What follows belongs to an exercise in optimizing a design on an open flow for small area, a short achievable clock period and few clock cycles; a production flow would make more cautious choices.
Only simulation tests tie the RTL to the original design; equivalence was not proved.
Some runs may be left out. An edit can pass the tests and still lose a function that they never use.

Run 1, wires at chosen ports, followed through buffers:
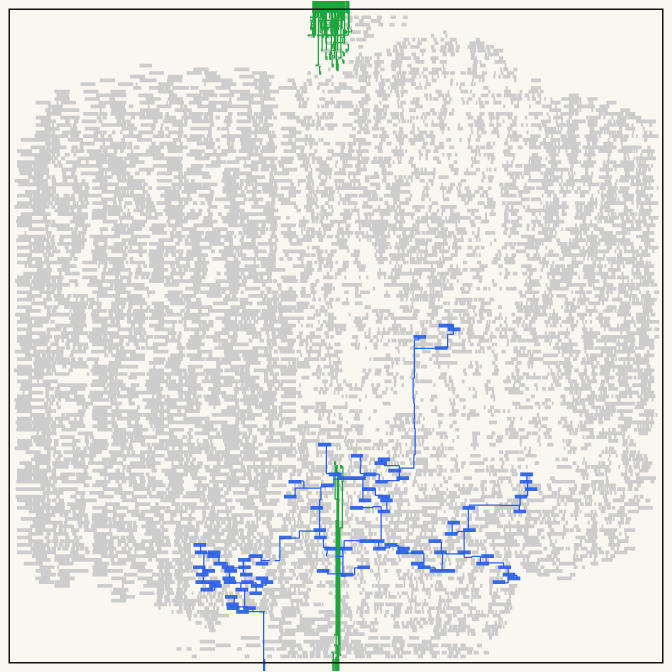
Run 1, pin placement:
Scale bar: 100 µm. Pins as bars across the die edge, other pins in grey.
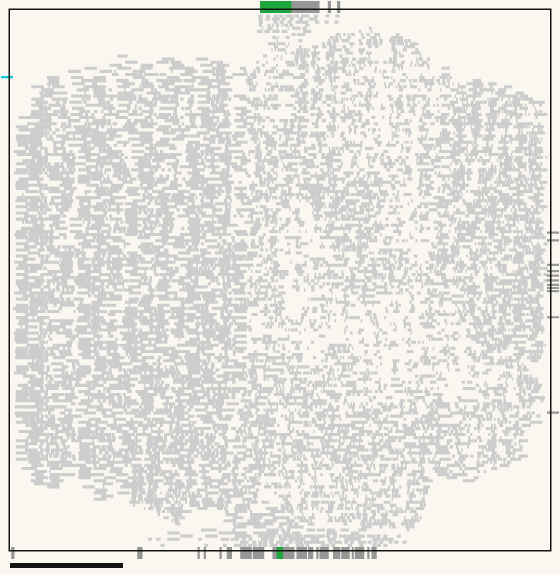
Run 1, routing congestion:
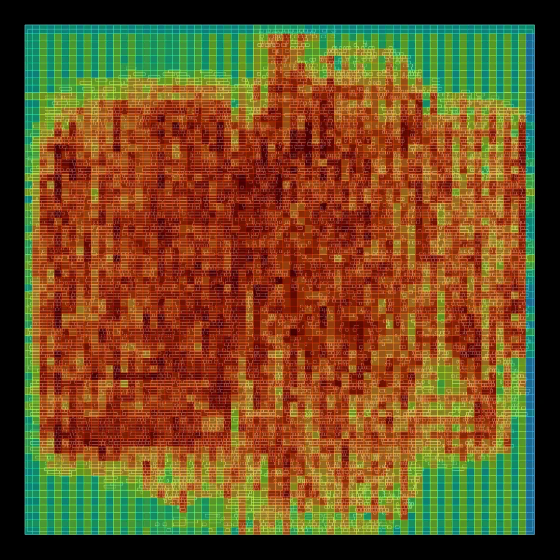
--- flow/design.v: outline only ---
// module CHIP: 273 lines
// module mul_cs: 1466 lines
module CHIP(clk,
            rst_n,
            mem_wen_D,
            mem_addr_D,
            mem_wdata_D,
            mem_rdata_D,
            mem_addr_I,
            mem_rdata_I
    );
  // ...
==> flow/run.sh <==
#!/bin/bash
# synth_recipe.tcl (not shown) runs the flow's synth.tcl, then flattens the netlist and writes it again
# the make line also repeats each setting of config.mk as NAME=value (left out here)
make -C /OpenROAD-flow-scripts/flow DESIGN_CONFIG=/design/flow/config.mk WORK_HOME=/design/flow/orfs CLKGATE_MAP_FILE= SYNTH_SCRIPT=/design/flow/synth_recipe.tcl finish
==> flow/config.mk <==
export PLATFORM = sky130hd
export DESIGN_NAME = CHIP
export DESIGN_NICKNAME = CHIP
export VERILOG_FILES = /design/flow/design.v
export SDC_FILE = /design/flow/constraint.sdc
export NUM_CORES = 8
export LEC_CHECK = 0
export CAP_MARGIN = 60
export CORE_MARGIN = 2
export CORE_UTILIZATION = 40
export SLEW_MARGIN = 60
==> flow/constraint.sdc <==
create_clock -name core_clock -period 16.5 [get_ports {clk}]
set_input_delay 3.3000 -clock core_clock [delete_from_list [all_inputs] [get_ports {clk}]]
set_output_delay 3.3000 -clock core_clock [all_outputs]
set_load 0.01 [all_outputs]
==> results.txt, run 1 <==
* Result of the run: complete, no violations
* Pre-CTS WS at 10.53 ns
* Iteration-0 DRC count of the detailed router at 16400
* Buffers inserted during post-CTS setup optimization at 0
* Xor-xnor portion of the synthesized cell area at 2.77%
* Data arrival at the endpoint of the critical path at 6.44 ns
* Die Area at 228000 µm²
* Number of buffers on the longest clock path at 3
* Largest family of logic cells by synthesized area: compound AO/OA/AOI/OAI gates
* Most frequently used cell type in the post-synthesis netlist: edfxtp_1
* Depth of the CTS H-tree at 4
* Vias post-DR at 83500
* Routed WL per cell at 41.1 µm
* Slack of the critical path at 10.80 ns
* Maximum number of pins on one net before global-route repair at 65
* Cell class ranked first by area: multi-input gates
* Height of the chip at 477 µm
* CP most frequent cell: fa_1
* Non-clk invs at 733
* Most frequently used flop master after synthesis: edfxtp_1
* Initial core utilization at 40.3%
* Mux contribution to synthesized area at 2.99%
* Type of the most critical hold path: reg2reg
* Ant diodes at 26
* Adder and majority cell fraction of the synthesized area at 13.5%
* Hold buffer count at CTS at 0
* Gr usage total at 41.3%
* F_max at 175 MHz
* Setup repair after global routing missed its margin: no
* Sequential share of cell area at 37.3%
* Pre-Repair DR Iteration Count at 11
* Synthesis Warnings at 1
* Kind of cell adding the most delay to the critical path: adder cells
* Count of maximum capacitance violations at 0
* Leading post-synthesis cells by cell area: edfxtp_1 38%, fa_1 9.2%, ha_1 4.3%
* Global-route wire length before repair at 655 mm
* # port buffers at 160
* Leading cell type in the layout, fill and taps excluded: edfxtp_1
* Register area share after synthesis at 42.7%
* Post-synthesis compound-gate area fraction at 20.4%
* Critical Path Source Type: flip-flop
* Flip-flop count of the largest register after layout at 992
* Met2 global-route usage at 60.1%
* Total of fill cells in the finished design at 20700
* Simple-gate portion of the synthesized area at 11.7%
* Count of clock-net buffers in the final layout at 183
* Share of synthesized flip-flops with an asynchronous set or reset at 7.10%
* Area growth, synth to finish at 14.7%
* CP endpoint kind: flip-flop
* Share of Yosys cell area claimed by the top area cell type at 37.8%
* Number of antenna violations at the first check in global routing at 52
* Final WL at 485 mm
* Setup slack on the worst flop-to-flop path at 10.80 ns
* Met1 Usage GRT at 48.3%
* Top cell type by total area after synthesis: edfxtp_1
* Detailed-route wire length on metal 1 at 161 mm
* Total standard cell area after synthesis at 89600 µm²
* Number of enable-type register cells in the synthesized netlist at 1128
* Number of rows created at floorplan at 173
* Grt total ovfl at 0
* Setup CP Type: reg2reg
* Synthesized instance count at 8621
* Seq cells at 1324
* Register bit count reported by yosys at 1324
* Clock skew at 0.0908 ns
* Number of global-route vias before repair at 79800
* Total area of sequential cells at 38300 µm²
* Clock root buffer: clkbuf_16
* Area of the multi-input gates at 47600 µm²
* Number of hold violations in the final report at 0
* Setup TNS at 0 ns
* Number of cells traversed by the worst register-to-register path at 14
* TritonCTS buffer count at 145
* Worst Path Buf+Inv at 3
* Clock Latency Late Sink at 0.89 ns
* Post-CTS sizing at 0
* Crit-path max cell delay at 0.68 ns
* Endpoint required time on the critical path at 17.23 ns
* Residual antenna-violating net count after detailed routing at 0
* Per-cell via count in the routed design at 7.08
* Reg clk slew, reported paths at 0.07 ns
* Max Fanout on Critical Path at 16
* Most frequent cells in the layout: 1128 x edfxtp_1, 717 x inv_1, 575 x nand2_1
* Portion of the layout cell area used by clock cells at 4.69%
* Nonclk buf count at 562
* Post-synthesis net count at 9405
* Instance count on the critical path at 14
* DP Cell Count at 11500
* Number of nets in the final layout at 9458
* WL met3 at 69.0 mm
* Non-clk buf share at 5.31%
* Fraction of layout cells with a size suffix above 1 at 11.6%
* Std-Cell Core Area at 223000 µm²
* Max-slew violation count at 0
* CP max stage cell: edfxtp_1
* Unique cell type count in the Yosys netlist at 97
* Cell types with the highest counts after synthesis: 1128 x edfxtp_1, 725 x inv_1, 582 x nand2_1, 519 x clkbuf_1, 482 x a21oi_1
* Cell count of the worst hold path at 0
* Post-synthesis average cell area at 10.4 µm²
* Actual slew at the worst max-slew pin at 0.692 ns
* Max-Slew Margin vs Limit at 53.4%
* Max layer used: met5
* Clock tree sinks at 1324
* Die span in x at 477 µm
* HPWL after detailed placement at 319 mm
* Proportion of cell area occupied by multi-input gates at 46.3%
* Critical-path cell list: buf_4, and2_1, fa_1, inv_1, fa_1, fa_1, fa_1, fa_1, fa_1, inv_1, fa_1, xor2_1, xnor2_1, a21boi_0
* Worst hold margin at 0.408 ns
* DRC errors left at 0
* Final instance area at 103000 µm²
* Number of multi-input logic gates at 5908
* Cell area reported after detailed placement at 97300 µm²
* GPL Wtd Cong at 1.02
* Wire length on met2 at 203 mm
* Period utilization at 34.5%
* Clock period minus final worst setup slack at 5.70 ns
* TritonCTS clock tree: built
* Fin cells at 11800
* Tap Cells at 2975
* Final setup fails at 0
* Top-Level Pins at 163
Testbench counts for the RTL of run 1, summed over its fixed seeds: cycles 30,522.
About 'wires at chosen ports, followed through buffers':
`rst_n`: drawn in blue, bits 1, direction input, edge south, end cells 94, buffers 3, wire 1140 µm. `mem_rdata_D`: drawn in green, bits 32, direction input, edge 28 north, 4 south, end cells 32, buffers 32, wire 1350 µm.

About 'pin placement':
`clk`: drawn in cyan, pins 1, direction input, edge west. `mem_rdata_D`: drawn in green, pins 32, direction input, edge 28 north, 4 south.

About 'routing congestion':
met3 demand-to-capacity share in global routing: 15.2%
layer carrying the most global-route usage: met2
final core utilization: 46.2%

## Run 2: what changed since run 1
--- a/flow/design.v
+++ b/flow/design.v
@@ -16,6 +16,7 @@
     input  [31:0] mem_rdata_I;
     reg  [31:0] pcF;
     reg  [31:0] irD;
+    reg  [7:0]  pdD;            
     reg         vD;
     reg  [32:0] A;
     reg  [31:0] B, S;
@@ -32,6 +33,7 @@
     reg         dAl;            
     reg  [ 4:0] dCnt;
     reg  [31:0] R, AD, WD;      
+    reg  [31:0] MC;             
     reg  [ 4:0] rdM;
     reg         wM, stM, ldM, mulM;
     assign mem_addr_I  = pcF;
@@ -43,14 +45,27 @@
     wire [4:0] rs1 = irD[19:15];
     wire [4:0] rs2 = irD[24:20];
     wire [4:0] rd  = irD[11:7];
-    wire dJal   = op[3];
-    wire dJalr  = op[6] & op[2] & ~op[3];
-    wire dBr    = op[6] & ~op[2];
-    wire dAuipc = ~op[6] & op[2];
-    wire dR     = ~op[6] & op[5] & op[4];
-    wire dSt    = ~op[6] & op[5] & ~op[4];
-    wire dI     = ~op[6] & ~op[5] & op[4] & ~op[2];
-    wire dLd    = ~op[6] & ~op[5] & ~op[4] & ~op[2];
+    function [7:0] predecode;
+        input [6:0] o;
+        begin
+            predecode = {o[3],                               
+                         o[6] & o[2] & ~o[3],                
+                         o[6] & ~o[2],                       
+                         ~o[6] & o[2],                       
+                         ~o[6] & o[5] & o[4],                
+                         ~o[6] & o[5] & ~o[4],               
+                         ~o[6] & ~o[5] & o[4] & ~o[2],       
+                         ~o[6] & ~o[5] & ~o[4] & ~o[2]};     
+        end
+    endfunction
+    wire dJal   = pdD[7];
+    wire dJalr  = pdD[6];
+    wire dBr    = pdD[5];
+    wire dAuipc = pdD[4];
+    wire dR     = pdD[3];
+    wire dSt    = pdD[2];
+    wire dI     = pdD[1];
+    wire dLd    = pdD[0];
     wire dMD    = dR & irD[25];
     wire dMul   = dMD & ~f3[2];
     wire dDiv   = dMD & f3[2];
@@ -63,9 +78,11 @@
     wire [31:0] immB = {{20{irD[31]}}, irD[7], irD[30:25], irD[11:8], 1'b0};
     wire [31:0] immJ = {{12{irD[31]}}, irD[19:12], irD[20], irD[30:21], 1'b0};
     wire [31:0] immU = {irD[31:12], 12'b0};
-    wire [31:0] pcD  = pcF - 32'd4;
     wire [31:0] immP = dBr ? immB : (dJal ? immJ : immU);
-    wire [31:0] tgtD = pcD + immP;
+    wire [31:0] tK   = 32'hfffffffc;
+    wire [31:0] tS   = pcF ^ immP ^ tK;
+    wire [31:0] tC   = (pcF & immP) | (tK & (pcF | immP));
+    wire [31:0] tgtD = tS + {tC[30:0], 1'b0};
     reg  [31:0] rf [1:31];
     reg  [31:1] rfv;            
     wire [31:0] mres;
@@ -123,7 +140,10 @@
         end
     end
     always @(posedge clk) begin
-        if (!stallD) irD <= mem_rdata_I;
+        if (!stallD) begin
+            irD <= mem_rdata_I;
+            pdD <= predecode(mem_rdata_I[6:0]);
+        end
     end
     wire [31:0] opA = {fA2 ? R[31:16] : A[31:16], fA ? R[15:0] : A[15:0]};
     wire [31:0] opB = {fB2 ? R[31:16] : B[31:16], fB ? R[15:0] : B[15:0]};
@@ -139,8 +159,19 @@
     wire        bEq  = fA ? (fB | eqRB) : (fB ? eqAR : eqAB);
     wire        bLt  = fA ? (~fB & ltRB) : (fB ? ltAR : ltAB);
     wire [31:0] jt   = A[31:0] + B;
-    wire [31:0] sll  = opA << opB[4:0];
-    wire [31:0] sra  = $signed(opA) >>> opB[4:0];
+    function [31:0] rev;
+        input [31:0] x;
+        integer k;
+        begin
+            for (k = 0; k < 32; k = k + 1) rev[k] = x[31 - k];
+        end
+    endfunction
+    wire [31:0] shIn  = eSra ? opA : rev(dAl ? B : opA);
+    wire [4:0]  shAmt = dAl ? dCnt : opB[4:0];
+    wire [63:0] shExt = {{32{eSra & opA[31]}}, shIn};
+    wire [63:0] shOut = shExt >> shAmt;
+    wire [31:0] sra   = shOut[31:0];
+    wire [31:0] sll   = rev(shOut[31:0]);
     assign redirE = ~kE & (brE & (geE ? ~bLt : bEq) | jrE);
     assign tgtE   = jrE ? jt : S;
     function [5:0] clz;
@@ -163,8 +194,9 @@
     wire [5:0]  dsh   = zb - za;
     wire        bZero = zb[5];
     wire        aLess = (za > zb);
-    wire [32:0] dd    = A - {1'b0, B};       
-    wire        ge    = ~dd[32];
+    wire [32:0] dd;                          
+    wire        ge;                          
+    bk_add #(33, 6) u_dd(.a(A), .b(~{1'b0, B}), .ci(1'b1), .s(dd), .co(ge));
     wire [31:0] divRes = dFast ? {32{dZero}} : {S[30:0], ge};
     wire [31:0] eRes = ({32{eAdd}} & sum[31:0])
                      | ({32{eXor}} & xorv)
@@ -173,8 +205,8 @@
                      | ({32{eSra}} & sra)
                      | ({32{eLnk}} & S)
                      | ({32{divE}} & divRes);
-    wire [31:0] ms, mc;
-    mul_cs u_mul(.a(A[31:0]), .b(B), .s(ms), .c(mc));
+    wire [31:0] ms, mc, mx;
+    mul_cs u_mul(.a(A[31:0]), .b(B), .s(ms), .c(mc), .x(mx));
     wire [31:0] nB = dImm ? (dSt ? immS : immI) : rs2v;
     wire [31:0] nS = (dBr | dAuipc) ? tgtD : ((dJal | dJalr) ? pcF : rs2v);
     always @(posedge clk or negedge rst_n) begin
@@ -228,7 +260,7 @@
             if (!dRun) begin
                 dCnt <= dsh[4:0];
             end else if (dAl) begin
-                B    <= B << dCnt;
+                B    <= sll;
                 S    <= 32'd0;
             end else begin
                 A    <= {(ge ? dd[31:0] : A[31:0]), 1'b0};
@@ -256,10 +288,14 @@
         rdM <= rdE;
         R   <= mulE ? ms : eRes;
         AD  <= mulE ? mc : eRes;
+        MC  <= mx;
         WD  <= fS ? R : S;
     end
     assign mres = ldM ? mem_rdata_D : R;
-    wire [31:0] wres = mulM ? (R + AD) : mres;
+    wire [31:0] pS   = R ^ AD ^ MC;
+    wire [31:0] pC   = (R & AD) | (R & MC) | (AD & MC);
+    wire [31:0] prod = pS + {pC[30:0], 1'b0};
+    wire [31:0] wres = mulM ? prod : mres;
     always @(posedge clk or negedge rst_n) begin
         if (!rst_n) begin
             rfv <= 31'd0;
@@ -271,7 +307,44 @@
         if (wM) rf[rdM] <= wres;
     end
 endmodule
-module mul_cs(input [31:0] a, input [31:0] b, output [31:0] s, output [31:0] c);
+module bk_add #(parameter N = 32, parameter L = 5) (input [N-1:0] a, input [N-1:0] b, input ci, output [N-1:0] s, output co);
+    wire [N-1:0] p = a ^ b;
+    wire [N-1:0] g = a & b;
+    wire [N-1:0] g0 = {g[N-1:1], g[0] | (p[0] & ci)};
+    wire [N-1:0] G [0:2*L];
+    wire [N-1:0] P [0:2*L];
+    assign G[0] = g0;
+    assign P[0] = p;
+    genvar l, i;
+    generate
+        for (l = 0; l < L; l = l + 1) begin : up
+            for (i = 0; i < N; i = i + 1) begin : b
+                if (((i + 1) % (2 << l)) == 0) begin
+                    assign G[l+1][i] = G[l][i] | (P[l][i] & G[l][i - (1 << l)]);
+                    assign P[l+1][i] = P[l][i] & P[l][i - (1 << l)];
+                end else begin
+                    assign G[l+1][i] = G[l][i];
+                    assign P[l+1][i] = P[l][i];
+                end
+            end
+        end
+        for (l = L - 2; l >= 0; l = l - 1) begin : dn
+            for (i = 0; i < N; i = i + 1) begin : b
+                if (((i + 1) % (2 << l)) == (1 << l) && i >= (2 << l)) begin
+                    assign G[2*L-1-l][i] = G[2*L-2-l][i] | (P[2*L-2-l][i] & G[2*L-2-l][i - (1 << l)]);
+                    assign P[2*L-1-l][i] = P[2*L-2-l][i] & P[2*L-2-l][i - (1 << l)];
+                end else begin
+                    assign G[2*L-1-l][i] = G[2*L-2-l][i];
+                    assign P[2*L-1-l][i] = P[2*L-2-l][i];
+                end
+            end
+        end
+    endgenerate
+    wire [N-1:0] Gf = G[2*L-1];
+    assign s = p ^ {Gf[N-2:0], ci};
+    assign co = Gf[N-1];
+endmodule
+module mul_cs(input [31:0] a, input [31:0] b, output [31:0] s, output [31:0] c, output [31:0] x);
   wire p0_0 = a[0] & b[0];
   wire p0_1 = a[0] & b[1];
   wire p0_2 = a[0] & b[2];
@@ -1612,128 +1685,103 @@
   wire fc810 = (fc746 & fc748) | (fc746 & fs749) | (fc748 & fs749);
   wire fs811 = fc750 ^ fc752 ^ fs753;
   wire fc812 = (fc750 & fc752) | (fc750 & fs753) | (fc752 & fs753);
-  wire hs813 = p0_2 ^ p1_1;
-  wire hc814 = p0_2 & p1_1;
-  wire fs815 = p2_1 ^ p3_0 ^ hs757;
-  wire fc816 = (p2_1 & p3_0) | (p2_1 & hs757) | (p3_0 & hs757);
-  wire fs817 = hs651 ^ hc758 ^ fs759;
-  wire fc818 = (hs651 & hc758) | (hs651 & fs759) | (hc758 & fs759);
-  wire fs819 = hs655 ^ fc760 ^ fs761;
-  wire fc820 = (hs655 & fc760) | (hs655 & fs761) | (fc760 & fs761);
-  wire fs821 = fs659 ^ fc762 ^ fs763;
-  wire fc822 = (fs659 & fc762) | (fs659 & fs763) | (fc762 & fs763);
-  wire fs823 = fs663 ^ fc764 ^ fs765;
-  wire fc824 = (fs663 & fc764) | (fs663 & fs765) | (fc764 & fs765);
-  wire fs825 = fs667 ^ fc766 ^ fs767;
-  wire fc826 = (fs667 & fc766) | (fs667 & fs767) | (fc766 & fs767);
-  wire fs827 = fs671 ^ fc768 ^ fs769;
-  wire fc828 = (fs671 & fc768) | (fs671 & fs769) | (fc768 & fs769);
-  wire fs829 = fs675 ^ fc770 ^ fs771;
-  wire fc830 = (fs675 & fc770) | (fs675 & fs771) | (fc770 & fs771);
-  wire fs831 = fs679 ^ fc772 ^ fs773;
-  wire fc832 = (fs679 & fc772) | (fs679 & fs773) | (fc772 & fs773);
-  wire fs833 = fs683 ^ fc774 ^ fs775;
-  wire fc834 = (fs683 & fc774) | (fs683 & fs775) | (fc774 & fs775);
-  wire fs835 = fs687 ^ fc776 ^ fs777;
-  wire fc836 = (fs687 & fc776) | (fs687 & fs777) | (fc776 & fs777);
-  wire fs837 = fs691 ^ fc778 ^ fs779;
-  wire fc838 = (fs691 & fc778) | (fs691 & fs779) | (fc778 & fs779);
-  wire fs839 = fs695 ^ fc780 ^ fs781;
-  wire fc840 = (fs695 & fc780) | (fs695 & fs781) | (fc780 & fs781);
-  wire fs841 = fs699 ^ fc782 ^ fs783;
-  wire fc842 = (fs699 & fc782) | (fs699 & fs783) | (fc782 & fs783);
-  wire fs843 = fs703 ^ fc784 ^ fs785;
-  wire fc844 = (fs703 & fc784) | (fs703 & fs785) | (fc784 & fs785);
-  wire fs845 = fs707 ^ fc786 ^ fs787;
-  wire fc846 = (fs707 & fc786) | (fs707 & fs787) | (fc786 & fs787);
-  wire fs847 = fs711 ^ fc788 ^ fs789;
-  wire fc848 = (fs711 & fc788) | (fs711 & fs789) | (fc788 & fs789);
-  wire fs849 = fs715 ^ fc790 ^ fs791;
-  wire fc850 = (fs715 & fc790) | (fs715 & fs791) | (fc790 & fs791);
-  wire fs851 = fs719 ^ fc792 ^ fs793;
-  wire fc852 = (fs719 & fc792) | (fs719 & fs793) | (fc792 & fs793);
-  wire fs853 = fs723 ^ fc794 ^ fs795;
-  wire fc854 = (fs723 & fc794) | (fs723 & fs795) | (fc794 & fs795);
-  wire fs855 = fs727 ^ fc796 ^ fs797;
-  wire fc856 = (fs727 & fc796) | (fs727 & fs797) | (fc796 & fs797);
-  wire fs857 = fs731 ^ fc798 ^ fs799;
-  wire fc858 = (fs731 & fc798) | (fs731 & fs799) | (fc798 & fs799);
-  wire fs859 = fs735 ^ fc800 ^ fs801;
-  wire fc860 = (fs735 & fc800) | (fs735 & fs801) | (fc800 & fs801);
-  wire fs861 = fs739 ^ fc802 ^ fs803;
-  wire fc862 = (fs739 & fc802) | (fs739 & fs803) | (fc802 & fs803);
-  wire fs863 = fs743 ^ fc804 ^ fs805;
-  wire fc864 = (fs743 & fc804) | (fs743 & fs805) | (fc804 & fs805);
-  wire fs865 = fs747 ^ fc806 ^ fs807;
-  wire fc866 = (fs747 & fc806) | (fs747 & fs807) | (fc806 & fs807);
-  wire fs867 = fs751 ^ fc808 ^ fs809;
-  wire fc868 = (fs751 & fc808) | (fs751 & fs809) | (fc808 & fs809);
-  wire fs869 = fs755 ^ fc810 ^ fs811;
-  wire fc870 = (fs755 & fc810) | (fs755 & fs811) | (fc810 & fs811);
-  wire t_early = ^{p0_31, p1_30, p2_29, p3_28, p4_27, p5_26, p6_25, p7_24, p8_23, p9_22, p10_21, p11_20, p12_19, p13_18, p14_17, p15_16, p16_15, p17_14, p18_13, p19_12, p20_11, p21_10, p22_9, p23_8, p24_7, p25_6, p26_5, p27_4, p28_3, p29_2, p30_1, p31_0, fc8, fc10, hc12, fc140, fc142, fc144, fc146, fc148, fc150, fc152, fc154, fc156, fc332, fc334, fc336, fc338, fc340, fc342, fc500, fc502, fc504, fc506, fc646, fc648, fc650};
-  wire t_late = ^{fc754, fc756, fc812, fc870};
+  wire t_top0 = ^{p0_31, p1_30, p2_29, p3_28, p4_27, p5_26, p6_25, p7_24, p8_23, p9_22, p10_21, p11_20, p12_19, p13_18, p14_17, p15_16, p16_15, p17_14, p18_13, p19_12, p20_11, p21_10, p22_9, p23_8, p24_7, p25_6, p26_5, p27_4, p28_3, p29_2, p30_1, p31_0};
+  wire t_top1 = ^{fc8, fc10, hc12, fc140, fc142, fc144, fc146, fc148, fc150, fc152, fc154, fc156, fc332, fc334, fc336, fc338, fc340, fc342, fc500, fc502, fc504, fc506, fc646, fc648, fc650};
+  wire t_top2 = ^{fc754, fc756, fc812};
   assign s[0] = p0_0;
   assign c[0] = 1'b0;
+  assign x[0] = 1'b0;
   assign s[1] = p0_1;
   assign c[1] = p1_0;
-  assign s[2] = p2_0;
-  assign c[2] = hs813;
-  assign s[3] = hc814;
-  assign c[3] = fs815;
-  assign s[4] = fc816;
-  assign c[4] = fs817;
-  assign s[5] = fc818;
-  assign c[5] = fs819;
-  assign s[6] = fc820;
-  assign c[6] = fs821;
-  assign s[7] = fc822;
-  assign c[7] = fs823;
-  assign s[8] = fc824;
-  assign c[8] = fs825;
-  assign s[9] = fc826;
-  assign c[9] = fs827;
-  assign s[10] = fc828;
-  assign c[10] = fs829;
-  assign s[11] = fc830;
-  assign c[11] = fs831;
-  assign s[12] = fc832;
-  assign c[12] = fs833;
-  assign s[13] = fc834;
-  assign c[13] = fs835;
-  assign s[14] = fc836;
-  assign c[14] = fs837;
-  assign s[15] = fc838;
-  assign c[15] = fs839;
-  assign s[16] = fc840;
-  assign c[16] = fs841;
-  assign s[17] = fc842;
-  assign c[17] = fs843;
-  assign s[18] = fc844;
-  assign c[18] = fs845;
-  assign s[19] = fc846;
-  assign c[19] = fs847;
-  assign s[20] = fc848;
-  assign c[20] = fs849;
-  assign s[21] = fc850;
-  assign c[21] = fs851;
-  assign s[22] = fc852;
-  assign c[22] = fs853;
-  assign s[23] = fc854;
-  assign c[23] = fs855;
-  assign s[24] = fc856;
-  assign c[24] = fs857;
-  assign s[25] = fc858;
-  assign c[25] = fs859;
-  assign s[26] = fc860;
-  assign c[26] = fs861;
-  assign s[27] = fc862;
-  assign c[27] = fs863;
-  assign s[28] = fc864;
-  assign c[28] = fs865;
-  assign s[29] = fc866;
-  assign c[29] = fs867;
-  assign s[30] = fc868;
-  assign c[30] = fs869;
-  assign s[31] = t_early;
-  assign c[31] = t_late;
+  assign x[1] = 1'b0;
+  assign s[2] = p0_2;
+  assign c[2] = p1_1;
+  assign x[2] = p2_0;
+  assign s[3] = p2_1;
+  assign c[3] = p3_0;
+  assign x[3] = hs757;
+  assign s[4] = hs651;
+  assign c[4] = hc758;
+  assign x[4] = fs759;
+  assign s[5] = hs655;
+  assign c[5] = fc760;
+  assign x[5] = fs761;
+  assign s[6] = fs659;
+  assign c[6] = fc762;
+  assign x[6] = fs763;
+  assign s[7] = fs663;
+  assign c[7] = fc764;
+  assign x[7] = fs765;
+  assign s[8] = fs667;
+  assign c[8] = fc766;
+  assign x[8] = fs767;
+  assign s[9] = fs671;
+  assign c[9] = fc768;
+  assign x[9] = fs769;
+  assign s[10] = fs675;
+  assign c[10] = fc770;
+  assign x[10] = fs771;
+  assign s[11] = fs679;
+  assign c[11] = fc772;
+  assign x[11] = fs773;
+  assign s[12] = fs683;
+  assign c[12] = fc774;
+  assign x[12] = fs775;
+  assign s[13] = fs687;
+  assign c[13] = fc776;
+  assign x[13] = fs777;
+  assign s[14] = fs691;
+  assign c[14] = fc778;
+  assign x[14] = fs779;
+  assign s[15] = fs695;
+  assign c[15] = fc780;
+  assign x[15] = fs781;
+  assign s[16] = fs699;
+  assign c[16] = fc782;
+  assign x[16] = fs783;
+  assign s[17] = fs703;
+  assign c[17] = fc784;
+  assign x[17] = fs785;
+  assign s[18] = fs707;
+  assign c[18] = fc786;
+  assign x[18] = fs787;
+  assign s[19] = fs711;
+  assign c[19] = fc788;
+  assign x[19] = fs789;
+  assign s[20] = fs715;
+  assign c[20] = fc790;
+  assign x[20] = fs791;
+  assign s[21] = fs719;
+  assign c[21] = fc792;
+  assign x[21] = fs793;
+  assign s[22] = fs723;
+  assign c[22] = fc794;
+  assign x[22] = fs795;
+  assign s[23] = fs727;
+  assign c[23] = fc796;
+  assign x[23] = fs797;
+  assign s[24] = fs731;
+  assign c[24] = fc798;
+  assign x[24] = fs799;
+  assign s[25] = fs735;
+  assign c[25] = fc800;
+  assign x[25] = fs801;
+  assign s[26] = fs739;
+  assign c[26] = fc802;
+  assign x[26] = fs803;
+  assign s[27] = fs743;
+  assign c[27] = fc804;
+  assign x[27] = fs805;
+  assign s[28] = fs747;
+  assign c[28] = fc806;
+  assign x[28] = fs807;
+  assign s[29] = fs751;
+  assign c[29] = fc808;
+  assign x[29] = fs809;
+  assign s[30] = fs755;
+  assign c[30] = fc810;
+  assign x[30] = fs811;
+  assign s[31] = t_top0;
+  assign c[31] = t_top1;
+  assign x[31] = t_top2;
 endmodule
==> flow/flow/run.sh (new file) <==
#!/bin/bash
# The standard layout, except that the input and output ports are buffered
# with buf_4 cells rather than the weakest buffer the placer would pick.
# Each ORFS step keeps its own log under orfs/logs/; make's whole output is
# also kept in flow_make.log here.
set -euo pipefail
bash standard.sh finish "BUFFER_PORTS_ARGS=-buffer_cell sky130_fd_sc_hd__buf_4" > flow_make.log 2>&1
==> flow/standard.sh (new file) <==
#!/bin/bash
# synth_recipe.tcl (not shown) runs the flow's synth.tcl, then flattens the netlist and writes it again
# the make line also repeats each setting of config.mk as NAME=value (left out here)
make -C /OpenROAD-flow-scripts/flow DESIGN_CONFIG=/design/flow/config.mk WORK_HOME=/design/flow/orfs CLKGATE_MAP_FILE= SYNTH_SCRIPT=/design/flow/synth_recipe.tcl "${@:-finish}"
--- a/flow/config.mk
+++ b/flow/config.mk
@@ -8,4 +8,6 @@
 export CAP_MARGIN = 60
 export CORE_MARGIN = 2
 export CORE_UTILIZATION = 40
+export CTS_CLUSTER_DIAMETER = 80
+export CTS_CLUSTER_SIZE = 30
 export SLEW_MARGIN = 60
removed: flow/run.sh
==> results.txt, run 2 <==
* Result of the run: complete, no violations
* Clock tree sinks at 1357 (+2.5%)
* Number of buffers on the longest clock path at 3 (unchanged)
* TritonCTS clock tree: built
* HPWL after detailed placement at 315 mm (-1.2%)
* Clock skew at 0.0723 ns (-0.0185 ns)
* Met1 Usage GRT at 46.9% (-1.4 points)
* GPL Wtd Cong at 1.06 (+3.6%)
* Synthesis Warnings at 2 (+1)
* Ant diodes at 26 (unchanged)
* WL met3 at 69.9 mm (+1.3%)
* Most frequently used cell type in the post-synthesis netlist: edfxtp_1
* # port buffers at 160 (unchanged)
* Period utilization at 34.6% (+0.036 points)
* Sequential share of cell area at 39.1% (+1.8 points)
* Post-synthesis average cell area at 10.5 µm² (+1.4%)
* Cell area reported after detailed placement at 95900 µm² (-1.4%)
* Critical-path cell list: buf_4, buf_4, mux2_4, a31oi_1, nand2_1, fa_1, nor2b_1, o21ai_0, a21oi_1, o31ai_1, a21oi_1, o311a_1, a21oi_1, xnor2_1, a221oi_2, buf_4, a21oi_1
* Number of multi-input logic gates at 5669 (-4.0%)
* Maximum number of pins on one net before global-route repair at 70 (+7.7%)
* Vias post-DR at 81300 (-2.5%)
* Clock root buffer: clkbuf_16
* Register area share after synthesis at 44.1% (+1.4 points)
* Fin cells at 11400 (-3.2%)
* Most frequent cells in the layout: 1131 x edfxtp_1, 713 x inv_1, 656 x a22oi_1
* DRC errors left at 0 (unchanged)
* Number of cells traversed by the worst register-to-register path at 17 (+3)
* Unique cell type count in the Yosys netlist at 99 (+2.1%)
* Area of the multi-input gates at 46100 µm² (-3.2%)
* Worst hold margin at 0.418 ns (+0.00999 ns)
* Pre-Repair DR Iteration Count at 11 (unchanged)
* Non-clk invs at 736 (+0.41%)
* Top cell type by total area after synthesis: edfxtp_1
* Number of rows created at floorplan at 172 (-0.58%)
* Data arrival at the endpoint of the critical path at 6.36 ns (-0.08 ns)
* Portion of the layout cell area used by clock cells at 3.40% (-1.3 points)
* Endpoint required time on the critical path at 17.15 ns (-0.08 ns)
* Non-clk buf share at 4.85% (-0.46 points)
* Crit-path max cell delay at 0.49 ns (-0.19 ns)
* Residual antenna-violating net count after detailed routing at 0 (unchanged)
* Final instance area at 99800 µm² (-2.9%)
* CP most frequent cell: a21oi_1
* Max-slew violation count at 0 (unchanged)
* Detailed-route wire length on metal 1 at 151 mm (-6.0%)
* Hold buffer count at CTS at 0 (unchanged)
* Cell count of the worst hold path at 0 (unchanged)
* Max-Slew Margin vs Limit at 51.5% (-1.9 points)
* Buffers inserted during post-CTS setup optimization at 0 (unchanged)
* Share of synthesized flip-flops with an asynchronous set or reset at 6.93% (-0.17 points)
* CP endpoint kind: flip-flop
* Largest family of logic cells by synthesized area: compound AO/OA/AOI/OAI gates
* Register bit count reported by yosys at 1357 (+2.5%)
* Reg clk slew, reported paths at 0.10 ns (+0.03 ns)
* Slack of the critical path at 10.79 ns (-0.00590 ns)
* Area growth, synth to finish at 13.0%
* Nonclk buf count at 584 (+3.9%)
* Clock period minus final worst setup slack at 5.71 ns (+0.00590 ns)
* Top-Level Pins at 163 (unchanged)
* CP max stage cell: a31oi_1
* Per-cell via count in the routed design at 7.13 (+0.68%)
* Leading cell type in the layout, fill and taps excluded: edfxtp_1
* Simple-gate portion of the synthesized area at 11.4% (-0.23 points)
* Routed WL per cell at 41.0 µm (-0.33%)
* Instance count on the critical path at 17 (+3)
* Adder and majority cell fraction of the synthesized area at 14.0% (+0.52 points)
* Actual slew at the worst max-slew pin at 0.728 ns (+0.0353 ns)
Testbench counts for the RTL of run 2, summed over its fixed seeds: cycles 30,522.
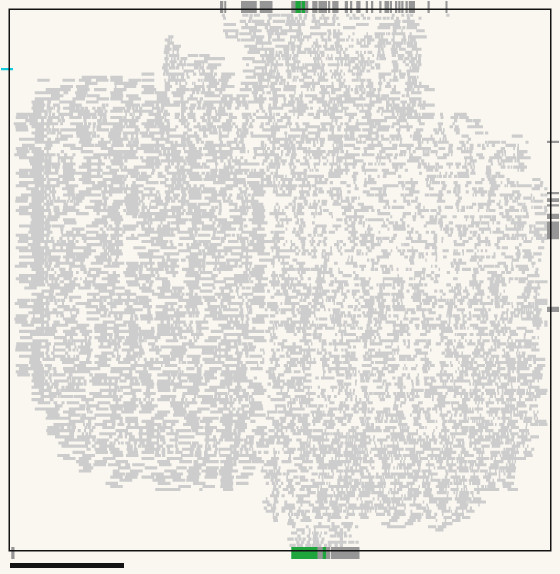
Run 2: pin placement
Scale bar: 100 µm. Pins as bars across the die edge, other pins in grey.
`clk`: drawn in cyan, pins 1, direction input, edge west. `mem_rdata_D`: drawn in green, pins 32, direction input, edge 26 south, 6 north.

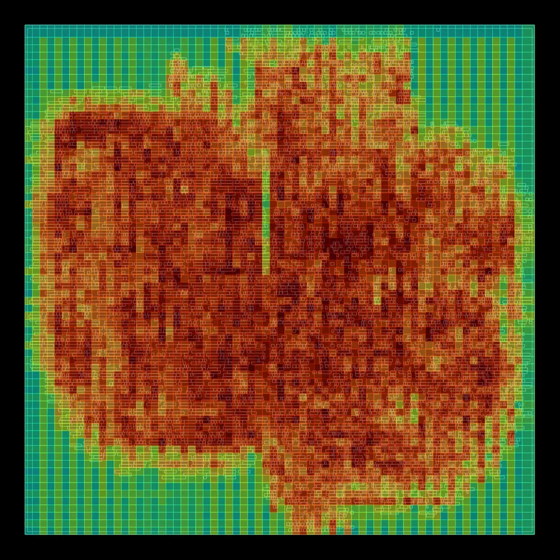
Run 2: routing congestion
met2 global-route usage: 58.3%
met3 demand-to-capacity share in global routing: 16.1%

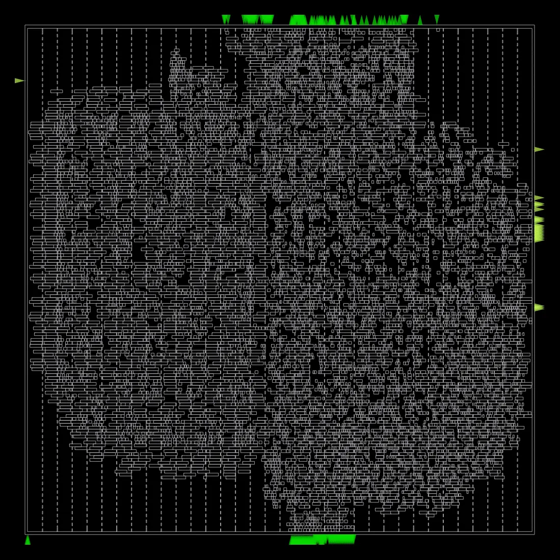
Run 2: placed standard cells
final core utilization: 45.5%
Seq cells: 1357
Tap Cells: 2871

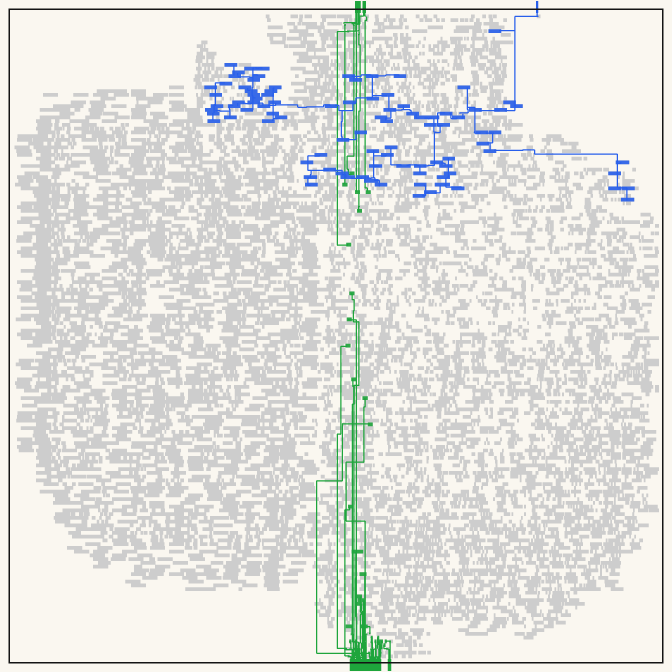
Run 2: wires at chosen ports, followed through buffers
`rst_n`: drawn in blue, bits 1, direction input, edge north, end cells 94, buffers 3, wire 1070 µm. `mem_rdata_D`: drawn in green, bits 32, direction input, edge 26 south, 6 north, end cells 32, buffers 32, wire 3040 µm.

## Run 3: what changed since run 2
==> flow/run.sh (new file) <==
#!/bin/bash
# synth_recipe.tcl (not shown) runs the flow's synth.tcl, then flattens the netlist and writes it again
# the make line also repeats each setting of config.mk as NAME=value (left out here)
make -C /OpenROAD-flow-scripts/flow DESIGN_CONFIG=/design/flow/config.mk WORK_HOME=/design/flow/orfs CLKGATE_MAP_FILE= SYNTH_SCRIPT=/design/flow/synth_recipe.tcl finish
removed: flow/flow/run.sh
removed: flow/standard.sh
==> results.txt, run 3 <==
* Hold buffer count at CTS at 0 (unchanged)
* F_max at 184 MHz
* Die span in x at 474 µm
* Xor-xnor portion of the synthesized cell area at 2.63%
* Leading cell type in the layout, fill and taps excluded: edfxtp_1
* Number of nets in the final layout at 9224
* Number of antenna violations at the first check in global routing at 22
* Setup TNS at 0 ns
* Worst hold margin at 0.427 ns (+0.00943 ns)
* Max Fanout on Critical Path at 3
* Most frequently used flop master after synthesis: edfxtp_1
* Post-CTS sizing at 0
* Global-route wire length before repair at 631 mm
* Unique cell type count in the Yosys netlist at 99 (unchanged)
* Total of fill cells in the finished design at 20300
* Buffers inserted during post-CTS setup optimization at 0 (unchanged)
* Maximum number of pins on one net before global-route repair at 65 (-7.1%)
* Clock root buffer: clkbuf_16
* Area growth, synth to finish at 13.2%
* Non-clk invs at 736 (unchanged)
* Seq cells at 1357 (unchanged)
* Kind of cell adding the most delay to the critical path: compound AO/OA/AOI/OAI gates
* GPL Wtd Cong at 1.06 (+0.38%)
* Actual slew at the worst max-slew pin at 0.719 ns (-0.00823 ns)
* Adder and majority cell fraction of the synthesized area at 14.0% (unchanged)
* Residual antenna-violating net count after detailed routing at 0 (unchanged)
* Share of synthesized flip-flops with an asynchronous set or reset at 6.93% (unchanged)
* Cell types with the highest counts after synthesis: 1131 x edfxtp_1, 722 x inv_1, 659 x a22oi_1, 579 x nand2_1, 545 x nor2_1
* Area of the multi-input gates at 46100 µm² (about the same)
* Clock tree sinks at 1357 (unchanged)
* Initial core utilization at 40.2%
* DRC errors left at 0 (unchanged)
* Setup slack on the worst flop-to-flop path at 11.07 ns
* Setup repair after global routing missed its margin: no
* Cell class ranked first by area: multi-input gates
* CP max stage cell: a22o_1
* Share of Yosys cell area claimed by the top area cell type at 38.5%
* Instance count on the critical path at 7 (-10)
* Post-synthesis compound-gate area fraction at 19.3%
* Pre-Repair DR Iteration Count at 14 (+3)
* WL met3 at 71.6 mm (+2.4%)
* Number of global-route vias before repair at 77200
* CP endpoint kind: flip-flop
* Cell area reported after detailed placement at 96200 µm² (+0.32%)
* DP Cell Count at 11200
* Leading post-synthesis cells by cell area: edfxtp_1 38%, fa_1 9.7%, a22oi_1 5.6%
* Crit-path max cell delay at 0.69 ns (+0.20 ns)
* Number of cells traversed by the worst register-to-register path at 15 (-2)
* Max layer used: met5
* Die Area at 224000 µm²
* Mux contribution to synthesized area at 2.59%
* Synthesis Warnings at 2 (unchanged)
* Reg clk slew, reported paths at 0.09 ns (about the same)
* Clock Latency Late Sink at 0.85 ns
* Number of multi-input logic gates at 5669 (unchanged)
* Layer carrying the most global-route usage: met2
* Grt total ovfl at 0
* Tap Cells at 2871 (unchanged)
* Number of hold violations in the final report at 0
* Most frequently used cell type in the post-synthesis netlist: edfxtp_1
* Endpoint required time on the critical path at 17.04 ns (-0.11 ns)
* Nonclk buf count at 573 (-1.9%)
* Routed WL per cell at 41.0 µm (about the same)
* Portion of the layout cell area used by clock cells at 3.24% (-0.16 points)
* Final WL at 466 mm
* Pre-CTS WS at 10.56 ns
* Setup CP Type: in2reg
* Number of enable-type register cells in the synthesized netlist at 1131
* Detailed-route wire length on metal 1 at 152 mm (+0.65%)
* Period utilization at 33.0% (-1.6 points)
* Most frequent cells in the layout: 1131 x edfxtp_1, 715 x inv_1, 657 x a22oi_1
* Number of buffers on the longest clock path at 3 (unchanged)
* Slack of the critical path at 11.06 ns (+0.263 ns)
* Type of the most critical hold path: reg2reg
* Worst Path Buf+Inv at 1
* Result of the run: complete, no violations
* Proportion of cell area occupied by multi-input gates at 46.2%
* Fin cells at 11400 (-0.25%)
* Depth of the CTS H-tree at 3
* Clock period minus final worst setup slack at 5.44 ns (-0.263 ns)
* Post-synthesis net count at 9171
* Max-slew violation count at 0 (unchanged)
* Height of the chip at 474 µm
* Vias post-DR at 81100 (-0.27%)
* Largest family of logic cells by synthesized area: compound AO/OA/AOI/OAI gates
* Final setup fails at 0
* Count of maximum capacitance violations at 0
* Iteration-0 DRC count of the detailed router at 16600
* Ant diodes at 14 (-46%)
* Cell count of the worst hold path at 0 (unchanged)
* Critical-path cell list: clkdlybuf4s50_1, mux2i_1, a22o_1, nor2_1, a21oi_1, a211oi_1, a221o_1
* Final core utilization at 45.5% (+0.076 points)
* HPWL after detailed placement at 308 mm (-2.2%)
* Top cell type by total area after synthesis: edfxtp_1
* Total standard cell area after synthesis at 88300 µm²
* Flip-flop count of the largest register after layout at 992
* Per-cell via count in the routed design at 7.12 (about the same)
* Register area share after synthesis at 44.1% (unchanged)
* Count of clock-net buffers in the final layout at 100
* Synthesized instance count at 8374
* Register bit count reported by yosys at 1357 (unchanged)
* Data arrival at the endpoint of the critical path at 5.99 ns (-0.37 ns)
* # port buffers at 160 (unchanged)
* Non-clk buf share at 5.17% (+0.31 points)
* Clock skew at 0.107 ns (+0.0350 ns)
* TritonCTS buffer count at 90
* Wire length on met2 at 189 mm
* Fraction of layout cells with a size suffix above 1 at 11.9%
* Final instance area at 99900 µm² (+0.17%)
* Total area of sequential cells at 39000 µm²
* Simple-gate portion of the synthesized area at 11.4% (unchanged)
* Critical Path Source Type: primary input
* TritonCTS clock tree: built
* Top-Level Pins at 163 (unchanged)
* Max-Slew Margin vs Limit at 52.0% (+0.55 points)
* Post-synthesis average cell area at 10.5 µm² (unchanged)
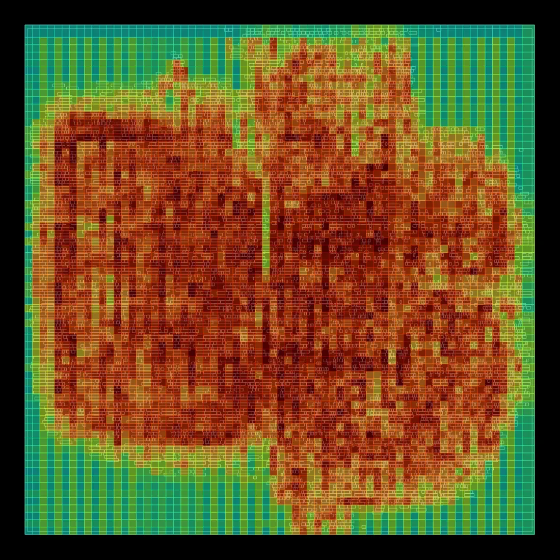
Run 3: routing congestion
met2 global-route usage: 57.7%
met3 demand-to-capacity share in global routing: 16.1%
gr usage total: 40.5%
met1 Usage GRT: 47.4%

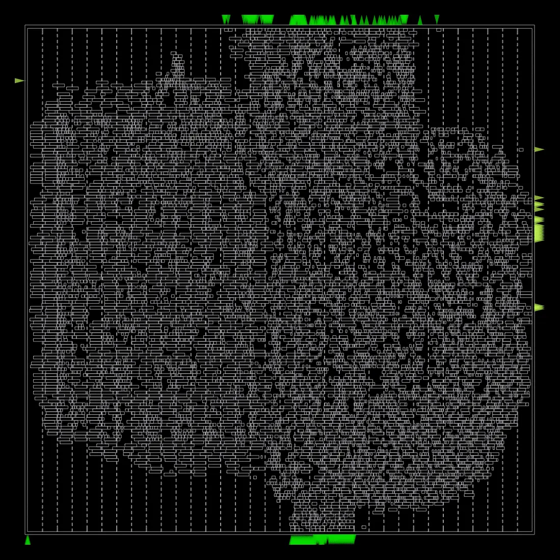
Run 3: placed standard cells
Std-Cell Core Area: 220000 µm²
sequential share of cell area: 39.0%
number of rows created at floorplan: 172

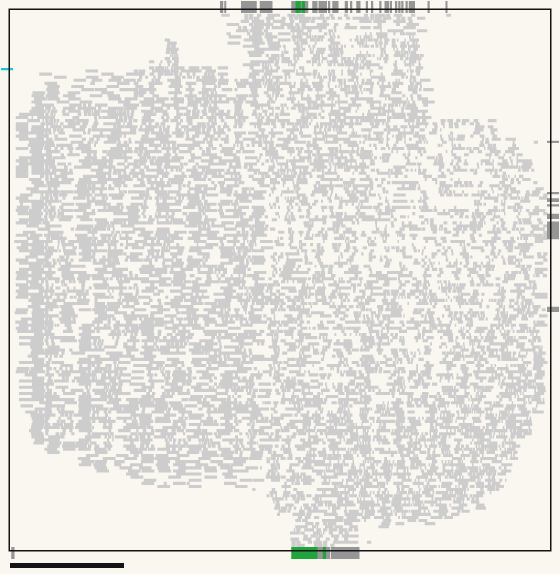
Run 3: pin placement
Scale bar: 100 µm. Pins as bars across the die edge, other pins in grey.
`mem_rdata_D`: drawn in green, pins 32, direction input, edge 26 south, 6 north. `clk`: drawn in cyan, pins 1, direction input, edge west.

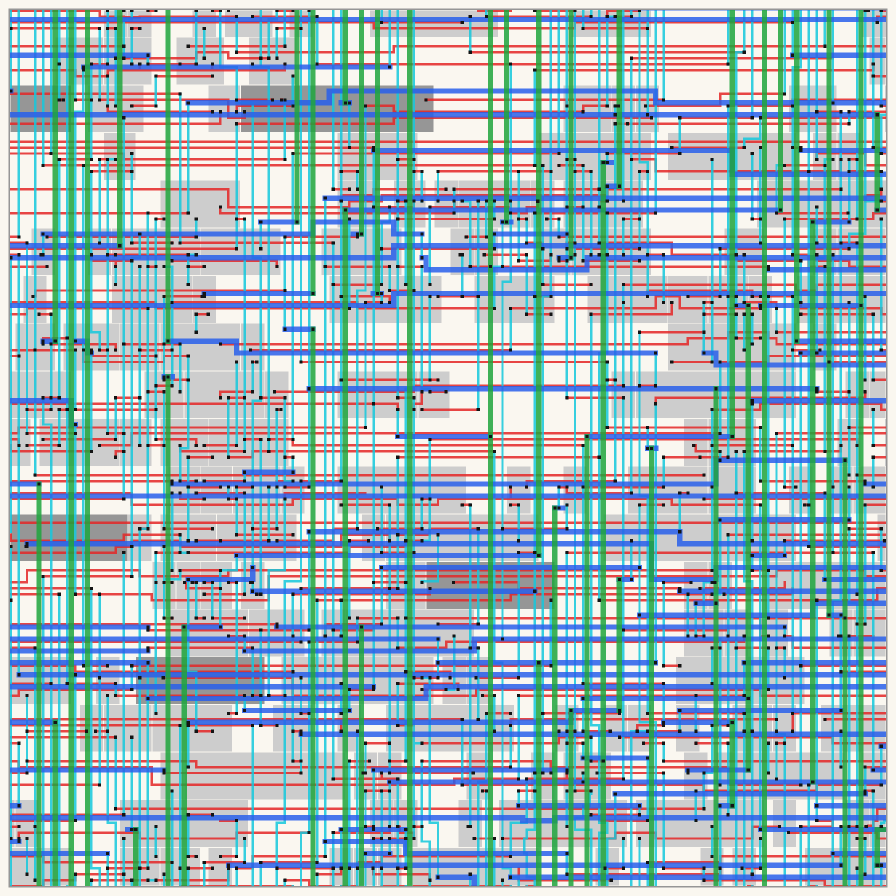
Run 3: a small window of the routed layout
Region (330, 93) to (380, 143) µm. Cells in grey, sequential cells in the stronger grey; small squares are vias.
M4: drawn in green. M3: drawn in blue. M2: drawn in cyan. M1: drawn in red.
169 logic cells have their middle in the window. Most frequent: inv_1 (32), nor2_1 (23), ha_1 (22). Sequential cells in the window: 4.

## Run 4: what changed since run 3
--- a/flow/design.v
+++ b/flow/design.v
@@ -24,7 +24,6 @@
     reg         wE, eAdd, eSub, eXor, eSlt, eSll, eSra, eLnk;
     reg         ldE, stE, brE, geE, jrE, mulE, divE;
     reg         fA, fB, fS;     
-    reg         fA2, fB2;       
     reg         kE;             
     reg         dRun;           
     reg         dLast;          
@@ -113,7 +112,7 @@
     wire [31:0] rs2v = s2 ? S : (m2 ? mres : q2);
     wire e1 = eL1 & ~eLnk & useRs1;             
     wire e2 = eL2 & ~eLnk & useRs2;
-    wire dHaz    = vD & (((e1 | e2) & (ldE | mulE | dMD | dJalr)) | mm1 | mm2);
+    wire dHaz    = vD & (((e1 | e2) & (ldE | mulE)) | (e1 & ~dBr) | (e2 & ~(dBr | dSt)) | mm1 | mm2);
     wire eHold   = divE & ~kE & ~(dRun & dLast);
     wire stallD  = eHold | dHaz;
     wire redirE;
@@ -145,8 +144,8 @@
             pdD <= predecode(mem_rdata_I[6:0]);
         end
     end
-    wire [31:0] opA = {fA2 ? R[31:16] : A[31:16], fA ? R[15:0] : A[15:0]};
-    wire [31:0] opB = {fB2 ? R[31:16] : B[31:16], fB ? R[15:0] : B[15:0]};
+    wire [31:0] opA = A[31:0];
+    wire [31:0] opB = B;
     wire [32:0] sum  = {1'b0, opA} + {1'b0, eSub ? ~opB : opB} + {32'd0, eSub};
     wire [31:0] xorv = opA ^ opB;
     wire        lt   = (opA[31] ^ opB[31]) ? opA[31] : sum[31];
@@ -215,7 +214,6 @@
             eSll <= 1'b0; eSra <= 1'b0; eLnk <= 1'b0; ldE <= 1'b0; stE <= 1'b0;
             brE <= 1'b0; geE <= 1'b0; jrE <= 1'b0; mulE <= 1'b0; divE <= 1'b0;
             fA <= 1'b0; fB <= 1'b0; fS <= 1'b0; kE <= 1'b0;
-            fA2 <= 1'b1; fB2 <= 1'b1;
             dRun <= 1'b0; dLast <= 1'b0; dFast <= 1'b0; dZero <= 1'b0; dAl <= 1'b0;
         end else if (eHold) begin
             dRun <= 1'b1;
@@ -249,9 +247,7 @@
             divE <= issue & dDiv;
             kE   <= redirE;
             fA   <= e1;
-            fB   <= e2 & ~dImm;
-            fA2  <= e1;
-            fB2  <= e2 & ~dImm;
+            fB   <= e2;
             fS   <= e2 & dSt;
         end
     end
--- a/flow/config.mk
+++ b/flow/config.mk
@@ -8,6 +8,6 @@
 export CAP_MARGIN = 60
 export CORE_MARGIN = 2
 export CORE_UTILIZATION = 40
-export CTS_CLUSTER_DIAMETER = 80
-export CTS_CLUSTER_SIZE = 30
+export CTS_CLUSTER_DIAMETER = 60
+export CTS_CLUSTER_SIZE = 20
 export SLEW_MARGIN = 60
==> results.txt, run 4 <==
* Buffers inserted during post-CTS setup optimization at 0 (unchanged)
* Die Area at 221000 µm² (-1.5%)
* F_max at 179 MHz (-2.4%)
* Cell class ranked first by area: multi-input gates
* Unique cell type count in the Yosys netlist at 103 (+4.0%)
* Maximum number of pins on one net before global-route repair at 72 (+11%)
* Global-route wire length before repair at 624 mm (-1.2%)
* Total area of sequential cells at 38900 µm² (-0.21%)
* Most frequent cells in the layout: 1131 x edfxtp_1, 673 x inv_1, 512 x nor2_1
* Final instance area at 98700 µm² (-1.2%)
* Count of clock-net buffers in the final layout at 129 (+29%)
* Layer carrying the most global-route usage: met2
* Met3 demand-to-capacity share in global routing at 17.3% (+1.2 points)
* Number of global-route vias before repair at 75800 (-1.7%)
* Clock skew at 0.0971 ns (-0.0102 ns)
* Endpoint required time on the critical path at 13.20 ns (-3.84 ns)
* Final setup fails at 0 (unchanged)
* Post-synthesis compound-gate area fraction at 19.6% (+0.30 points)
* Slack of the critical path at 10.92 ns (-0.136 ns)
* Flip-flop count of the largest register after layout at 992 (unchanged)
* # port buffers at 160 (unchanged)
* Number of antenna violations at the first check in global routing at 34 (+55%)
* Result of the run: complete, no violations
* Height of the chip at 470 µm (-0.73%)
* GPL Wtd Cong at 1.05 (-1.0%)
* Actual slew at the worst max-slew pin at 0.712 ns (-0.00706 ns)
* DP Cell Count at 10900 (-2.9%)
* Area of the multi-input gates at 44600 µm² (-3.2%)
* Per-cell via count in the routed design at 7.18 (+0.71%)
* Iteration-0 DRC count of the detailed router at 16000 (-3.4%)
* Worst hold margin at 0.435 ns (+0.00823 ns)
* Critical-path cell list: clkdlybuf4s50_1
* Met2 global-route usage at 57.8% (+0.11 points)
* Simple-gate portion of the synthesized area at 10.7% (-0.75 points)
* Register bit count reported by yosys at 1355 (-0.15%)
* Final core utilization at 45.6% (about the same)
* Xor-xnor portion of the synthesized cell area at 2.38% (-0.25 points)
* Die span in x at 470 µm (-0.73%)
* Number of hold violations in the final report at 0 (unchanged)
* Gr usage total at 40.5% (about the same)
* Total of fill cells in the finished design at 19900 (-1.9%)
* Cell count of the worst hold path at 0 (unchanged)
* Mux contribution to synthesized area at 2.60% (+0.0027 points)
* Seq cells at 1355 (-0.15%)
* Data arrival at the endpoint of the critical path at 2.28 ns (-3.71 ns)
* Leading cell type in the layout, fill and taps excluded: edfxtp_1
* Pre-Repair DR Iteration Count at 13 (-1)
* Clock period minus final worst setup slack at 5.58 ns (+0.136 ns)
* Grt total ovfl at 0 (unchanged)
* Synthesis Warnings at 2 (unchanged)
* Share of synthesized flip-flops with an asynchronous set or reset at 6.79% (-0.14 points)
* Non-clk invs at 700 (-4.9%)
* Max-slew violation count at 0 (unchanged)
* Post-synthesis average cell area at 10.8 µm² (+2.1%)
* Period utilization at 33.8% (+0.82 points)
* Post-synthesis net count at 8879 (-3.2%)
* Kind of cell adding the most delay to the critical path: flip-flops
* CP max stage cell: dfxtp_1
* Met1 Usage GRT at 46.2% (-1.2 points)
* TritonCTS clock tree: built
* Leading post-synthesis cells by cell area: edfxtp_1 39%, fa_1 9.9%, ha_1 4.4%
* Routed WL per cell at 41.7 µm (+1.9%)
* HPWL after detailed placement at 300 mm (-2.6%)
* Number of nets in the final layout at 8937 (-3.1%)
* Ant diodes at 25 (+11)
* Worst Path Buf+Inv at 1 (unchanged)
* Nonclk buf count at 531 (-7.3%)
* Setup repair after global routing missed its margin: no
* Most frequently used cell type in the post-synthesis netlist: edfxtp_1
* Max layer used: met5
* Critical Path Source Type: flip-flop
* Setup CP Type: reg2out
* Portion of the layout cell area used by clock cells at 4.04% (+0.80 points)
* Cell types with the highest counts after synthesis: 1131 x edfxtp_1, 681 x inv_1, 547 x nor2_1, 470 x clkbuf_1, 470 x nand2_1
* Initial core utilization at 40.1% (-0.084 points)
* Number of enable-type register cells in the synthesized netlist at 1131 (unchanged)
Testbench counts for the RTL of run 4, summed over its fixed seeds: cycles 30,761.
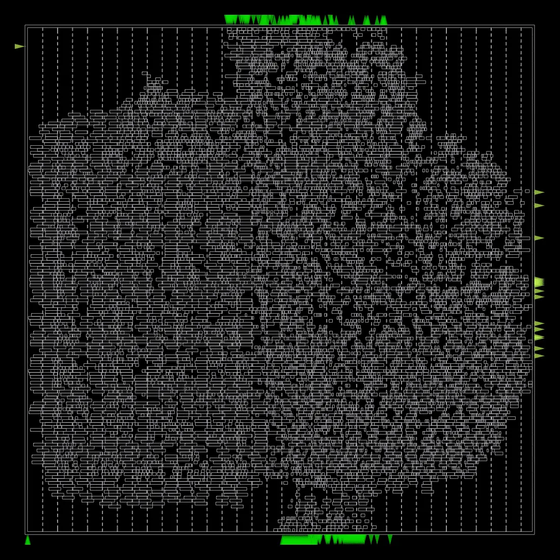
Run 4: placed standard cells
number of rows created at floorplan: 171
Tap Cells: 2854
Std-Cell Core Area: 217000 µm²
fin cells: 11100

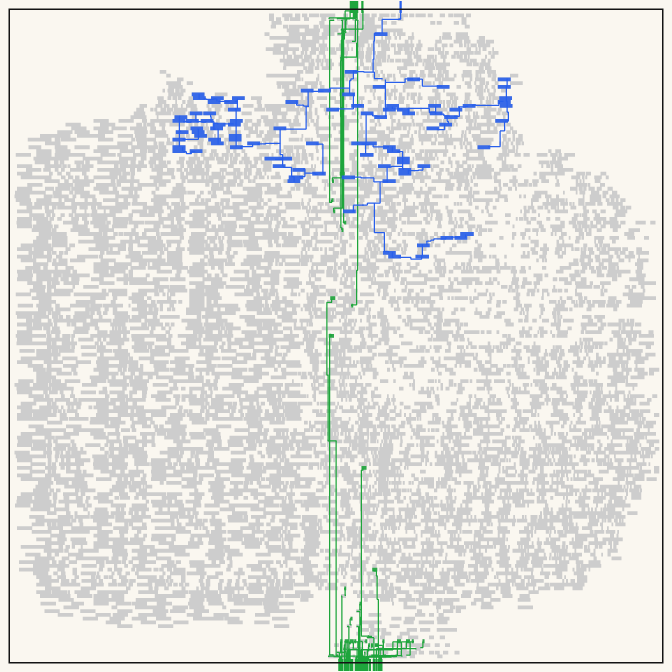
Run 4: wires at chosen ports, followed through buffers
`rst_n`: drawn in blue, bits 1, direction input, edge north, end cells 92, buffers 3, wire 1070 µm. `mem_rdata_D`: drawn in green, bits 32, direction input, edge 25 south, 7 north, end cells 32, buffers 32, wire 2520 µm.

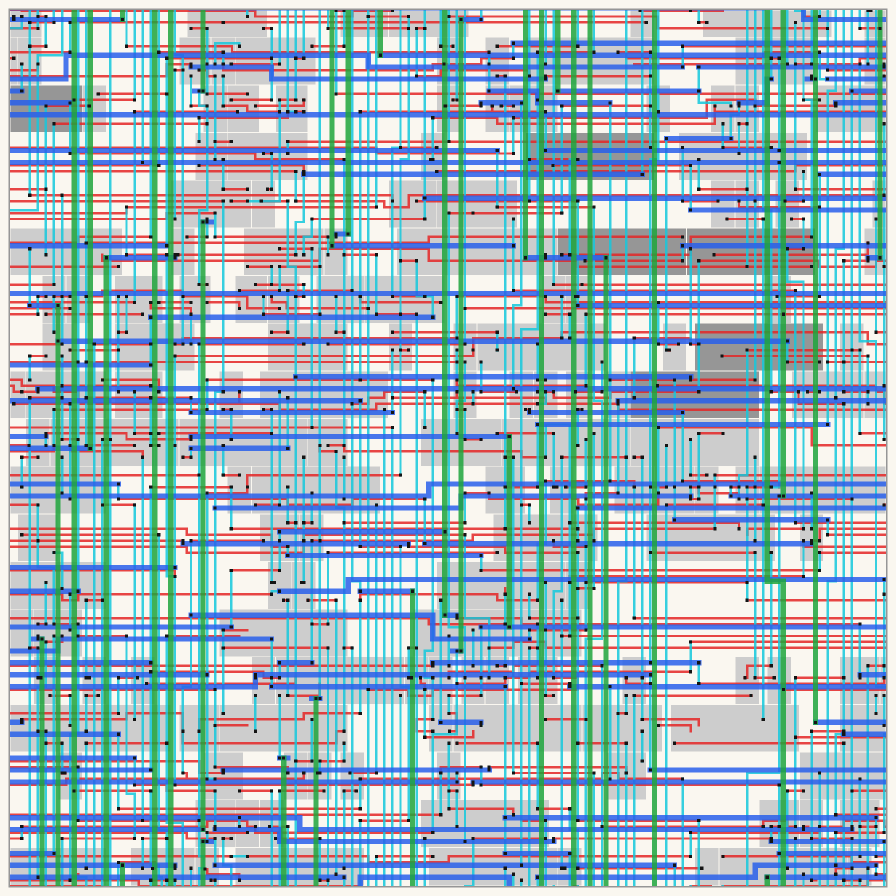
Run 4: a small window of the routed layout
Region (328, 93) to (378, 143) µm. Cells in grey, sequential cells in the stronger grey; small squares are vias.
M3: drawn in blue. M2: drawn in cyan. M4: drawn in green. M1: drawn in red.
Sequential cells in the window: 5. 164 logic cells have their middle in the window. Most frequent: inv_1 (33), fa_1 (28), nor2_1 (24).

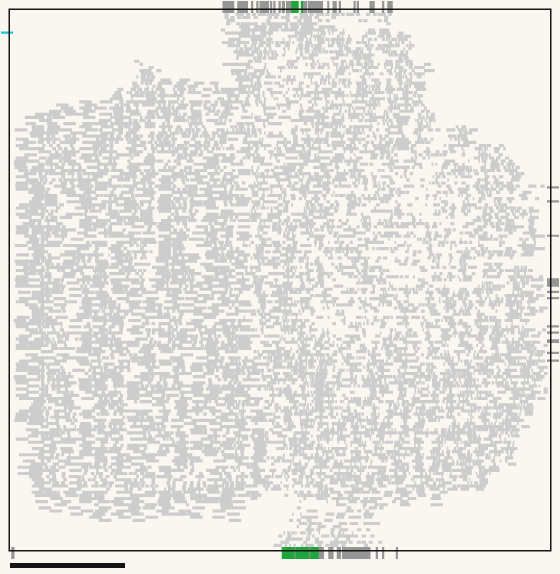
Run 4: pin placement
Scale bar: 100 µm. Pins as bars across the die edge, other pins in grey.
`clk`: drawn in cyan, pins 1, direction input, edge west. `mem_rdata_D`: drawn in green, pins 32, direction input, edge 25 south, 7 north.

## Run 5: what changed since run 4
==> flow/flow/run.sh (new file) <==
#!/bin/bash
# The standard layout, except that the input and output ports are buffered
# with buf_4 cells rather than the weakest buffer the placer would pick.
# Each ORFS step keeps its own log under orfs/logs/; make's whole output is
# also kept in flow_make.log here.
set -euo pipefail
bash standard.sh finish "BUFFER_PORTS_ARGS=-buffer_cell sky130_fd_sc_hd__buf_4" > flow_make.log 2>&1
==> flow/standard.sh (new file) <==
#!/bin/bash
# synth_recipe.tcl (not shown) runs the flow's synth.tcl, then flattens the netlist and writes it again
# the make line also repeats each setting of config.mk as NAME=value (left out here)
make -C /OpenROAD-flow-scripts/flow DESIGN_CONFIG=/design/flow/config.mk WORK_HOME=/design/flow/orfs CLKGATE_MAP_FILE= SYNTH_SCRIPT=/design/flow/synth_recipe.tcl "${@:-finish}"
removed: flow/run.sh
==> results.txt, run 5 <==
* DP Cell Count at 10900 (+0.055%)
* Met2 global-route usage at 57.1% (-0.62 points)
* Buffers inserted during post-CTS setup optimization at 0 (unchanged)
* # port buffers at 160 (unchanged)
* Clock skew at 0.137 ns (+0.0400 ns)
* Max Fanout on Critical Path at 18
* Critical Path Source Type: flip-flop
* Area of the multi-input gates at 44500 µm² (-0.24%)
* F_max at 180 MHz (+0.65%)
* CP max stage cell: o21bai_1
* Actual slew at the worst max-slew pin at 0.726 ns (+0.0136 ns)
* Result of the run: complete, no violations
* Number of enable-type register cells in the synthesized netlist at 1131 (unchanged)
* Tap Cells at 2854 (unchanged)
* Worst hold margin at 0.407 ns (-0.0283 ns)
* Portion of the layout cell area used by clock cells at 4.19% (+0.15 points)
* Xor-xnor portion of the synthesized cell area at 2.38% (unchanged)
* Cell class ranked first by area: multi-input gates
* Final setup fails at 0 (unchanged)
* Met3 demand-to-capacity share in global routing at 17.9% (+0.54 points)
* Setup repair after global routing missed its margin: no
* Ant diodes at 27 (+8.0%)
* Die Area at 221000 µm² (unchanged)
* Nonclk buf count at 541 (+1.9%)
* Post-synthesis compound-gate area fraction at 19.6% (unchanged)
* Unique cell type count in the Yosys netlist at 103 (unchanged)
* HPWL after detailed placement at 299 mm (-0.40%)
* Routed WL per cell at 41.4 µm (-0.72%)
* Post-synthesis average cell area at 10.8 µm² (unchanged)
* Number of antenna violations at the first check in global routing at 37 (+8.8%)
* Register bit count reported by yosys at 1355 (unchanged)
* Synthesis Warnings at 2 (unchanged)
* Iteration-0 DRC count of the detailed router at 16500 (+3.1%)
* Worst Path Buf+Inv at 5 (+4)
* Final instance area at 98600 µm² (-0.13%)
* Critical-path cell list: buf_4, inv_1, buf_4, nand4_1, nor2_1, o21bai_1, o21ai_0, or2_2, o21ai_0, inv_1, ha_1, nor2b_1, o21a_1, o21a_1, o21ai_0, nand2b_1, a21oi_1, o21ai_0, buf_4, mux2i_1, o21ai_0
* Number of global-route vias before repair at 75900 (+0.15%)
* Maximum number of pins on one net before global-route repair at 65 (-9.7%)
* Gr usage total at 40.4% (-0.18 points)
* Per-cell via count in the routed design at 7.17 (about the same)
* Flip-flop count of the largest register after layout at 992 (unchanged)
* Period utilization at 33.6% (-0.22 points)
* Type of the most critical hold path: reg2reg
* Cell types with the highest counts after synthesis: 1131 x edfxtp_1, 681 x inv_1, 547 x nor2_1, 470 x clkbuf_1, 470 x nand2_1
* Total area of sequential cells at 38900 µm² (about the same)
* Global-route wire length before repair at 622 mm (-0.26%)
* Die span in x at 470 µm (unchanged)
* Data arrival at the endpoint of the critical path at 6.20 ns (+3.92 ns)
* Kind of cell adding the most delay to the critical path: compound AO/OA/AOI/OAI gates
* Non-clk invs at 700 (unchanged)
* Pre-Repair DR Iteration Count at 14 (+1)
* Initial core utilization at 40.1% (unchanged)
* Height of the chip at 470 µm (unchanged)
* Grt total ovfl at 0 (unchanged)
* Layer carrying the most global-route usage: met2
* Final core utilization at 45.5% (-0.061 points)
* Max-Slew Margin vs Limit at 51.6%
* Simple-gate portion of the synthesized area at 10.7% (unchanged)
* Setup CP Type: reg2reg
* Mux contribution to synthesized area at 2.60% (unchanged)
* Leading post-synthesis cells by cell area: edfxtp_1 39%, fa_1 9.9%, ha_1 4.4%
* Endpoint required time on the critical path at 17.15 ns (+3.95 ns)
* Count of clock-net buffers in the final layout at 127 (-1.6%)
* GPL Wtd Cong at 1.04 (-1.1%)
* Clock period minus final worst setup slack at 5.54 ns (-0.0358 ns)
* Post-CTS sizing at 0
* Most frequent cells in the layout: 1131 x edfxtp_1, 673 x inv_1, 513 x nor2_1
* Max layer used: met5
* Cell count of the worst hold path at 0 (unchanged)
* Depth of the CTS H-tree at 3
* Number of hold violations in the final report at 0 (unchanged)
* Fin cells at 11100 (+0.15%)
* Number of nets in the final layout at 8947 (+0.11%)
* Max-slew violation count at 0 (unchanged)
* Number of rows created at floorplan at 171 (unchanged)
* Post-synthesis net count at 8879 (unchanged)
* TritonCTS clock tree: built
* Std-Cell Core Area at 217000 µm² (unchanged)
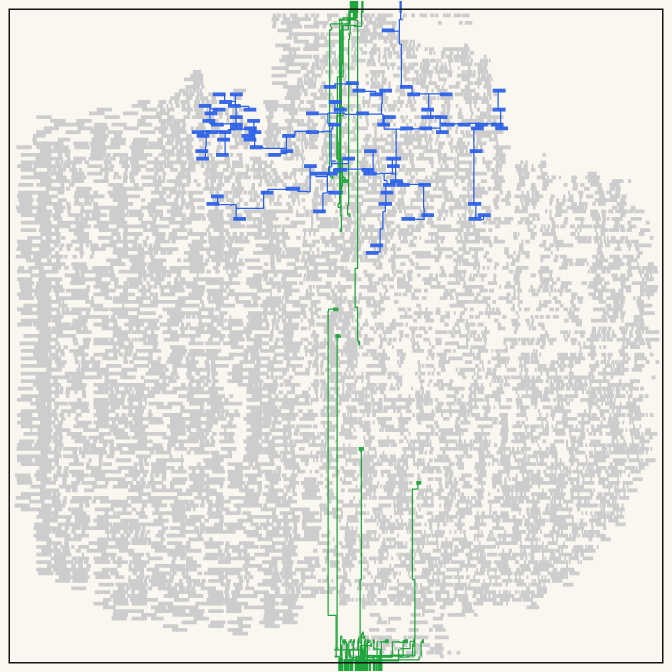
Run 5: wires at chosen ports, followed through buffers
`rst_n`: drawn in blue, bits 1, direction input, edge north, end cells 92, buffers 3, wire 1130 µm. `mem_rdata_D`: drawn in green, bits 32, direction input, edge 25 south, 7 north, end cells 32, buffers 32, wire 2580 µm.

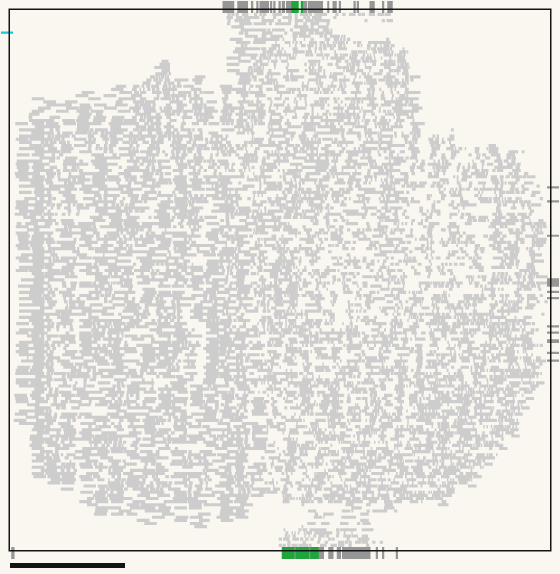
Run 5: pin placement
Scale bar: 100 µm. Pins as bars across the die edge, other pins in grey.
`clk`: drawn in cyan, pins 1, direction input, edge west. `mem_rdata_D`: drawn in green, pins 32, direction input, edge 25 south, 7 north.

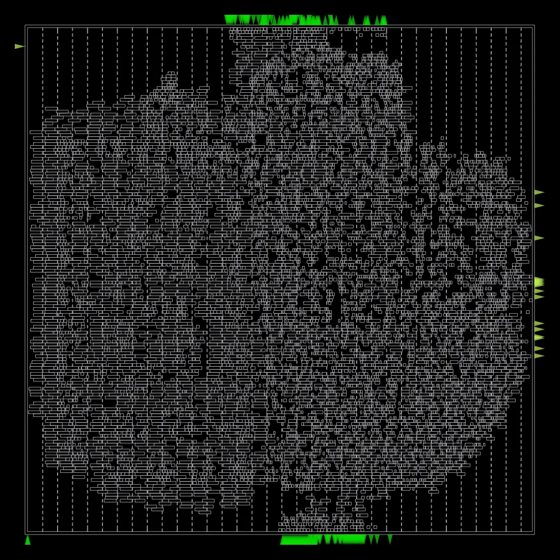
Run 5: placed standard cells
Seq cells: 1355
sequential share of cell area: 39.5%

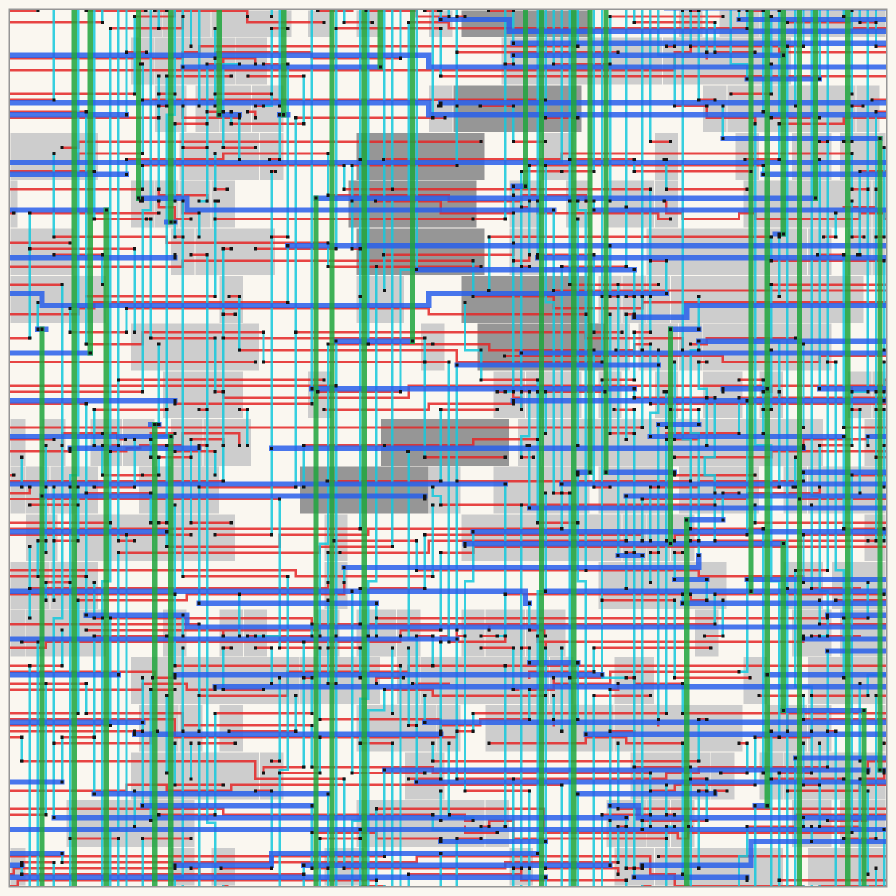
Run 5: a small window of the routed layout
Region (328, 93) to (378, 143) µm. Cells in grey, sequential cells in the stronger grey; small squares are vias.
M2: drawn in cyan. M3: drawn in blue. M1: drawn in red. M4: drawn in green.
Most frequent: nor2_1 (30), inv_1 (29), fa_1 (22). Sequential cells in the window: 9. 162 logic cells have their middle in the window.

## Run 6: what changed since run 5
--- a/flow/design.v
+++ b/flow/design.v
@@ -31,12 +31,12 @@
     reg         dZero;          
     reg         dAl;            
     reg  [ 4:0] dCnt;
-    reg  [31:0] R, AD, WD;      
+    reg  [31:0] R, WD;          
     reg  [31:0] MC;             
     reg  [ 4:0] rdM;
     reg         wM, stM, ldM, mulM;
     assign mem_addr_I  = pcF;
-    assign mem_addr_D  = AD;
+    assign mem_addr_D  = R;
     assign mem_wdata_D = WD;
     assign mem_wen_D   = stM;
     wire [6:0] op  = irD[6:0];
@@ -146,7 +146,7 @@
     end
     wire [31:0] opA = A[31:0];
     wire [31:0] opB = B;
-    wire [32:0] sum  = {1'b0, opA} + {1'b0, eSub ? ~opB : opB} + {32'd0, eSub};
+    wire [33:0] sum  = {1'b0, A} + {1'b0, eSub ? ~{1'b0, opB} : {1'b0, opB}} + {33'd0, eSub};
     wire [31:0] xorv = opA ^ opB;
     wire        lt   = (opA[31] ^ opB[31]) ? opA[31] : sum[31];
     wire        eqAB = (A[31:0] == B);
@@ -157,7 +157,7 @@
     wire        ltAR = $signed(A[31:0]) < $signed(R);
     wire        bEq  = fA ? (fB | eqRB) : (fB ? eqAR : eqAB);
     wire        bLt  = fA ? (~fB & ltRB) : (fB ? ltAR : ltAB);
-    wire [31:0] jt   = A[31:0] + B;
+    wire [31:0] jt   = sum[31:0];
     function [31:0] rev;
         input [31:0] x;
         integer k;
@@ -193,9 +193,8 @@
     wire [5:0]  dsh   = zb - za;
     wire        bZero = zb[5];
     wire        aLess = (za > zb);
-    wire [32:0] dd;                          
-    wire        ge;                          
-    bk_add #(33, 6) u_dd(.a(A), .b(~{1'b0, B}), .ci(1'b1), .s(dd), .co(ge));
+    wire [32:0] dd    = sum[32:0];           
+    wire        ge    = sum[33];             
     wire [31:0] divRes = dFast ? {32{dZero}} : {S[30:0], ge};
     wire [31:0] eRes = ({32{eAdd}} & sum[31:0])
                      | ({32{eXor}} & xorv)
@@ -232,7 +231,7 @@
             dRun <= 1'b0;
             wE   <= issue & dWr;
             eAdd <= issue & ((dR & ~irD[25] & ~f3[2]) | (dI & f3 == 3'b000) | dLd | dSt);
-            eSub <= issue & ((dR & irD[30]) | (dI & f3 == 3'b010));
+            eSub <= issue & ((dR & irD[30]) | (dI & f3 == 3'b010) | dDiv);
             eXor <= issue & dR & ~irD[25] & f3[2];
             eSlt <= issue & dI & (f3 == 3'b010);
             eSll <= issue & dI & (f3 == 3'b001);
@@ -283,13 +282,12 @@
     always @(posedge clk) begin
         rdM <= rdE;
         R   <= mulE ? ms : eRes;
-        AD  <= mulE ? mc : eRes;
+        WD  <= mulE ? mc : (fS ? R : S);
         MC  <= mx;
-        WD  <= fS ? R : S;
     end
     assign mres = ldM ? mem_rdata_D : R;
-    wire [31:0] pS   = R ^ AD ^ MC;
-    wire [31:0] pC   = (R & AD) | (R & MC) | (AD & MC);
+    wire [31:0] pS   = R ^ WD ^ MC;
+    wire [31:0] pC   = (R & WD) | (R & MC) | (WD & MC);
     wire [31:0] prod = pS + {pC[30:0], 1'b0};
     wire [31:0] wres = mulM ? prod : mres;
     always @(posedge clk or negedge rst_n) begin
@@ -303,43 +301,6 @@
         if (wM) rf[rdM] <= wres;
     end
 endmodule
-module bk_add #(parameter N = 32, parameter L = 5) (input [N-1:0] a, input [N-1:0] b, input ci, output [N-1:0] s, output co);
-    wire [N-1:0] p = a ^ b;
-    wire [N-1:0] g = a & b;
-    wire [N-1:0] g0 = {g[N-1:1], g[0] | (p[0] & ci)};
-    wire [N-1:0] G [0:2*L];
-    wire [N-1:0] P [0:2*L];
-    assign G[0] = g0;
-    assign P[0] = p;
-    genvar l, i;
-    generate
-        for (l = 0; l < L; l = l + 1) begin : up
-            for (i = 0; i < N; i = i + 1) begin : b
-                if (((i + 1) % (2 << l)) == 0) begin
-                    assign G[l+1][i] = G[l][i] | (P[l][i] & G[l][i - (1 << l)]);
-                    assign P[l+1][i] = P[l][i] & P[l][i - (1 << l)];
-                end else begin
-                    assign G[l+1][i] = G[l][i];
-                    assign P[l+1][i] = P[l][i];
-                end
-            end
-        end
-        for (l = L - 2; l >= 0; l = l - 1) begin : dn
-            for (i = 0; i < N; i = i + 1) begin : b
-                if (((i + 1) % (2 << l)) == (1 << l) && i >= (2 << l)) begin
-                    assign G[2*L-1-l][i] = G[2*L-2-l][i] | (P[2*L-2-l][i] & G[2*L-2-l][i - (1 << l)]);
-                    assign P[2*L-1-l][i] = P[2*L-2-l][i] & P[2*L-2-l][i - (1 << l)];
-                end else begin
-                    assign G[2*L-1-l][i] = G[2*L-2-l][i];
-                    assign P[2*L-1-l][i] = P[2*L-2-l][i];
-                end
-            end
-        end
-    endgenerate
-    wire [N-1:0] Gf = G[2*L-1];
-    assign s = p ^ {Gf[N-2:0], ci};
-    assign co = Gf[N-1];
-endmodule
 module mul_cs(input [31:0] a, input [31:0] b, output [31:0] s, output [31:0] c, output [31:0] x);
   wire p0_0 = a[0] & b[0];
   wire p0_1 = a[0] & b[1];
==> results.txt, run 6 <==
* Kind of cell adding the most delay to the critical path: adder cells
* Share of Yosys cell area claimed by the top area cell type at 39.9%
* Buffers inserted during post-CTS setup optimization at 0 (unchanged)
* Global-route wire length before repair at 601 mm (-3.4%)
* Max-slew violation count at 0 (unchanged)
* Max-Slew Margin vs Limit at 53.5% (+1.8 points)
* Final setup fails at 0 (unchanged)
* Depth of the CTS H-tree at 3 (unchanged)
* Worst Path Buf+Inv at 5 (unchanged)
* Vias post-DR at 76600
* Layer carrying the most global-route usage: met2
* Nonclk buf count at 495 (-8.5%)
* Iteration-0 DRC count of the detailed router at 14500 (-12%)
* Portion of the layout cell area used by clock cells at 4.33% (+0.14 points)
* Max layer used: met5
* # port buffers at 160 (unchanged)
* Mux contribution to synthesized area at 3.49% (+0.89 points)
* Synthesis Warnings at 1 (-1)
* Number of hold violations in the final report at 0 (unchanged)
* Area of the multi-input gates at 43700 µm² (-2.0%)
* Data arrival at the endpoint of the critical path at 5.98 ns (-0.22 ns)
* Cell class ranked first by area: multi-input gates
* Final WL at 443 mm
* Post-synthesis net count at 8582 (-3.3%)
* Worst hold margin at 0.421 ns (+0.0139 ns)
* Critical Path Source Type: flip-flop
* Unique cell type count in the Yosys netlist at 96 (-6.8%)
* GPL Wtd Cong at 1.02 (-1.8%)
* Post-CTS sizing at 0 (unchanged)
* Ant diodes at 26 (-3.7%)
* HPWL after detailed placement at 288 mm (-3.7%)
* Leading cell type in the layout, fill and taps excluded: edfxtp_1
* Total of fill cells in the finished design at 19600
* Seq cells at 1323 (-2.4%)
* TritonCTS clock tree: built
* Post-synthesis compound-gate area fraction at 18.5% (-1.2 points)
* Period utilization at 31.5% (-2.1 points)
* Post-synthesis average cell area at 10.9 µm² (+1.3%)
* Leading post-synthesis cells by cell area: edfxtp_1 40%, fa_1 9.7%, a22oi_1 4.9%
* Total area of sequential cells at 38300 µm² (-1.6%)
* Cell count of the worst hold path at 0 (unchanged)
* Die span in x at 466 µm (-1.0%)
* Count of clock-net buffers in the final layout at 124 (-2.4%)
* Clock root buffer: clkbuf_16
* Number of global-route vias before repair at 73900 (-2.7%)
* Result of the run: complete, no violations
* Number of nets in the final layout at 8604 (-3.8%)
* Number of enable-type register cells in the synthesized netlist at 1131 (unchanged)
* Most frequent cells in the layout: 1131 x edfxtp_1, 651 x inv_1, 555 x a22oi_1
* DP Cell Count at 10500 (-3.1%)
* Setup CP Type: reg2reg
* Cell types with the highest counts after synthesis: 1131 x edfxtp_1, 655 x inv_1, 555 x a22oi_1, 471 x nand2_1, 434 x clkbuf_1
* CP max stage cell: fa_1
* Per-cell via count in the routed design at 7.11 (-0.81%)
* Register bit count reported by yosys at 1323 (-2.4%)
* Final core utilization at 45.6% (+0.15 points)
* Type of the most critical hold path: reg2reg
* Xor-xnor portion of the synthesized cell area at 2.01% (-0.36 points)
* Number of antenna violations at the first check in global routing at 36 (-2.7%)
* Max Fanout on Critical Path at 14 (-4)
* Instance count on the critical path at 13
* Number of buffers on the longest clock path at 3
* Non-clk invs at 660 (-5.7%)
* Endpoint required time on the critical path at 17.28 ns (+0.13 ns)
* Die Area at 217000 µm² (-2.0%)
* Setup repair after global routing missed its margin: no
* Clock skew at 0.122 ns (-0.0147 ns)
* Met2 global-route usage at 58.1% (+1.0 points)
* F_max at 192 MHz (+6.7%)
* Actual slew at the worst max-slew pin at 0.697 ns (-0.0292 ns)
* Simple-gate portion of the synthesized area at 11.5% (+0.82 points)
* Height of the chip at 466 µm (-1.0%)
* Sequential share of cell area at 39.6% (+0.12 points)
* Flip-flop count of the largest register after layout at 992 (unchanged)
* Routed WL per cell at 41.1 µm (-0.64%)
* Final instance area at 96700 µm² (-1.9%)
* Grt total ovfl at 0 (unchanged)
* Maximum number of pins on one net before global-route repair at 66 (+1.5%)
Testbench counts for the RTL of run 6, summed over its fixed seeds: cycles 30,761.
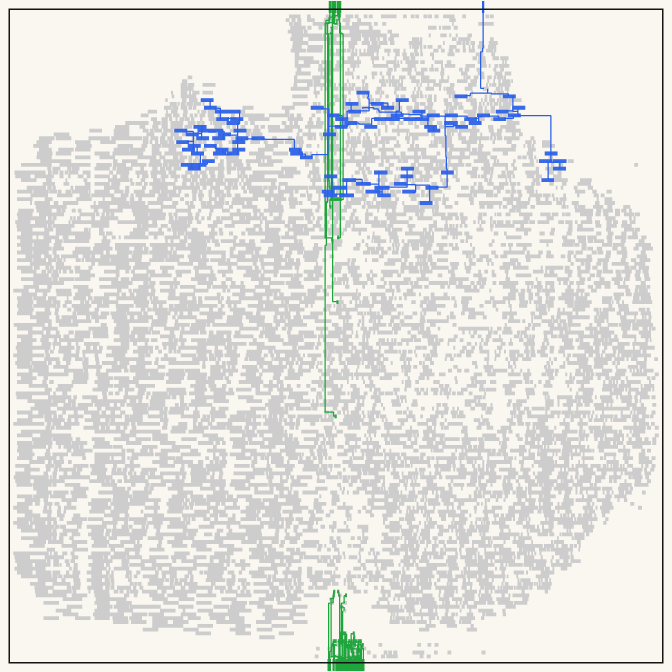
Run 6: wires at chosen ports, followed through buffers
`mem_rdata_D`: drawn in green, bits 32, direction input, edge 25 south, 7 north, end cells 32, buffers 32, wire 1920 µm. `rst_n`: drawn in blue, bits 1, direction input, edge north, end cells 92, buffers 2, wire 945 µm.

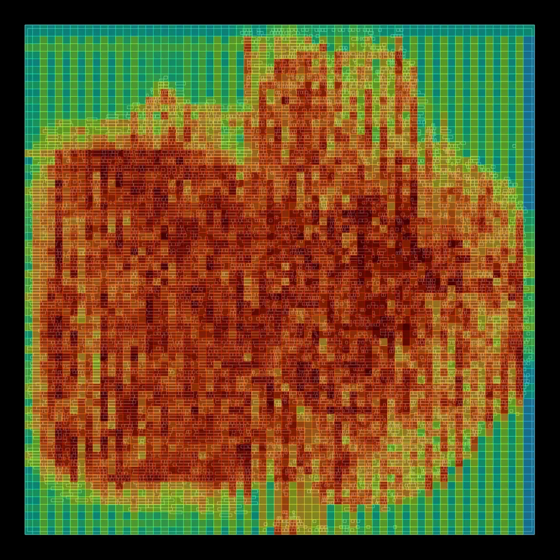
Run 6: routing congestion
gr usage total: 39.9%
met3 demand-to-capacity share in global routing: 16.2%

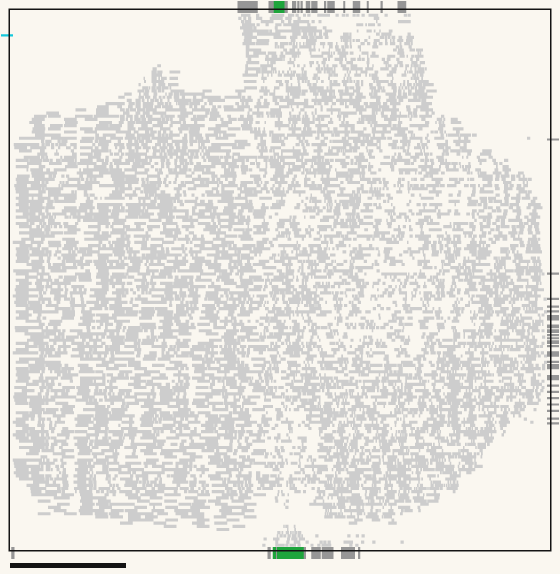
Run 6: pin placement
Scale bar: 100 µm. Pins as bars across the die edge, other pins in grey.
`mem_rdata_D`: drawn in green, pins 32, direction input, edge 25 south, 7 north. `clk`: drawn in cyan, pins 1, direction input, edge west.
All pins by edge: 64 north, 64 south, 34 east, 1 west.

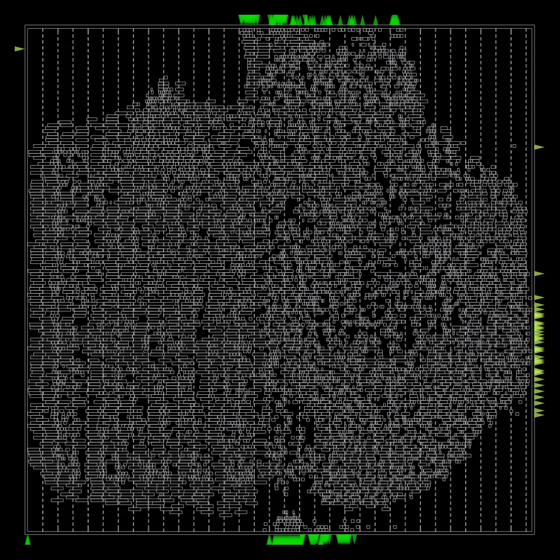
Run 6: placed standard cells
Tap Cells: 2821
number of rows created at floorplan: 169
fin cells: 10800
Std-Cell Core Area: 212000 µm²

## Run 7: what changed since run 6
==> flow/run.sh (new file) <==
#!/bin/bash
# synth_recipe.tcl (not shown) runs the flow's synth.tcl, then flattens the netlist and writes it again
# the make line also repeats each setting of config.mk as NAME=value (left out here)
make -C /OpenROAD-flow-scripts/flow DESIGN_CONFIG=/design/flow/config.mk WORK_HOME=/design/flow/orfs CLKGATE_MAP_FILE= SYNTH_SCRIPT=/design/flow/synth_recipe.tcl finish
removed: flow/flow/run.sh
removed: flow/standard.sh
==> results.txt, run 7 <==
* Final setup fails at 0 (unchanged)
* Total standard cell area after synthesis at 85200 µm²
* Count of maximum capacitance violations at 0
* Cell count of the worst hold path at 0 (unchanged)
* Number of antenna violations at the first check in global routing at 32 (-11%)
* Register bit count reported by yosys at 1323 (unchanged)
* Pre-CTS WS at 10.71 ns
* Nonclk buf count at 495 (unchanged)
* CP endpoint kind: primary output
* Hold buffer count at CTS at 0
* Portion of the layout cell area used by clock cells at 4.10% (-0.24 points)
* Worst Path Buf+Inv at 1 (-4)
* Reg clk slew, reported paths at 0.08 ns
* Clock root buffer: clkbuf_16
* GPL Wtd Cong at 1.03 (+0.65%)
* Global-route wire length before repair at 596 mm (-0.86%)
* Clock tree sinks at 1323
* Adder and majority cell fraction of the synthesized area at 13.9%
* Std-Cell Core Area at 212000 µm² (unchanged)
* Cell class ranked first by area: multi-input gates
* Area growth, synth to finish at 13.7%
* Total area of sequential cells at 38300 µm² (about the same)
* Number of global-route vias before repair at 73200 (-0.99%)
* DRC errors left at 0
* Number of multi-input logic gates at 5240
* Maximum number of pins on one net before global-route repair at 87 (+32%)
* Register area share after synthesis at 44.9%
* Fraction of layout cells with a size suffix above 1 at 11.2%
* Routed WL per cell at 40.9 µm (-0.63%)
* Proportion of cell area occupied by multi-input gates at 45.0%
* Synthesized instance count at 7815
* # port buffers at 160 (unchanged)
* Top cell type by total area after synthesis: edfxtp_1
* Top-Level Pins at 163
* Most frequent cells in the layout: 1131 x edfxtp_1, 652 x inv_1, 555 x a22oi_1
* Tap Cells at 2821 (unchanged)
* Setup TNS at 0 ns
* Met1 Usage GRT at 45.2%
* Iteration-0 DRC count of the detailed router at 14500 (-0.069%)
* Critical-path cell list: clkdlybuf4s50_1
* Layer carrying the most global-route usage: met2
* Number of enable-type register cells in the synthesized netlist at 1131 (unchanged)
* Number of nets in the final layout at 8598 (-0.070%)
* Post-synthesis average cell area at 10.9 µm² (unchanged)
* Height of the chip at 466 µm (unchanged)
* Ant diodes at 20 (-23%)
* Data arrival at the endpoint of the critical path at 2.31 ns (-3.67 ns)
* Result of the run: complete, no violations
* Grt total ovfl at 0 (unchanged)
* Type of the most critical hold path: reg2reg
* Final WL at 440 mm (-0.75%)
* Non-clk buf share at 5.08%
* Non-clk invs at 660 (unchanged)
* Clock period minus final worst setup slack at 5.61 ns
* Max-Slew Margin vs Limit at 53.1% (-0.31 points)
* Pre-Repair DR Iteration Count at 11
* DP Cell Count at 10500 (-0.048%)
* Cell area reported after detailed placement at 92400 µm²
* Endpoint required time on the critical path at 13.20 ns (-4.08 ns)
* Setup repair after global routing missed its margin: no
* Most frequently used flop master after synthesis: edfxtp_1
* Met2 global-route usage at 57.6% (-0.57 points)
* Initial core utilization at 40.2%
* Count of clock-net buffers in the final layout at 118 (-4.8%)
* TritonCTS buffer count at 111
* Final instance area at 96900 µm² (+0.16%)
* Period utilization at 34.0% (+2.5 points)
* Synthesis Warnings at 1 (unchanged)
* Max-slew violation count at 0 (unchanged)
* Clock skew at 0.0832 ns (-0.0392 ns)
* Setup slack on the worst flop-to-flop path at 11.26 ns
* Slack of the critical path at 10.89 ns
* Worst hold margin at 0.413 ns (-0.00830 ns)
* F_max at 178 MHz (-7.3%)
* Setup CP Type: reg2out
* Most frequently used cell type in the post-synthesis netlist: edfxtp_1
* Detailed-route wire length on metal 1 at 144 mm
* Area of the multi-input gates at 43600 µm² (-0.11%)
* Leading cell type in the layout, fill and taps excluded: edfxtp_1
* Largest family of logic cells by synthesized area: compound AO/OA/AOI/OAI gates
* Die Area at 217000 µm² (unchanged)
* Post-CTS sizing at 0 (unchanged)
* Gr usage total at 39.5% (-0.37 points)
* Number of hold violations in the final report at 0 (unchanged)
* Mux contribution to synthesized area at 3.49% (unchanged)
* Number of rows created at floorplan at 169 (unchanged)
* Number of buffers on the longest clock path at 3 (unchanged)
* Max Fanout on Critical Path at 5 (-9)
* Post-synthesis compound-gate area fraction at 18.5% (unchanged)
* TritonCTS clock tree: built
* Leading post-synthesis cells by cell area: edfxtp_1 40%, fa_1 9.7%, a22oi_1 4.9%
* Share of Yosys cell area claimed by the top area cell type at 39.9% (unchanged)
* Max layer used: met5
* Post-synthesis net count at 8582 (unchanged)
* Instance count on the critical path at 1 (-12)
* Actual slew at the worst max-slew pin at 0.689 ns (-0.00751 ns)
* Critical Path Source Type: flip-flop
* Met3 demand-to-capacity share in global routing at 15.4% (-0.85 points)
* Vias post-DR at 75900 (-0.97%)
* Die span in x at 466 µm (unchanged)
* WL met3 at 64.0 mm
* Sequential share of cell area at 39.5% (-0.060 points)
* Cell types with the highest counts after synthesis: 1131 x edfxtp_1, 655 x inv_1, 555 x a22oi_1, 471 x nand2_1, 434 x clkbuf_1
* Wire length on met2 at 184 mm
* Kind of cell adding the most delay to the critical path: buffers and inverters
* Unique cell type count in the Yosys netlist at 96 (unchanged)
* Share of synthesized flip-flops with an asynchronous set or reset at 6.95%
* Crit-path max cell delay at 0.86 ns
* CP max stage cell: clkdlybuf4s50_1
* Per-cell via count in the routed design at 7.05 (-0.85%)
* Clock Latency Late Sink at 0.87 ns
* Number of cells traversed by the worst register-to-register path at 21
* HPWL after detailed placement at 282 mm (-2.0%)
* Flip-flop count of the largest register after layout at 992 (unchanged)
* Depth of the CTS H-tree at 3 (unchanged)
* Buffers inserted during post-CTS setup optimization at 0 (unchanged)
* Residual antenna-violating net count after detailed routing at 0
* Simple-gate portion of the synthesized area at 11.5% (unchanged)
* Xor-xnor portion of the synthesized cell area at 2.01% (unchanged)
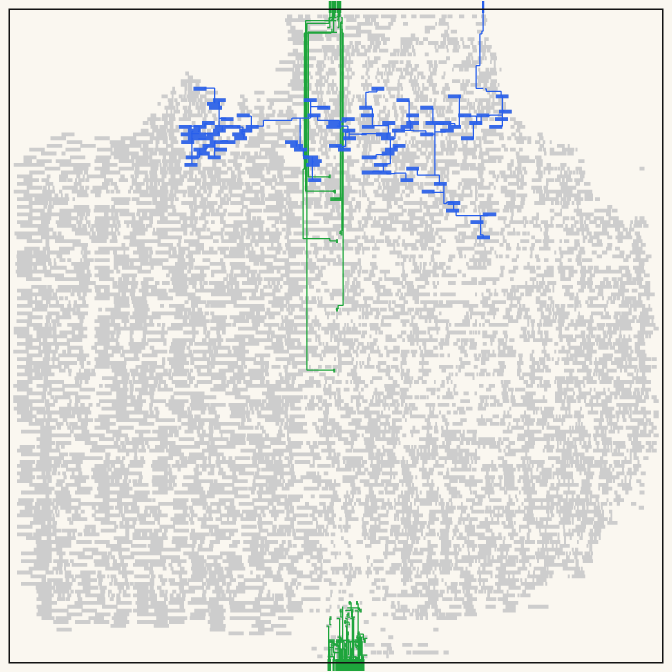
Run 7: wires at chosen ports, followed through buffers
`mem_rdata_D`: drawn in green, bits 32, direction input, edge 25 south, 7 north, end cells 32, buffers 32, wire 2030 µm. `rst_n`: drawn in blue, bits 1, direction input, edge north, end cells 92, buffers 3, wire 948 µm.

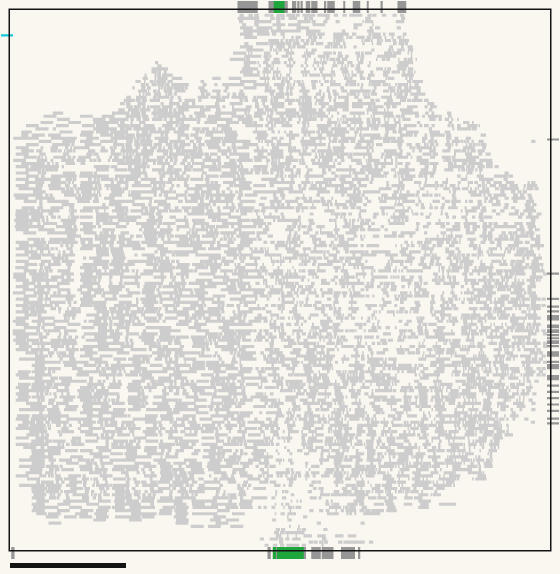
Run 7: pin placement
Scale bar: 100 µm. Pins as bars across the die edge, other pins in grey.
`mem_rdata_D`: drawn in green, pins 32, direction input, edge 25 south, 7 north. `clk`: drawn in cyan, pins 1, direction input, edge west.
All pins by edge: 64 north, 64 south, 34 east, 1 west.

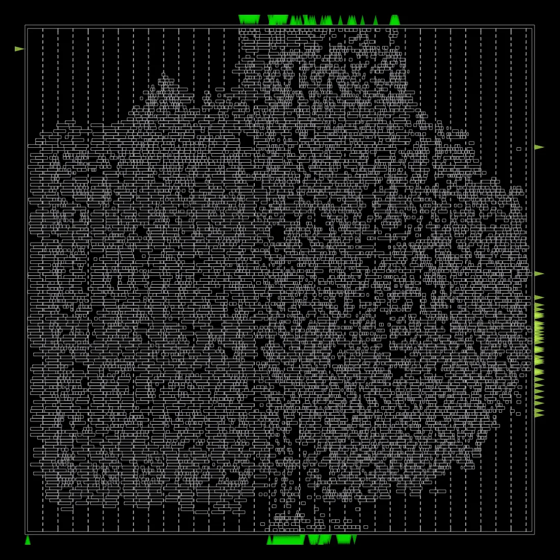
Run 7: placed standard cells
final core utilization: 45.7%
total of fill cells in the finished design: 19500
Seq cells: 1323
fin cells: 10800

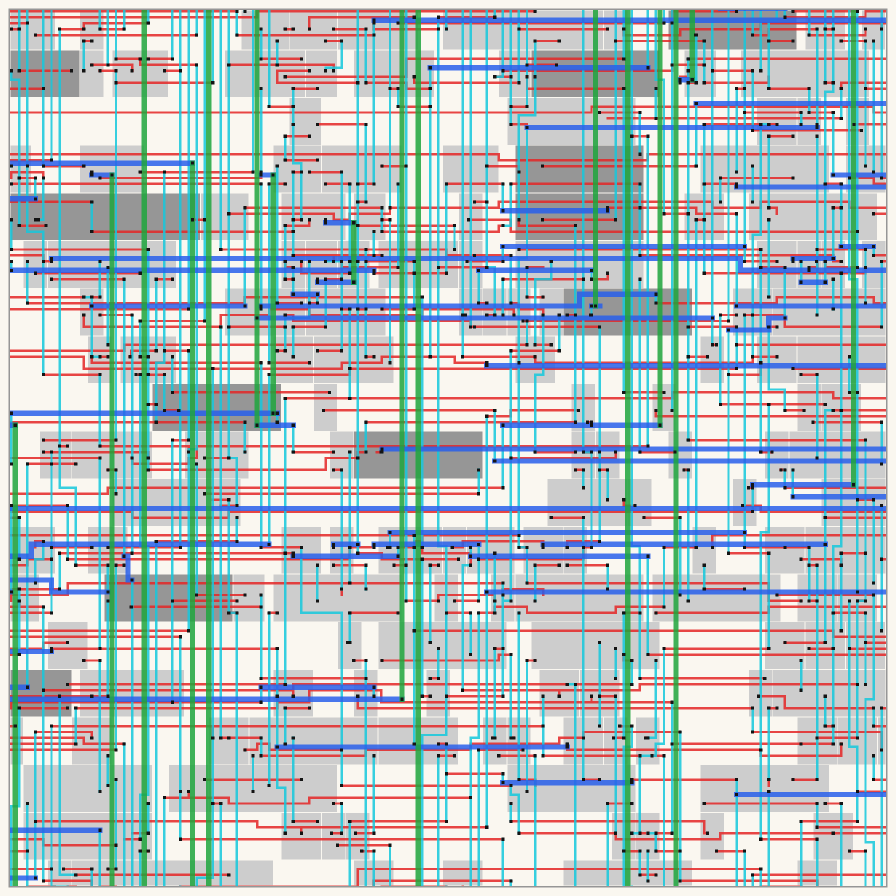
Run 7: a small window of the routed layout
Region (324, 91) to (374, 141) µm. Cells in grey, sequential cells in the stronger grey; small squares are vias.
M3: drawn in blue. M1: drawn in red. M4: drawn in green. M2: drawn in cyan.
160 logic cells have their middle in the window. Most frequent: and2_1 (35), inv_1 (27), fa_1 (23). Sequential cells in the window: 9.

## Run 8: what changed since run 7
--- a/flow/design.v
+++ b/flow/design.v
@@ -27,9 +27,8 @@
     reg         kE;             
     reg         dRun;           
     reg         dLast;          
-    reg         dFast;          
-    reg         dZero;          
     reg         dAl;            
+    reg  [ 5:0] zaR, zbR;       
     reg  [ 4:0] dCnt;
     reg  [31:0] R, WD;          
     reg  [31:0] MC;             
@@ -113,7 +112,8 @@
     wire e1 = eL1 & ~eLnk & useRs1;             
     wire e2 = eL2 & ~eLnk & useRs2;
     wire dHaz    = vD & (((e1 | e2) & (ldE | mulE)) | (e1 & ~dBr) | (e2 & ~(dBr | dSt)) | mm1 | mm2);
-    wire eHold   = divE & ~kE & ~(dRun & dLast);
+    wire dFast;
+    wire eHold   = divE & ~kE & ~(dRun & (dLast | (dAl & dFast)));
     wire stallD  = eHold | dHaz;
     wire redirE;
     wire [31:0] tgtE;
@@ -166,7 +166,8 @@
         end
     endfunction
     wire [31:0] shIn  = eSra ? opA : rev(dAl ? B : opA);
-    wire [4:0]  shAmt = dAl ? dCnt : opB[4:0];
+    wire [5:0]  dsh   = zbR - zaR;
+    wire [4:0]  shAmt = dAl ? dsh[4:0] : opB[4:0];
     wire [63:0] shExt = {{32{eSra & opA[31]}}, shIn};
     wire [63:0] shOut = shExt >> shAmt;
     wire [31:0] sra   = shOut[31:0];
@@ -188,14 +189,10 @@
             clz = (x == 32'd0) ? 6'd32 : {1'b0, z16, z8, z4, z2, ~u2[1]};
         end
     endfunction
-    wire [5:0]  za    = clz(A[31:0]);
-    wire [5:0]  zb    = clz(B);
-    wire [5:0]  dsh   = zb - za;
-    wire        bZero = zb[5];
-    wire        aLess = (za > zb);
+    assign      dFast = zbR[5] | (zaR > zbR);
     wire [32:0] dd    = sum[32:0];           
     wire        ge    = sum[33];             
-    wire [31:0] divRes = dFast ? {32{dZero}} : {S[30:0], ge};
+    wire [31:0] divRes = dAl ? {32{zbR[5]}} : {S[30:0], ge};
     wire [31:0] eRes = ({32{eAdd}} & sum[31:0])
                      | ({32{eXor}} & xorv)
                      | ({32{eSlt}} & {31'd0, lt})
@@ -213,22 +210,21 @@
             eSll <= 1'b0; eSra <= 1'b0; eLnk <= 1'b0; ldE <= 1'b0; stE <= 1'b0;
             brE <= 1'b0; geE <= 1'b0; jrE <= 1'b0; mulE <= 1'b0; divE <= 1'b0;
             fA <= 1'b0; fB <= 1'b0; fS <= 1'b0; kE <= 1'b0;
-            dRun <= 1'b0; dLast <= 1'b0; dFast <= 1'b0; dZero <= 1'b0; dAl <= 1'b0;
+            dRun <= 1'b0; dLast <= 1'b0; dAl <= 1'b0;
         end else if (eHold) begin
             dRun <= 1'b1;
             if (!dRun) begin
-                dFast <= bZero | aLess;
-                dZero <= bZero;
-                dLast <= bZero | aLess;
-                dAl   <= ~(bZero | aLess);
+                dAl   <= 1'b1;
+                dLast <= 1'b0;
             end else if (dAl) begin
                 dAl   <= 1'b0;
-                dLast <= (dCnt == 5'd0);
+                dLast <= (dsh == 6'd0);
             end else begin
                 dLast <= (dCnt == 5'd1);
             end
         end else begin
             dRun <= 1'b0;
+            dAl  <= 1'b0;
             wE   <= issue & dWr;
             eAdd <= issue & ((dR & ~irD[25] & ~f3[2]) | (dI & f3 == 3'b000) | dLd | dSt);
             eSub <= issue & ((dR & irD[30]) | (dI & f3 == 3'b010) | dDiv);
@@ -253,10 +249,12 @@
     always @(posedge clk) begin
         if (eHold) begin
             if (!dRun) begin
-                dCnt <= dsh[4:0];
+                zaR  <= clz(A[31:0]);
+                zbR  <= clz(B);
             end else if (dAl) begin
                 B    <= sll;
                 S    <= 32'd0;
+                dCnt <= dsh[4:0];
             end else begin
                 A    <= {(ge ? dd[31:0] : A[31:0]), 1'b0};
                 S    <= {S[30:0], ge};
==> flow/flow/run.sh (new file) <==
#!/bin/bash
# The standard layout, except that the input and output ports are buffered
# with buf_4 cells rather than the weakest buffer the placer would pick.
# Each ORFS step keeps its own log under orfs/logs/; make's whole output is
# also kept in flow_make.log here.
set -euo pipefail
bash standard.sh finish "BUFFER_PORTS_ARGS=-buffer_cell sky130_fd_sc_hd__buf_4" > flow_make.log 2>&1
==> flow/standard.sh (new file) <==
#!/bin/bash
# synth_recipe.tcl (not shown) runs the flow's synth.tcl, then flattens the netlist and writes it again
# the make line also repeats each setting of config.mk as NAME=value (left out here)
make -C /OpenROAD-flow-scripts/flow DESIGN_CONFIG=/design/flow/config.mk WORK_HOME=/design/flow/orfs CLKGATE_MAP_FILE= SYNTH_SCRIPT=/design/flow/synth_recipe.tcl "${@:-finish}"
--- a/flow/config.mk
+++ b/flow/config.mk
@@ -7,7 +7,7 @@
 export LEC_CHECK = 0
 export CAP_MARGIN = 60
 export CORE_MARGIN = 2
-export CORE_UTILIZATION = 40
+export CORE_UTILIZATION = 60
 export CTS_CLUSTER_DIAMETER = 60
 export CTS_CLUSTER_SIZE = 20
 export SLEW_MARGIN = 60
removed: flow/run.sh
==> results.txt, run 8 <==
* Pre-CTS WS at 11.13 ns (+0.418 ns)
* Number of antenna violations at the first check in global routing at 37 (+16%)
* Most frequently used cell type in the post-synthesis netlist: edfxtp_1
* Synthesized instance count at 7631 (-2.4%)
* Register area share after synthesis at 45.6% (+0.69 points)
* Met1 Usage GRT at 64.6% (+19 points)
* Leading cell type in the layout, fill and taps excluded: edfxtp_1
* Clock skew at 0.104 ns (+0.0211 ns)
* Post-synthesis net count at 8393 (-2.2%)
* Number of hold violations in the final report at 0 (unchanged)
* Register bit count reported by yosys at 1333 (+0.76%)
* Total standard cell area after synthesis at 84600 µm² (-0.71%)
* Iteration-0 DRC count of the detailed router at 17600 (+21%)
* Share of synthesized flip-flops with an asynchronous set or reset at 6.75% (-0.20 points)
* Std-Cell Core Area at 140000 µm² (-34%)
* Leading post-synthesis cells by cell area: edfxtp_1 41%, fa_1 9.7%, a221oi_1 4.4%
* Top cell type by total area after synthesis: edfxtp_1
* Flip-flop count of the largest register after layout at 992 (unchanged)
* CP endpoint kind: flip-flop
* Maximum number of pins on one net before global-route repair at 82 (-5.7%)
* Most frequently used flop master after synthesis: edfxtp_1
* Endpoint required time on the critical path at 17.16 ns (+3.96 ns)
* Layer carrying the most global-route usage: met2
* Setup CP Type: reg2reg
* Area growth, synth to finish at 11.8%
* Most frequent cells in the layout: 1143 x edfxtp_1, 619 x inv_1, 494 x nand2_1
* Share of Yosys cell area claimed by the top area cell type at 40.6% (+0.71 points)
* Post-synthesis compound-gate area fraction at 19.2% (+0.74 points)
* Non-clk buf share at 4.64% (-0.44 points)
* Detailed-route wire length on metal 1 at 126 mm (-12%)
* Tap Cells at 1876 (-33%)
* Buffers inserted during post-CTS setup optimization at 0 (unchanged)
* Setup TNS at 0 ns (unchanged)
* Simple-gate portion of the synthesized area at 10.5% (-1.0 points)
* Cell class ranked first by area: multi-input gates
* DRC errors left at 0 (unchanged)
* Final setup fails at 0 (unchanged)
* Result of the run: complete, no violations
* Top-Level Pins at 163 (unchanged)
* Count of clock-net buffers in the final layout at 123 (+4.2%)
* Number of nets in the final layout at 8416 (-2.1%)
* Clock Latency Late Sink at 0.84 ns (-0.03 ns)
* Routed WL per cell at 43.4 µm (+6.2%)
* Post-synthesis average cell area at 11.1 µm² (+1.7%)
* Data arrival at the endpoint of the critical path at 5.81 ns (+3.50 ns)
* Number of multi-input logic gates at 5090 (-2.9%)
* # port buffers at 160 (unchanged)
* Final WL at 418 mm (-4.9%)
* Per-cell via count in the routed design at 8.08 (+15%)
* WL met3 at 76.9 mm (+20%)
* Pre-Repair DR Iteration Count at 15 (+4)
* Total area of sequential cells at 38600 µm² (+0.79%)
* Xor-xnor portion of the synthesized cell area at 2.14% (+0.13 points)
* Cell area reported after detailed placement at 90200 µm² (-2.4%)
* Setup repair after global routing missed its margin: no
* Period utilization at 31.2% (-2.7 points)
* Sequential share of cell area at 40.8% (+1.3 points)
* Max layer used: met5
* Vias post-DR at 77800 (+2.6%)
* Hold buffer count at CTS at 0 (unchanged)
* Unique cell type count in the Yosys netlist at 98 (+2.1%)
* Die Area at 144000 µm² (-34%)
* Nonclk buf count at 495 (unchanged)
* Actual slew at the worst max-slew pin at 0.744 ns (+0.0548 ns)
* Wire length on met2 at 162 mm (-12%)
* Largest family of logic cells by synthesized area: compound AO/OA/AOI/OAI gates
* TritonCTS clock tree: built
* Mux contribution to synthesized area at 2.94% (-0.55 points)
* Number of global-route vias before repair at 74100 (+1.3%)
* TritonCTS buffer count at 110 (-0.90%)
* Worst hold margin at 0.455 ns (+0.0419 ns)
* Adder and majority cell fraction of the synthesized area at 13.9% (+0.026 points)
* Max-slew violation count at 0 (unchanged)
* CP max stage cell: fa_1
* Instance count on the critical path at 13 (+12)
* Count of maximum capacitance violations at 0 (unchanged)
* Height of the chip at 380 µm (-18%)
* Max-Slew Margin vs Limit at 50.4% (-2.7 points)
* Slack of the critical path at 11.35 ns (+0.450 ns)
* Clock period minus final worst setup slack at 5.15 ns (-0.450 ns)
* F_max at 194 MHz (+8.7%)
* Fraction of layout cells with a size suffix above 1 at 13.8% (+2.6 points)
* Kind of cell adding the most delay to the critical path: adder cells
* Portion of the layout cell area used by clock cells at 3.92% (-0.17 points)
* Cell types with the highest counts after synthesis: 1143 x edfxtp_1, 620 x inv_1, 499 x nand2_1, 425 x a221oi_1, 416 x clkbuf_1
* Critical-path cell list: buf_4, clkinv_2, nor2_1, fa_1, inv_1, fa_1, fa_1, fa_1, fa_1, inv_1, fa_1, nand2_1, o21ai_0
* GPL Wtd Cong at 1.08 (+5.3%)
* Proportion of cell area occupied by multi-input gates at 45.6% (+0.57 points)
* Number of buffers on the longest clock path at 3 (unchanged)
* Critical Path Source Type: flip-flop
* Crit-path max cell delay at 0.55 ns (-0.31 ns)
* Residual antenna-violating net count after detailed routing at 0 (unchanged)
* Worst Path Buf+Inv at 4 (+3)
* Die span in x at 380 µm (-18%)
Testbench counts for the RTL of run 8, summed over its fixed seeds: cycles 30,761.
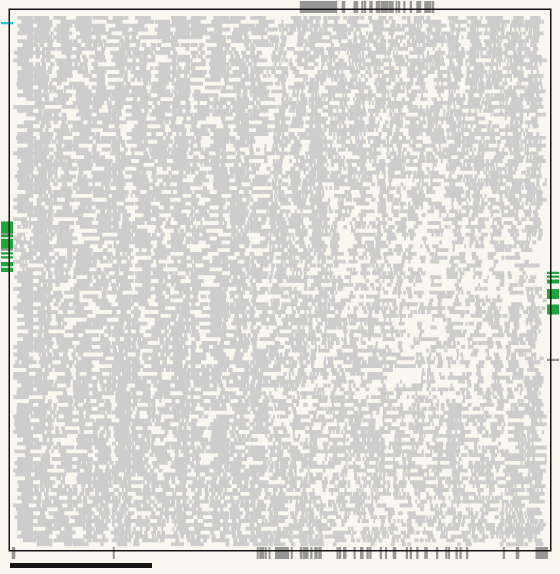
Run 8: pin placement
Scale bar: 100 µm. Pins as bars across the die edge, other pins in grey.
`clk`: drawn in cyan, pins 1, direction input, edge west. `mem_rdata_D`: drawn in green, pins 32, direction input, edge 18 west, 14 east.
All pins by edge: 66 south, 61 north, 21 west, 15 east.

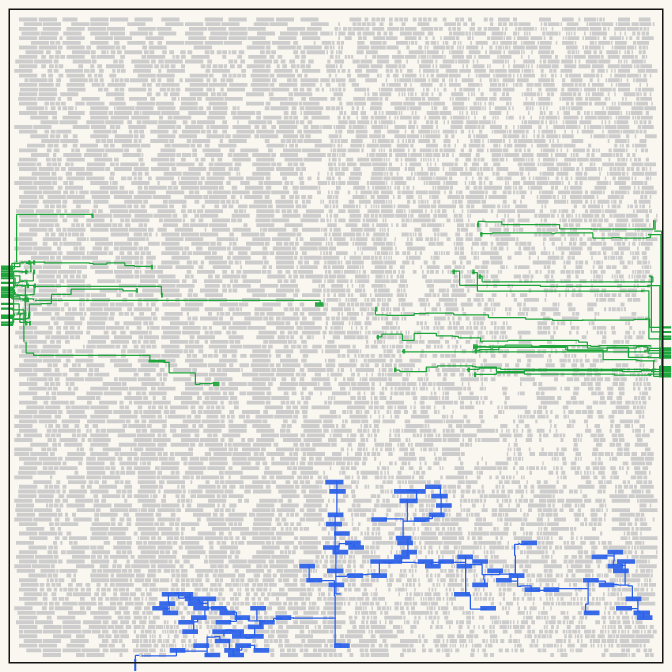
Run 8: wires at chosen ports, followed through buffers
`mem_rdata_D`: drawn in green, bits 32, direction input, edge 18 west, 14 east, end cells 32, buffers 32, wire 3060 µm. `rst_n`: drawn in blue, bits 1, direction input, edge south, end cells 90, buffers 3, wire 855 µm.

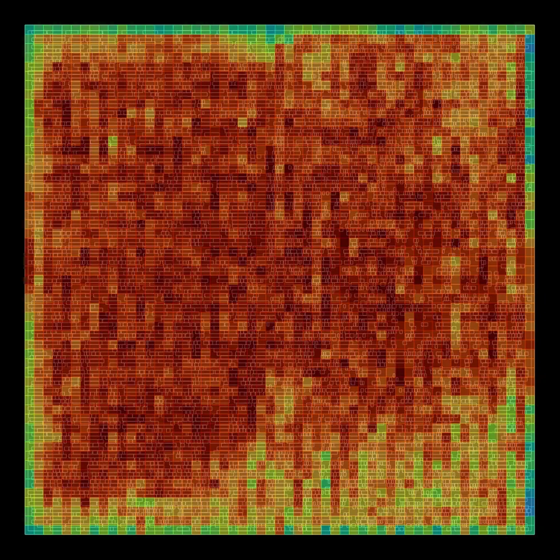
Run 8: routing congestion
met3 demand-to-capacity share in global routing: 29.8%
gr usage total: 56.9%
final core utilization: 67.7%
met2 global-route usage: 76.9%

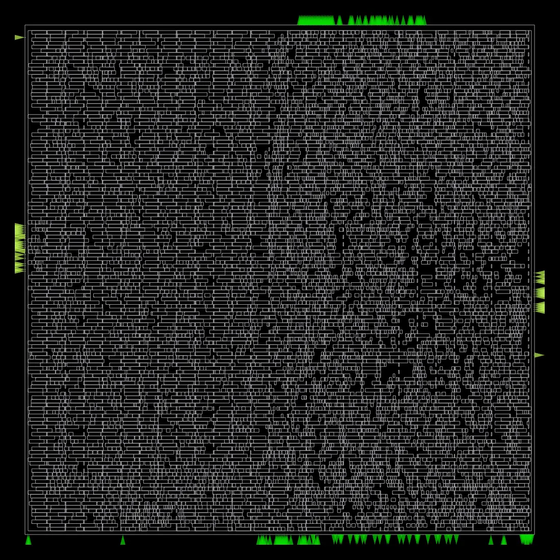
Run 8: placed standard cells
total of fill cells in the finished design: 10600
Seq cells: 1333
fin cells: 9633
number of rows created at floorplan: 137


==> gallery <==
A small window of the routed layout.
shot_01.png
Region (333, 94) to (383, 144) µm. Cells in grey, sequential cells in the stronger grey; small squares are vias.
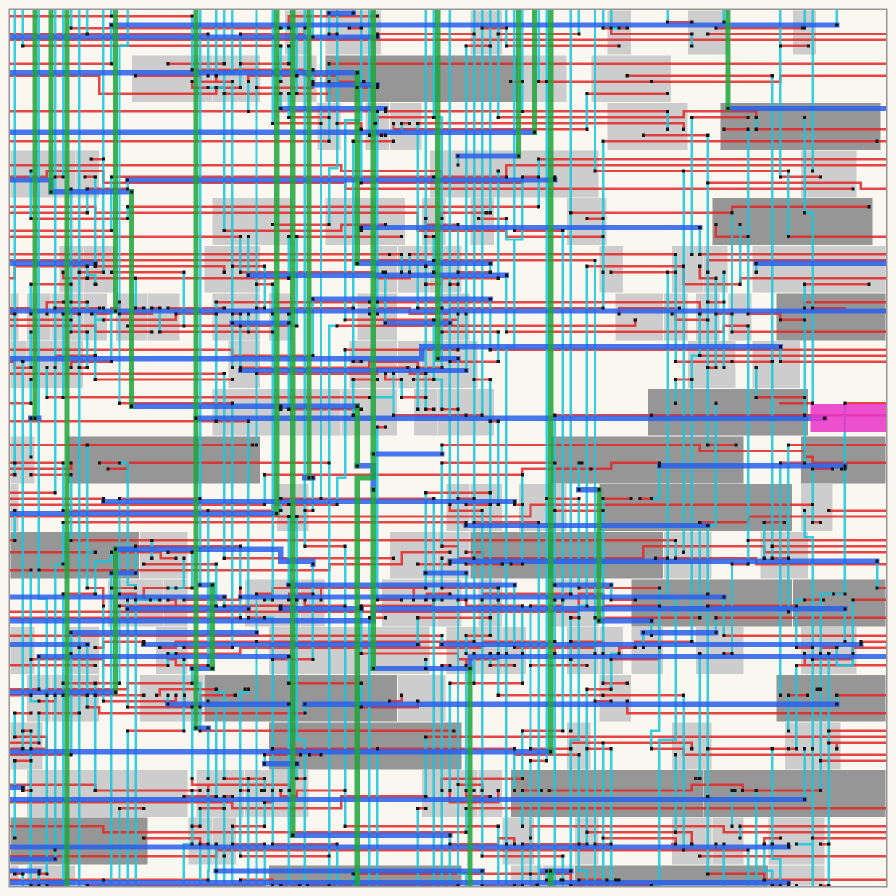
shot_02.png
Region (324, 91) to (374, 141) µm. Cells in grey, sequential cells in the stronger grey; small squares are vias.
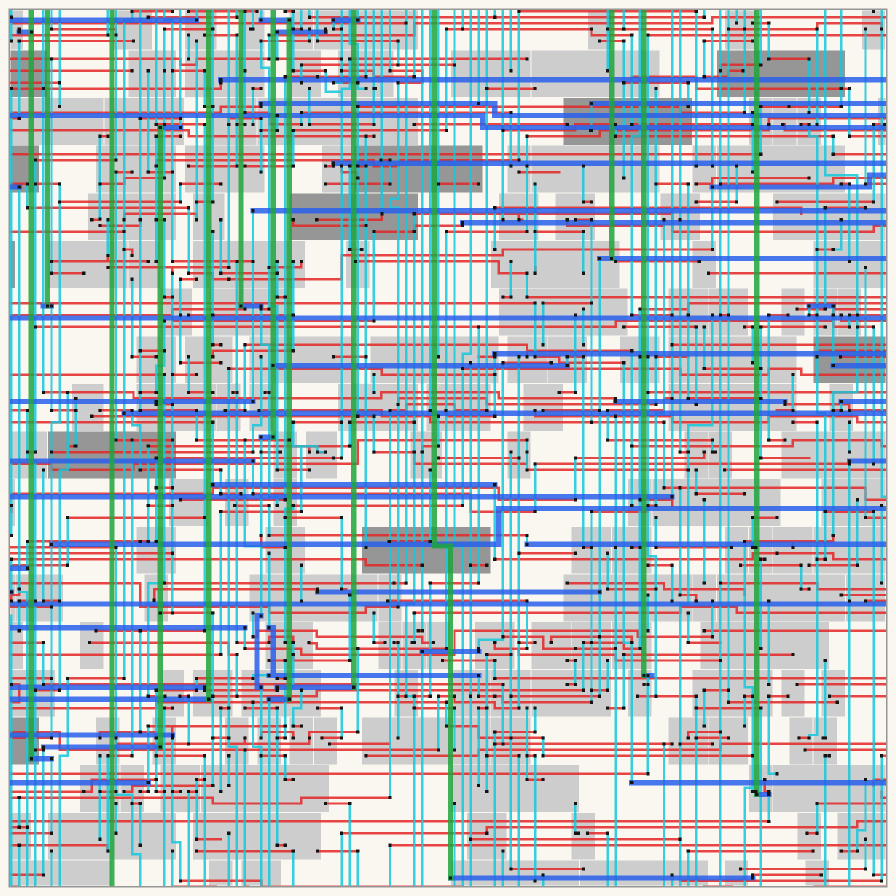
shot_03.png
Region (260, 70) to (310, 120) µm. Cells in grey, sequential cells in the stronger grey; small squares are vias.
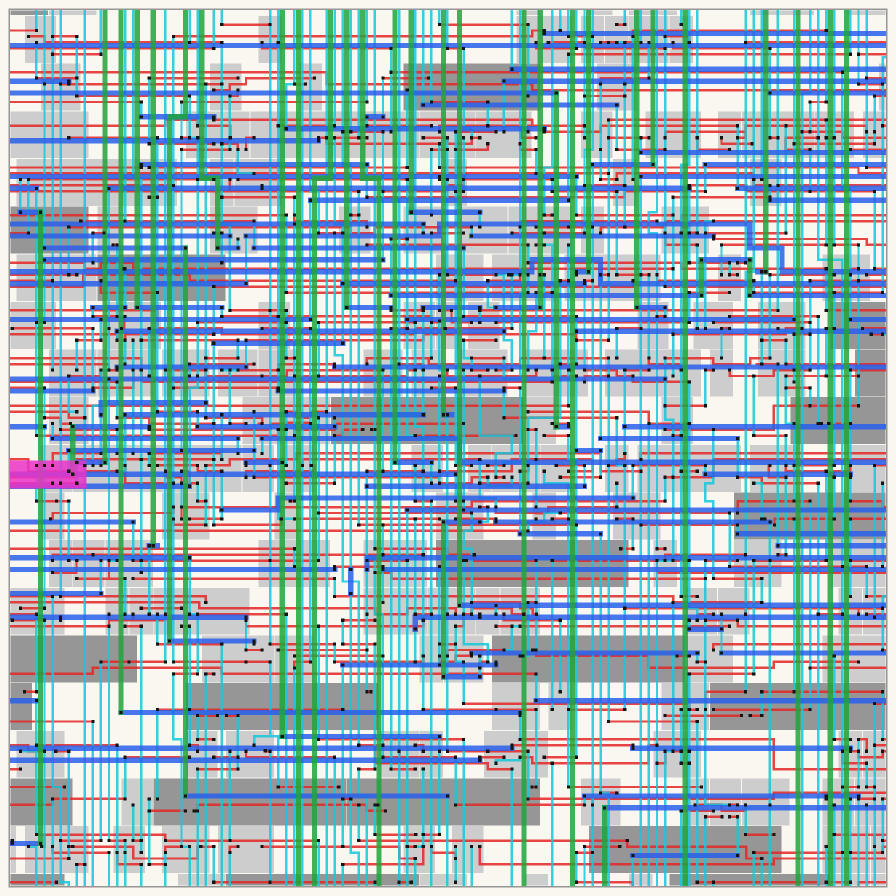
shot_04.png
Region (330, 93) to (380, 143) µm. Cells in grey, sequential cells in the stronger grey; small squares are vias.
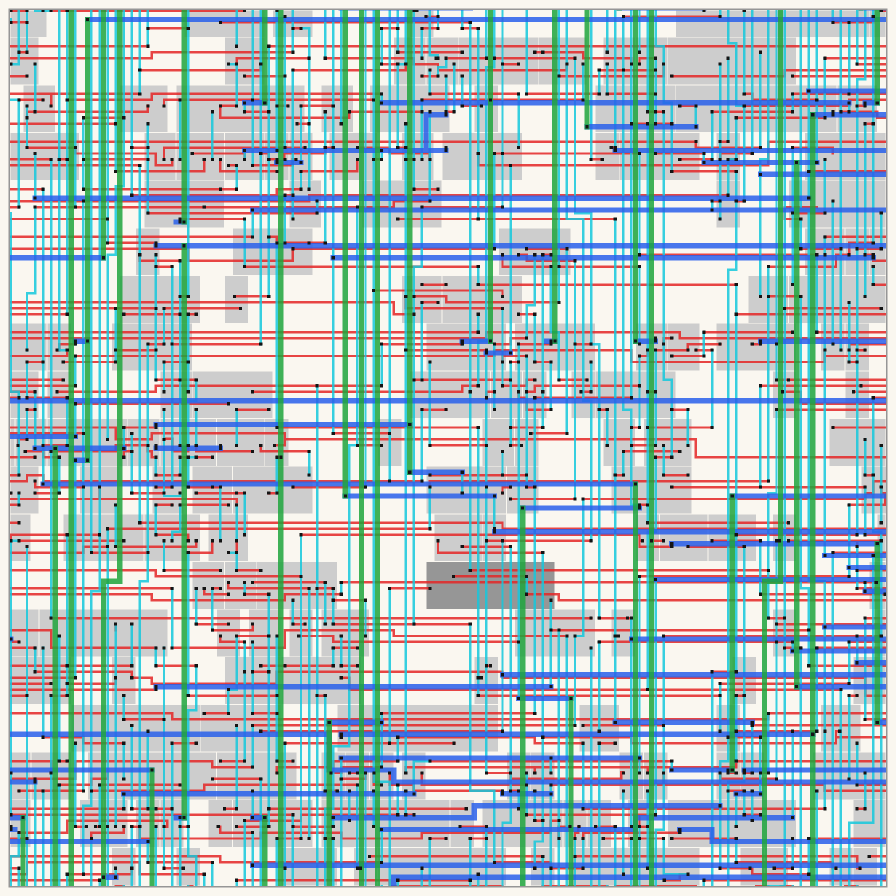
Run 1 is shot_01.png.
Run 6 is shot_02.png.
Run 8 is shot_03.png.
Run 2 is shot_04.png.

Key to shot_04.png:
M1: drawn in red. M4: drawn in green. M2: drawn in cyan. M3: drawn in blue.
Sequential cells in the window: 1. 167 logic cells have their middle in the window. Most frequent: ha_1 (32), inv_1 (31), nor2_1 (18).

## afterwards: timing with drivers on the ports
The results above use ideal ports. As a check the final layouts listed here were re-extracted and re-timed, cells and wires unchanged.
Step 1 (the two cells are an assumption about what drives the block):
set clk [get_ports {clk}]
set_driving_cell -lib_cell sky130_fd_sc_hd__clkbuf_16 $clk
set_driving_cell -lib_cell sky130_fd_sc_hd__buf_2 [delete_from_list [all_inputs] $clk]
Step 2 times the ports against the registers' clock, not the clock port: input delays grow and output delays shrink by t, the midpoint of the rising clock arrivals with the driver on.
Three values: ideal, step 1, step 2; two values: the first two.
run | t, ns | setup slack, ns | worst setup path after step 2 | worst data-port slew with drivers (ns)
run 1 | 0.946 | 10.799 / 10.789 / 10.329 | input to register | 0.05
run 2 | 0.895 | 10.794 / 10.794 / 10.778 | input to register | 0.06
run 3 | 0.892 | 11.057 / 10.990 / 10.237 | input to register | 0.07
run 4 | 0.945 | 10.921 / 10.823 / 10.612 | input to register | 0.05
run 5 | 0.933 | 10.957 / 10.957 / 10.878 | input to register | 0.06
run 6 | 0.948 | 11.304 / 11.226 / 10.946 | input to register | 0.07
run 7 | 0.914 | 10.895 / 10.809 / 10.647 | input to register | 0.07
run 8 | 0.879 | 11.345 / 11.339 / 11.041 | input to register | 0.08
After both steps every run listed still meets setup and hold. For run 3, which loses most, drivers alone change the setup slack by -0.067 ns; drivers and shift together by -0.820 ns.
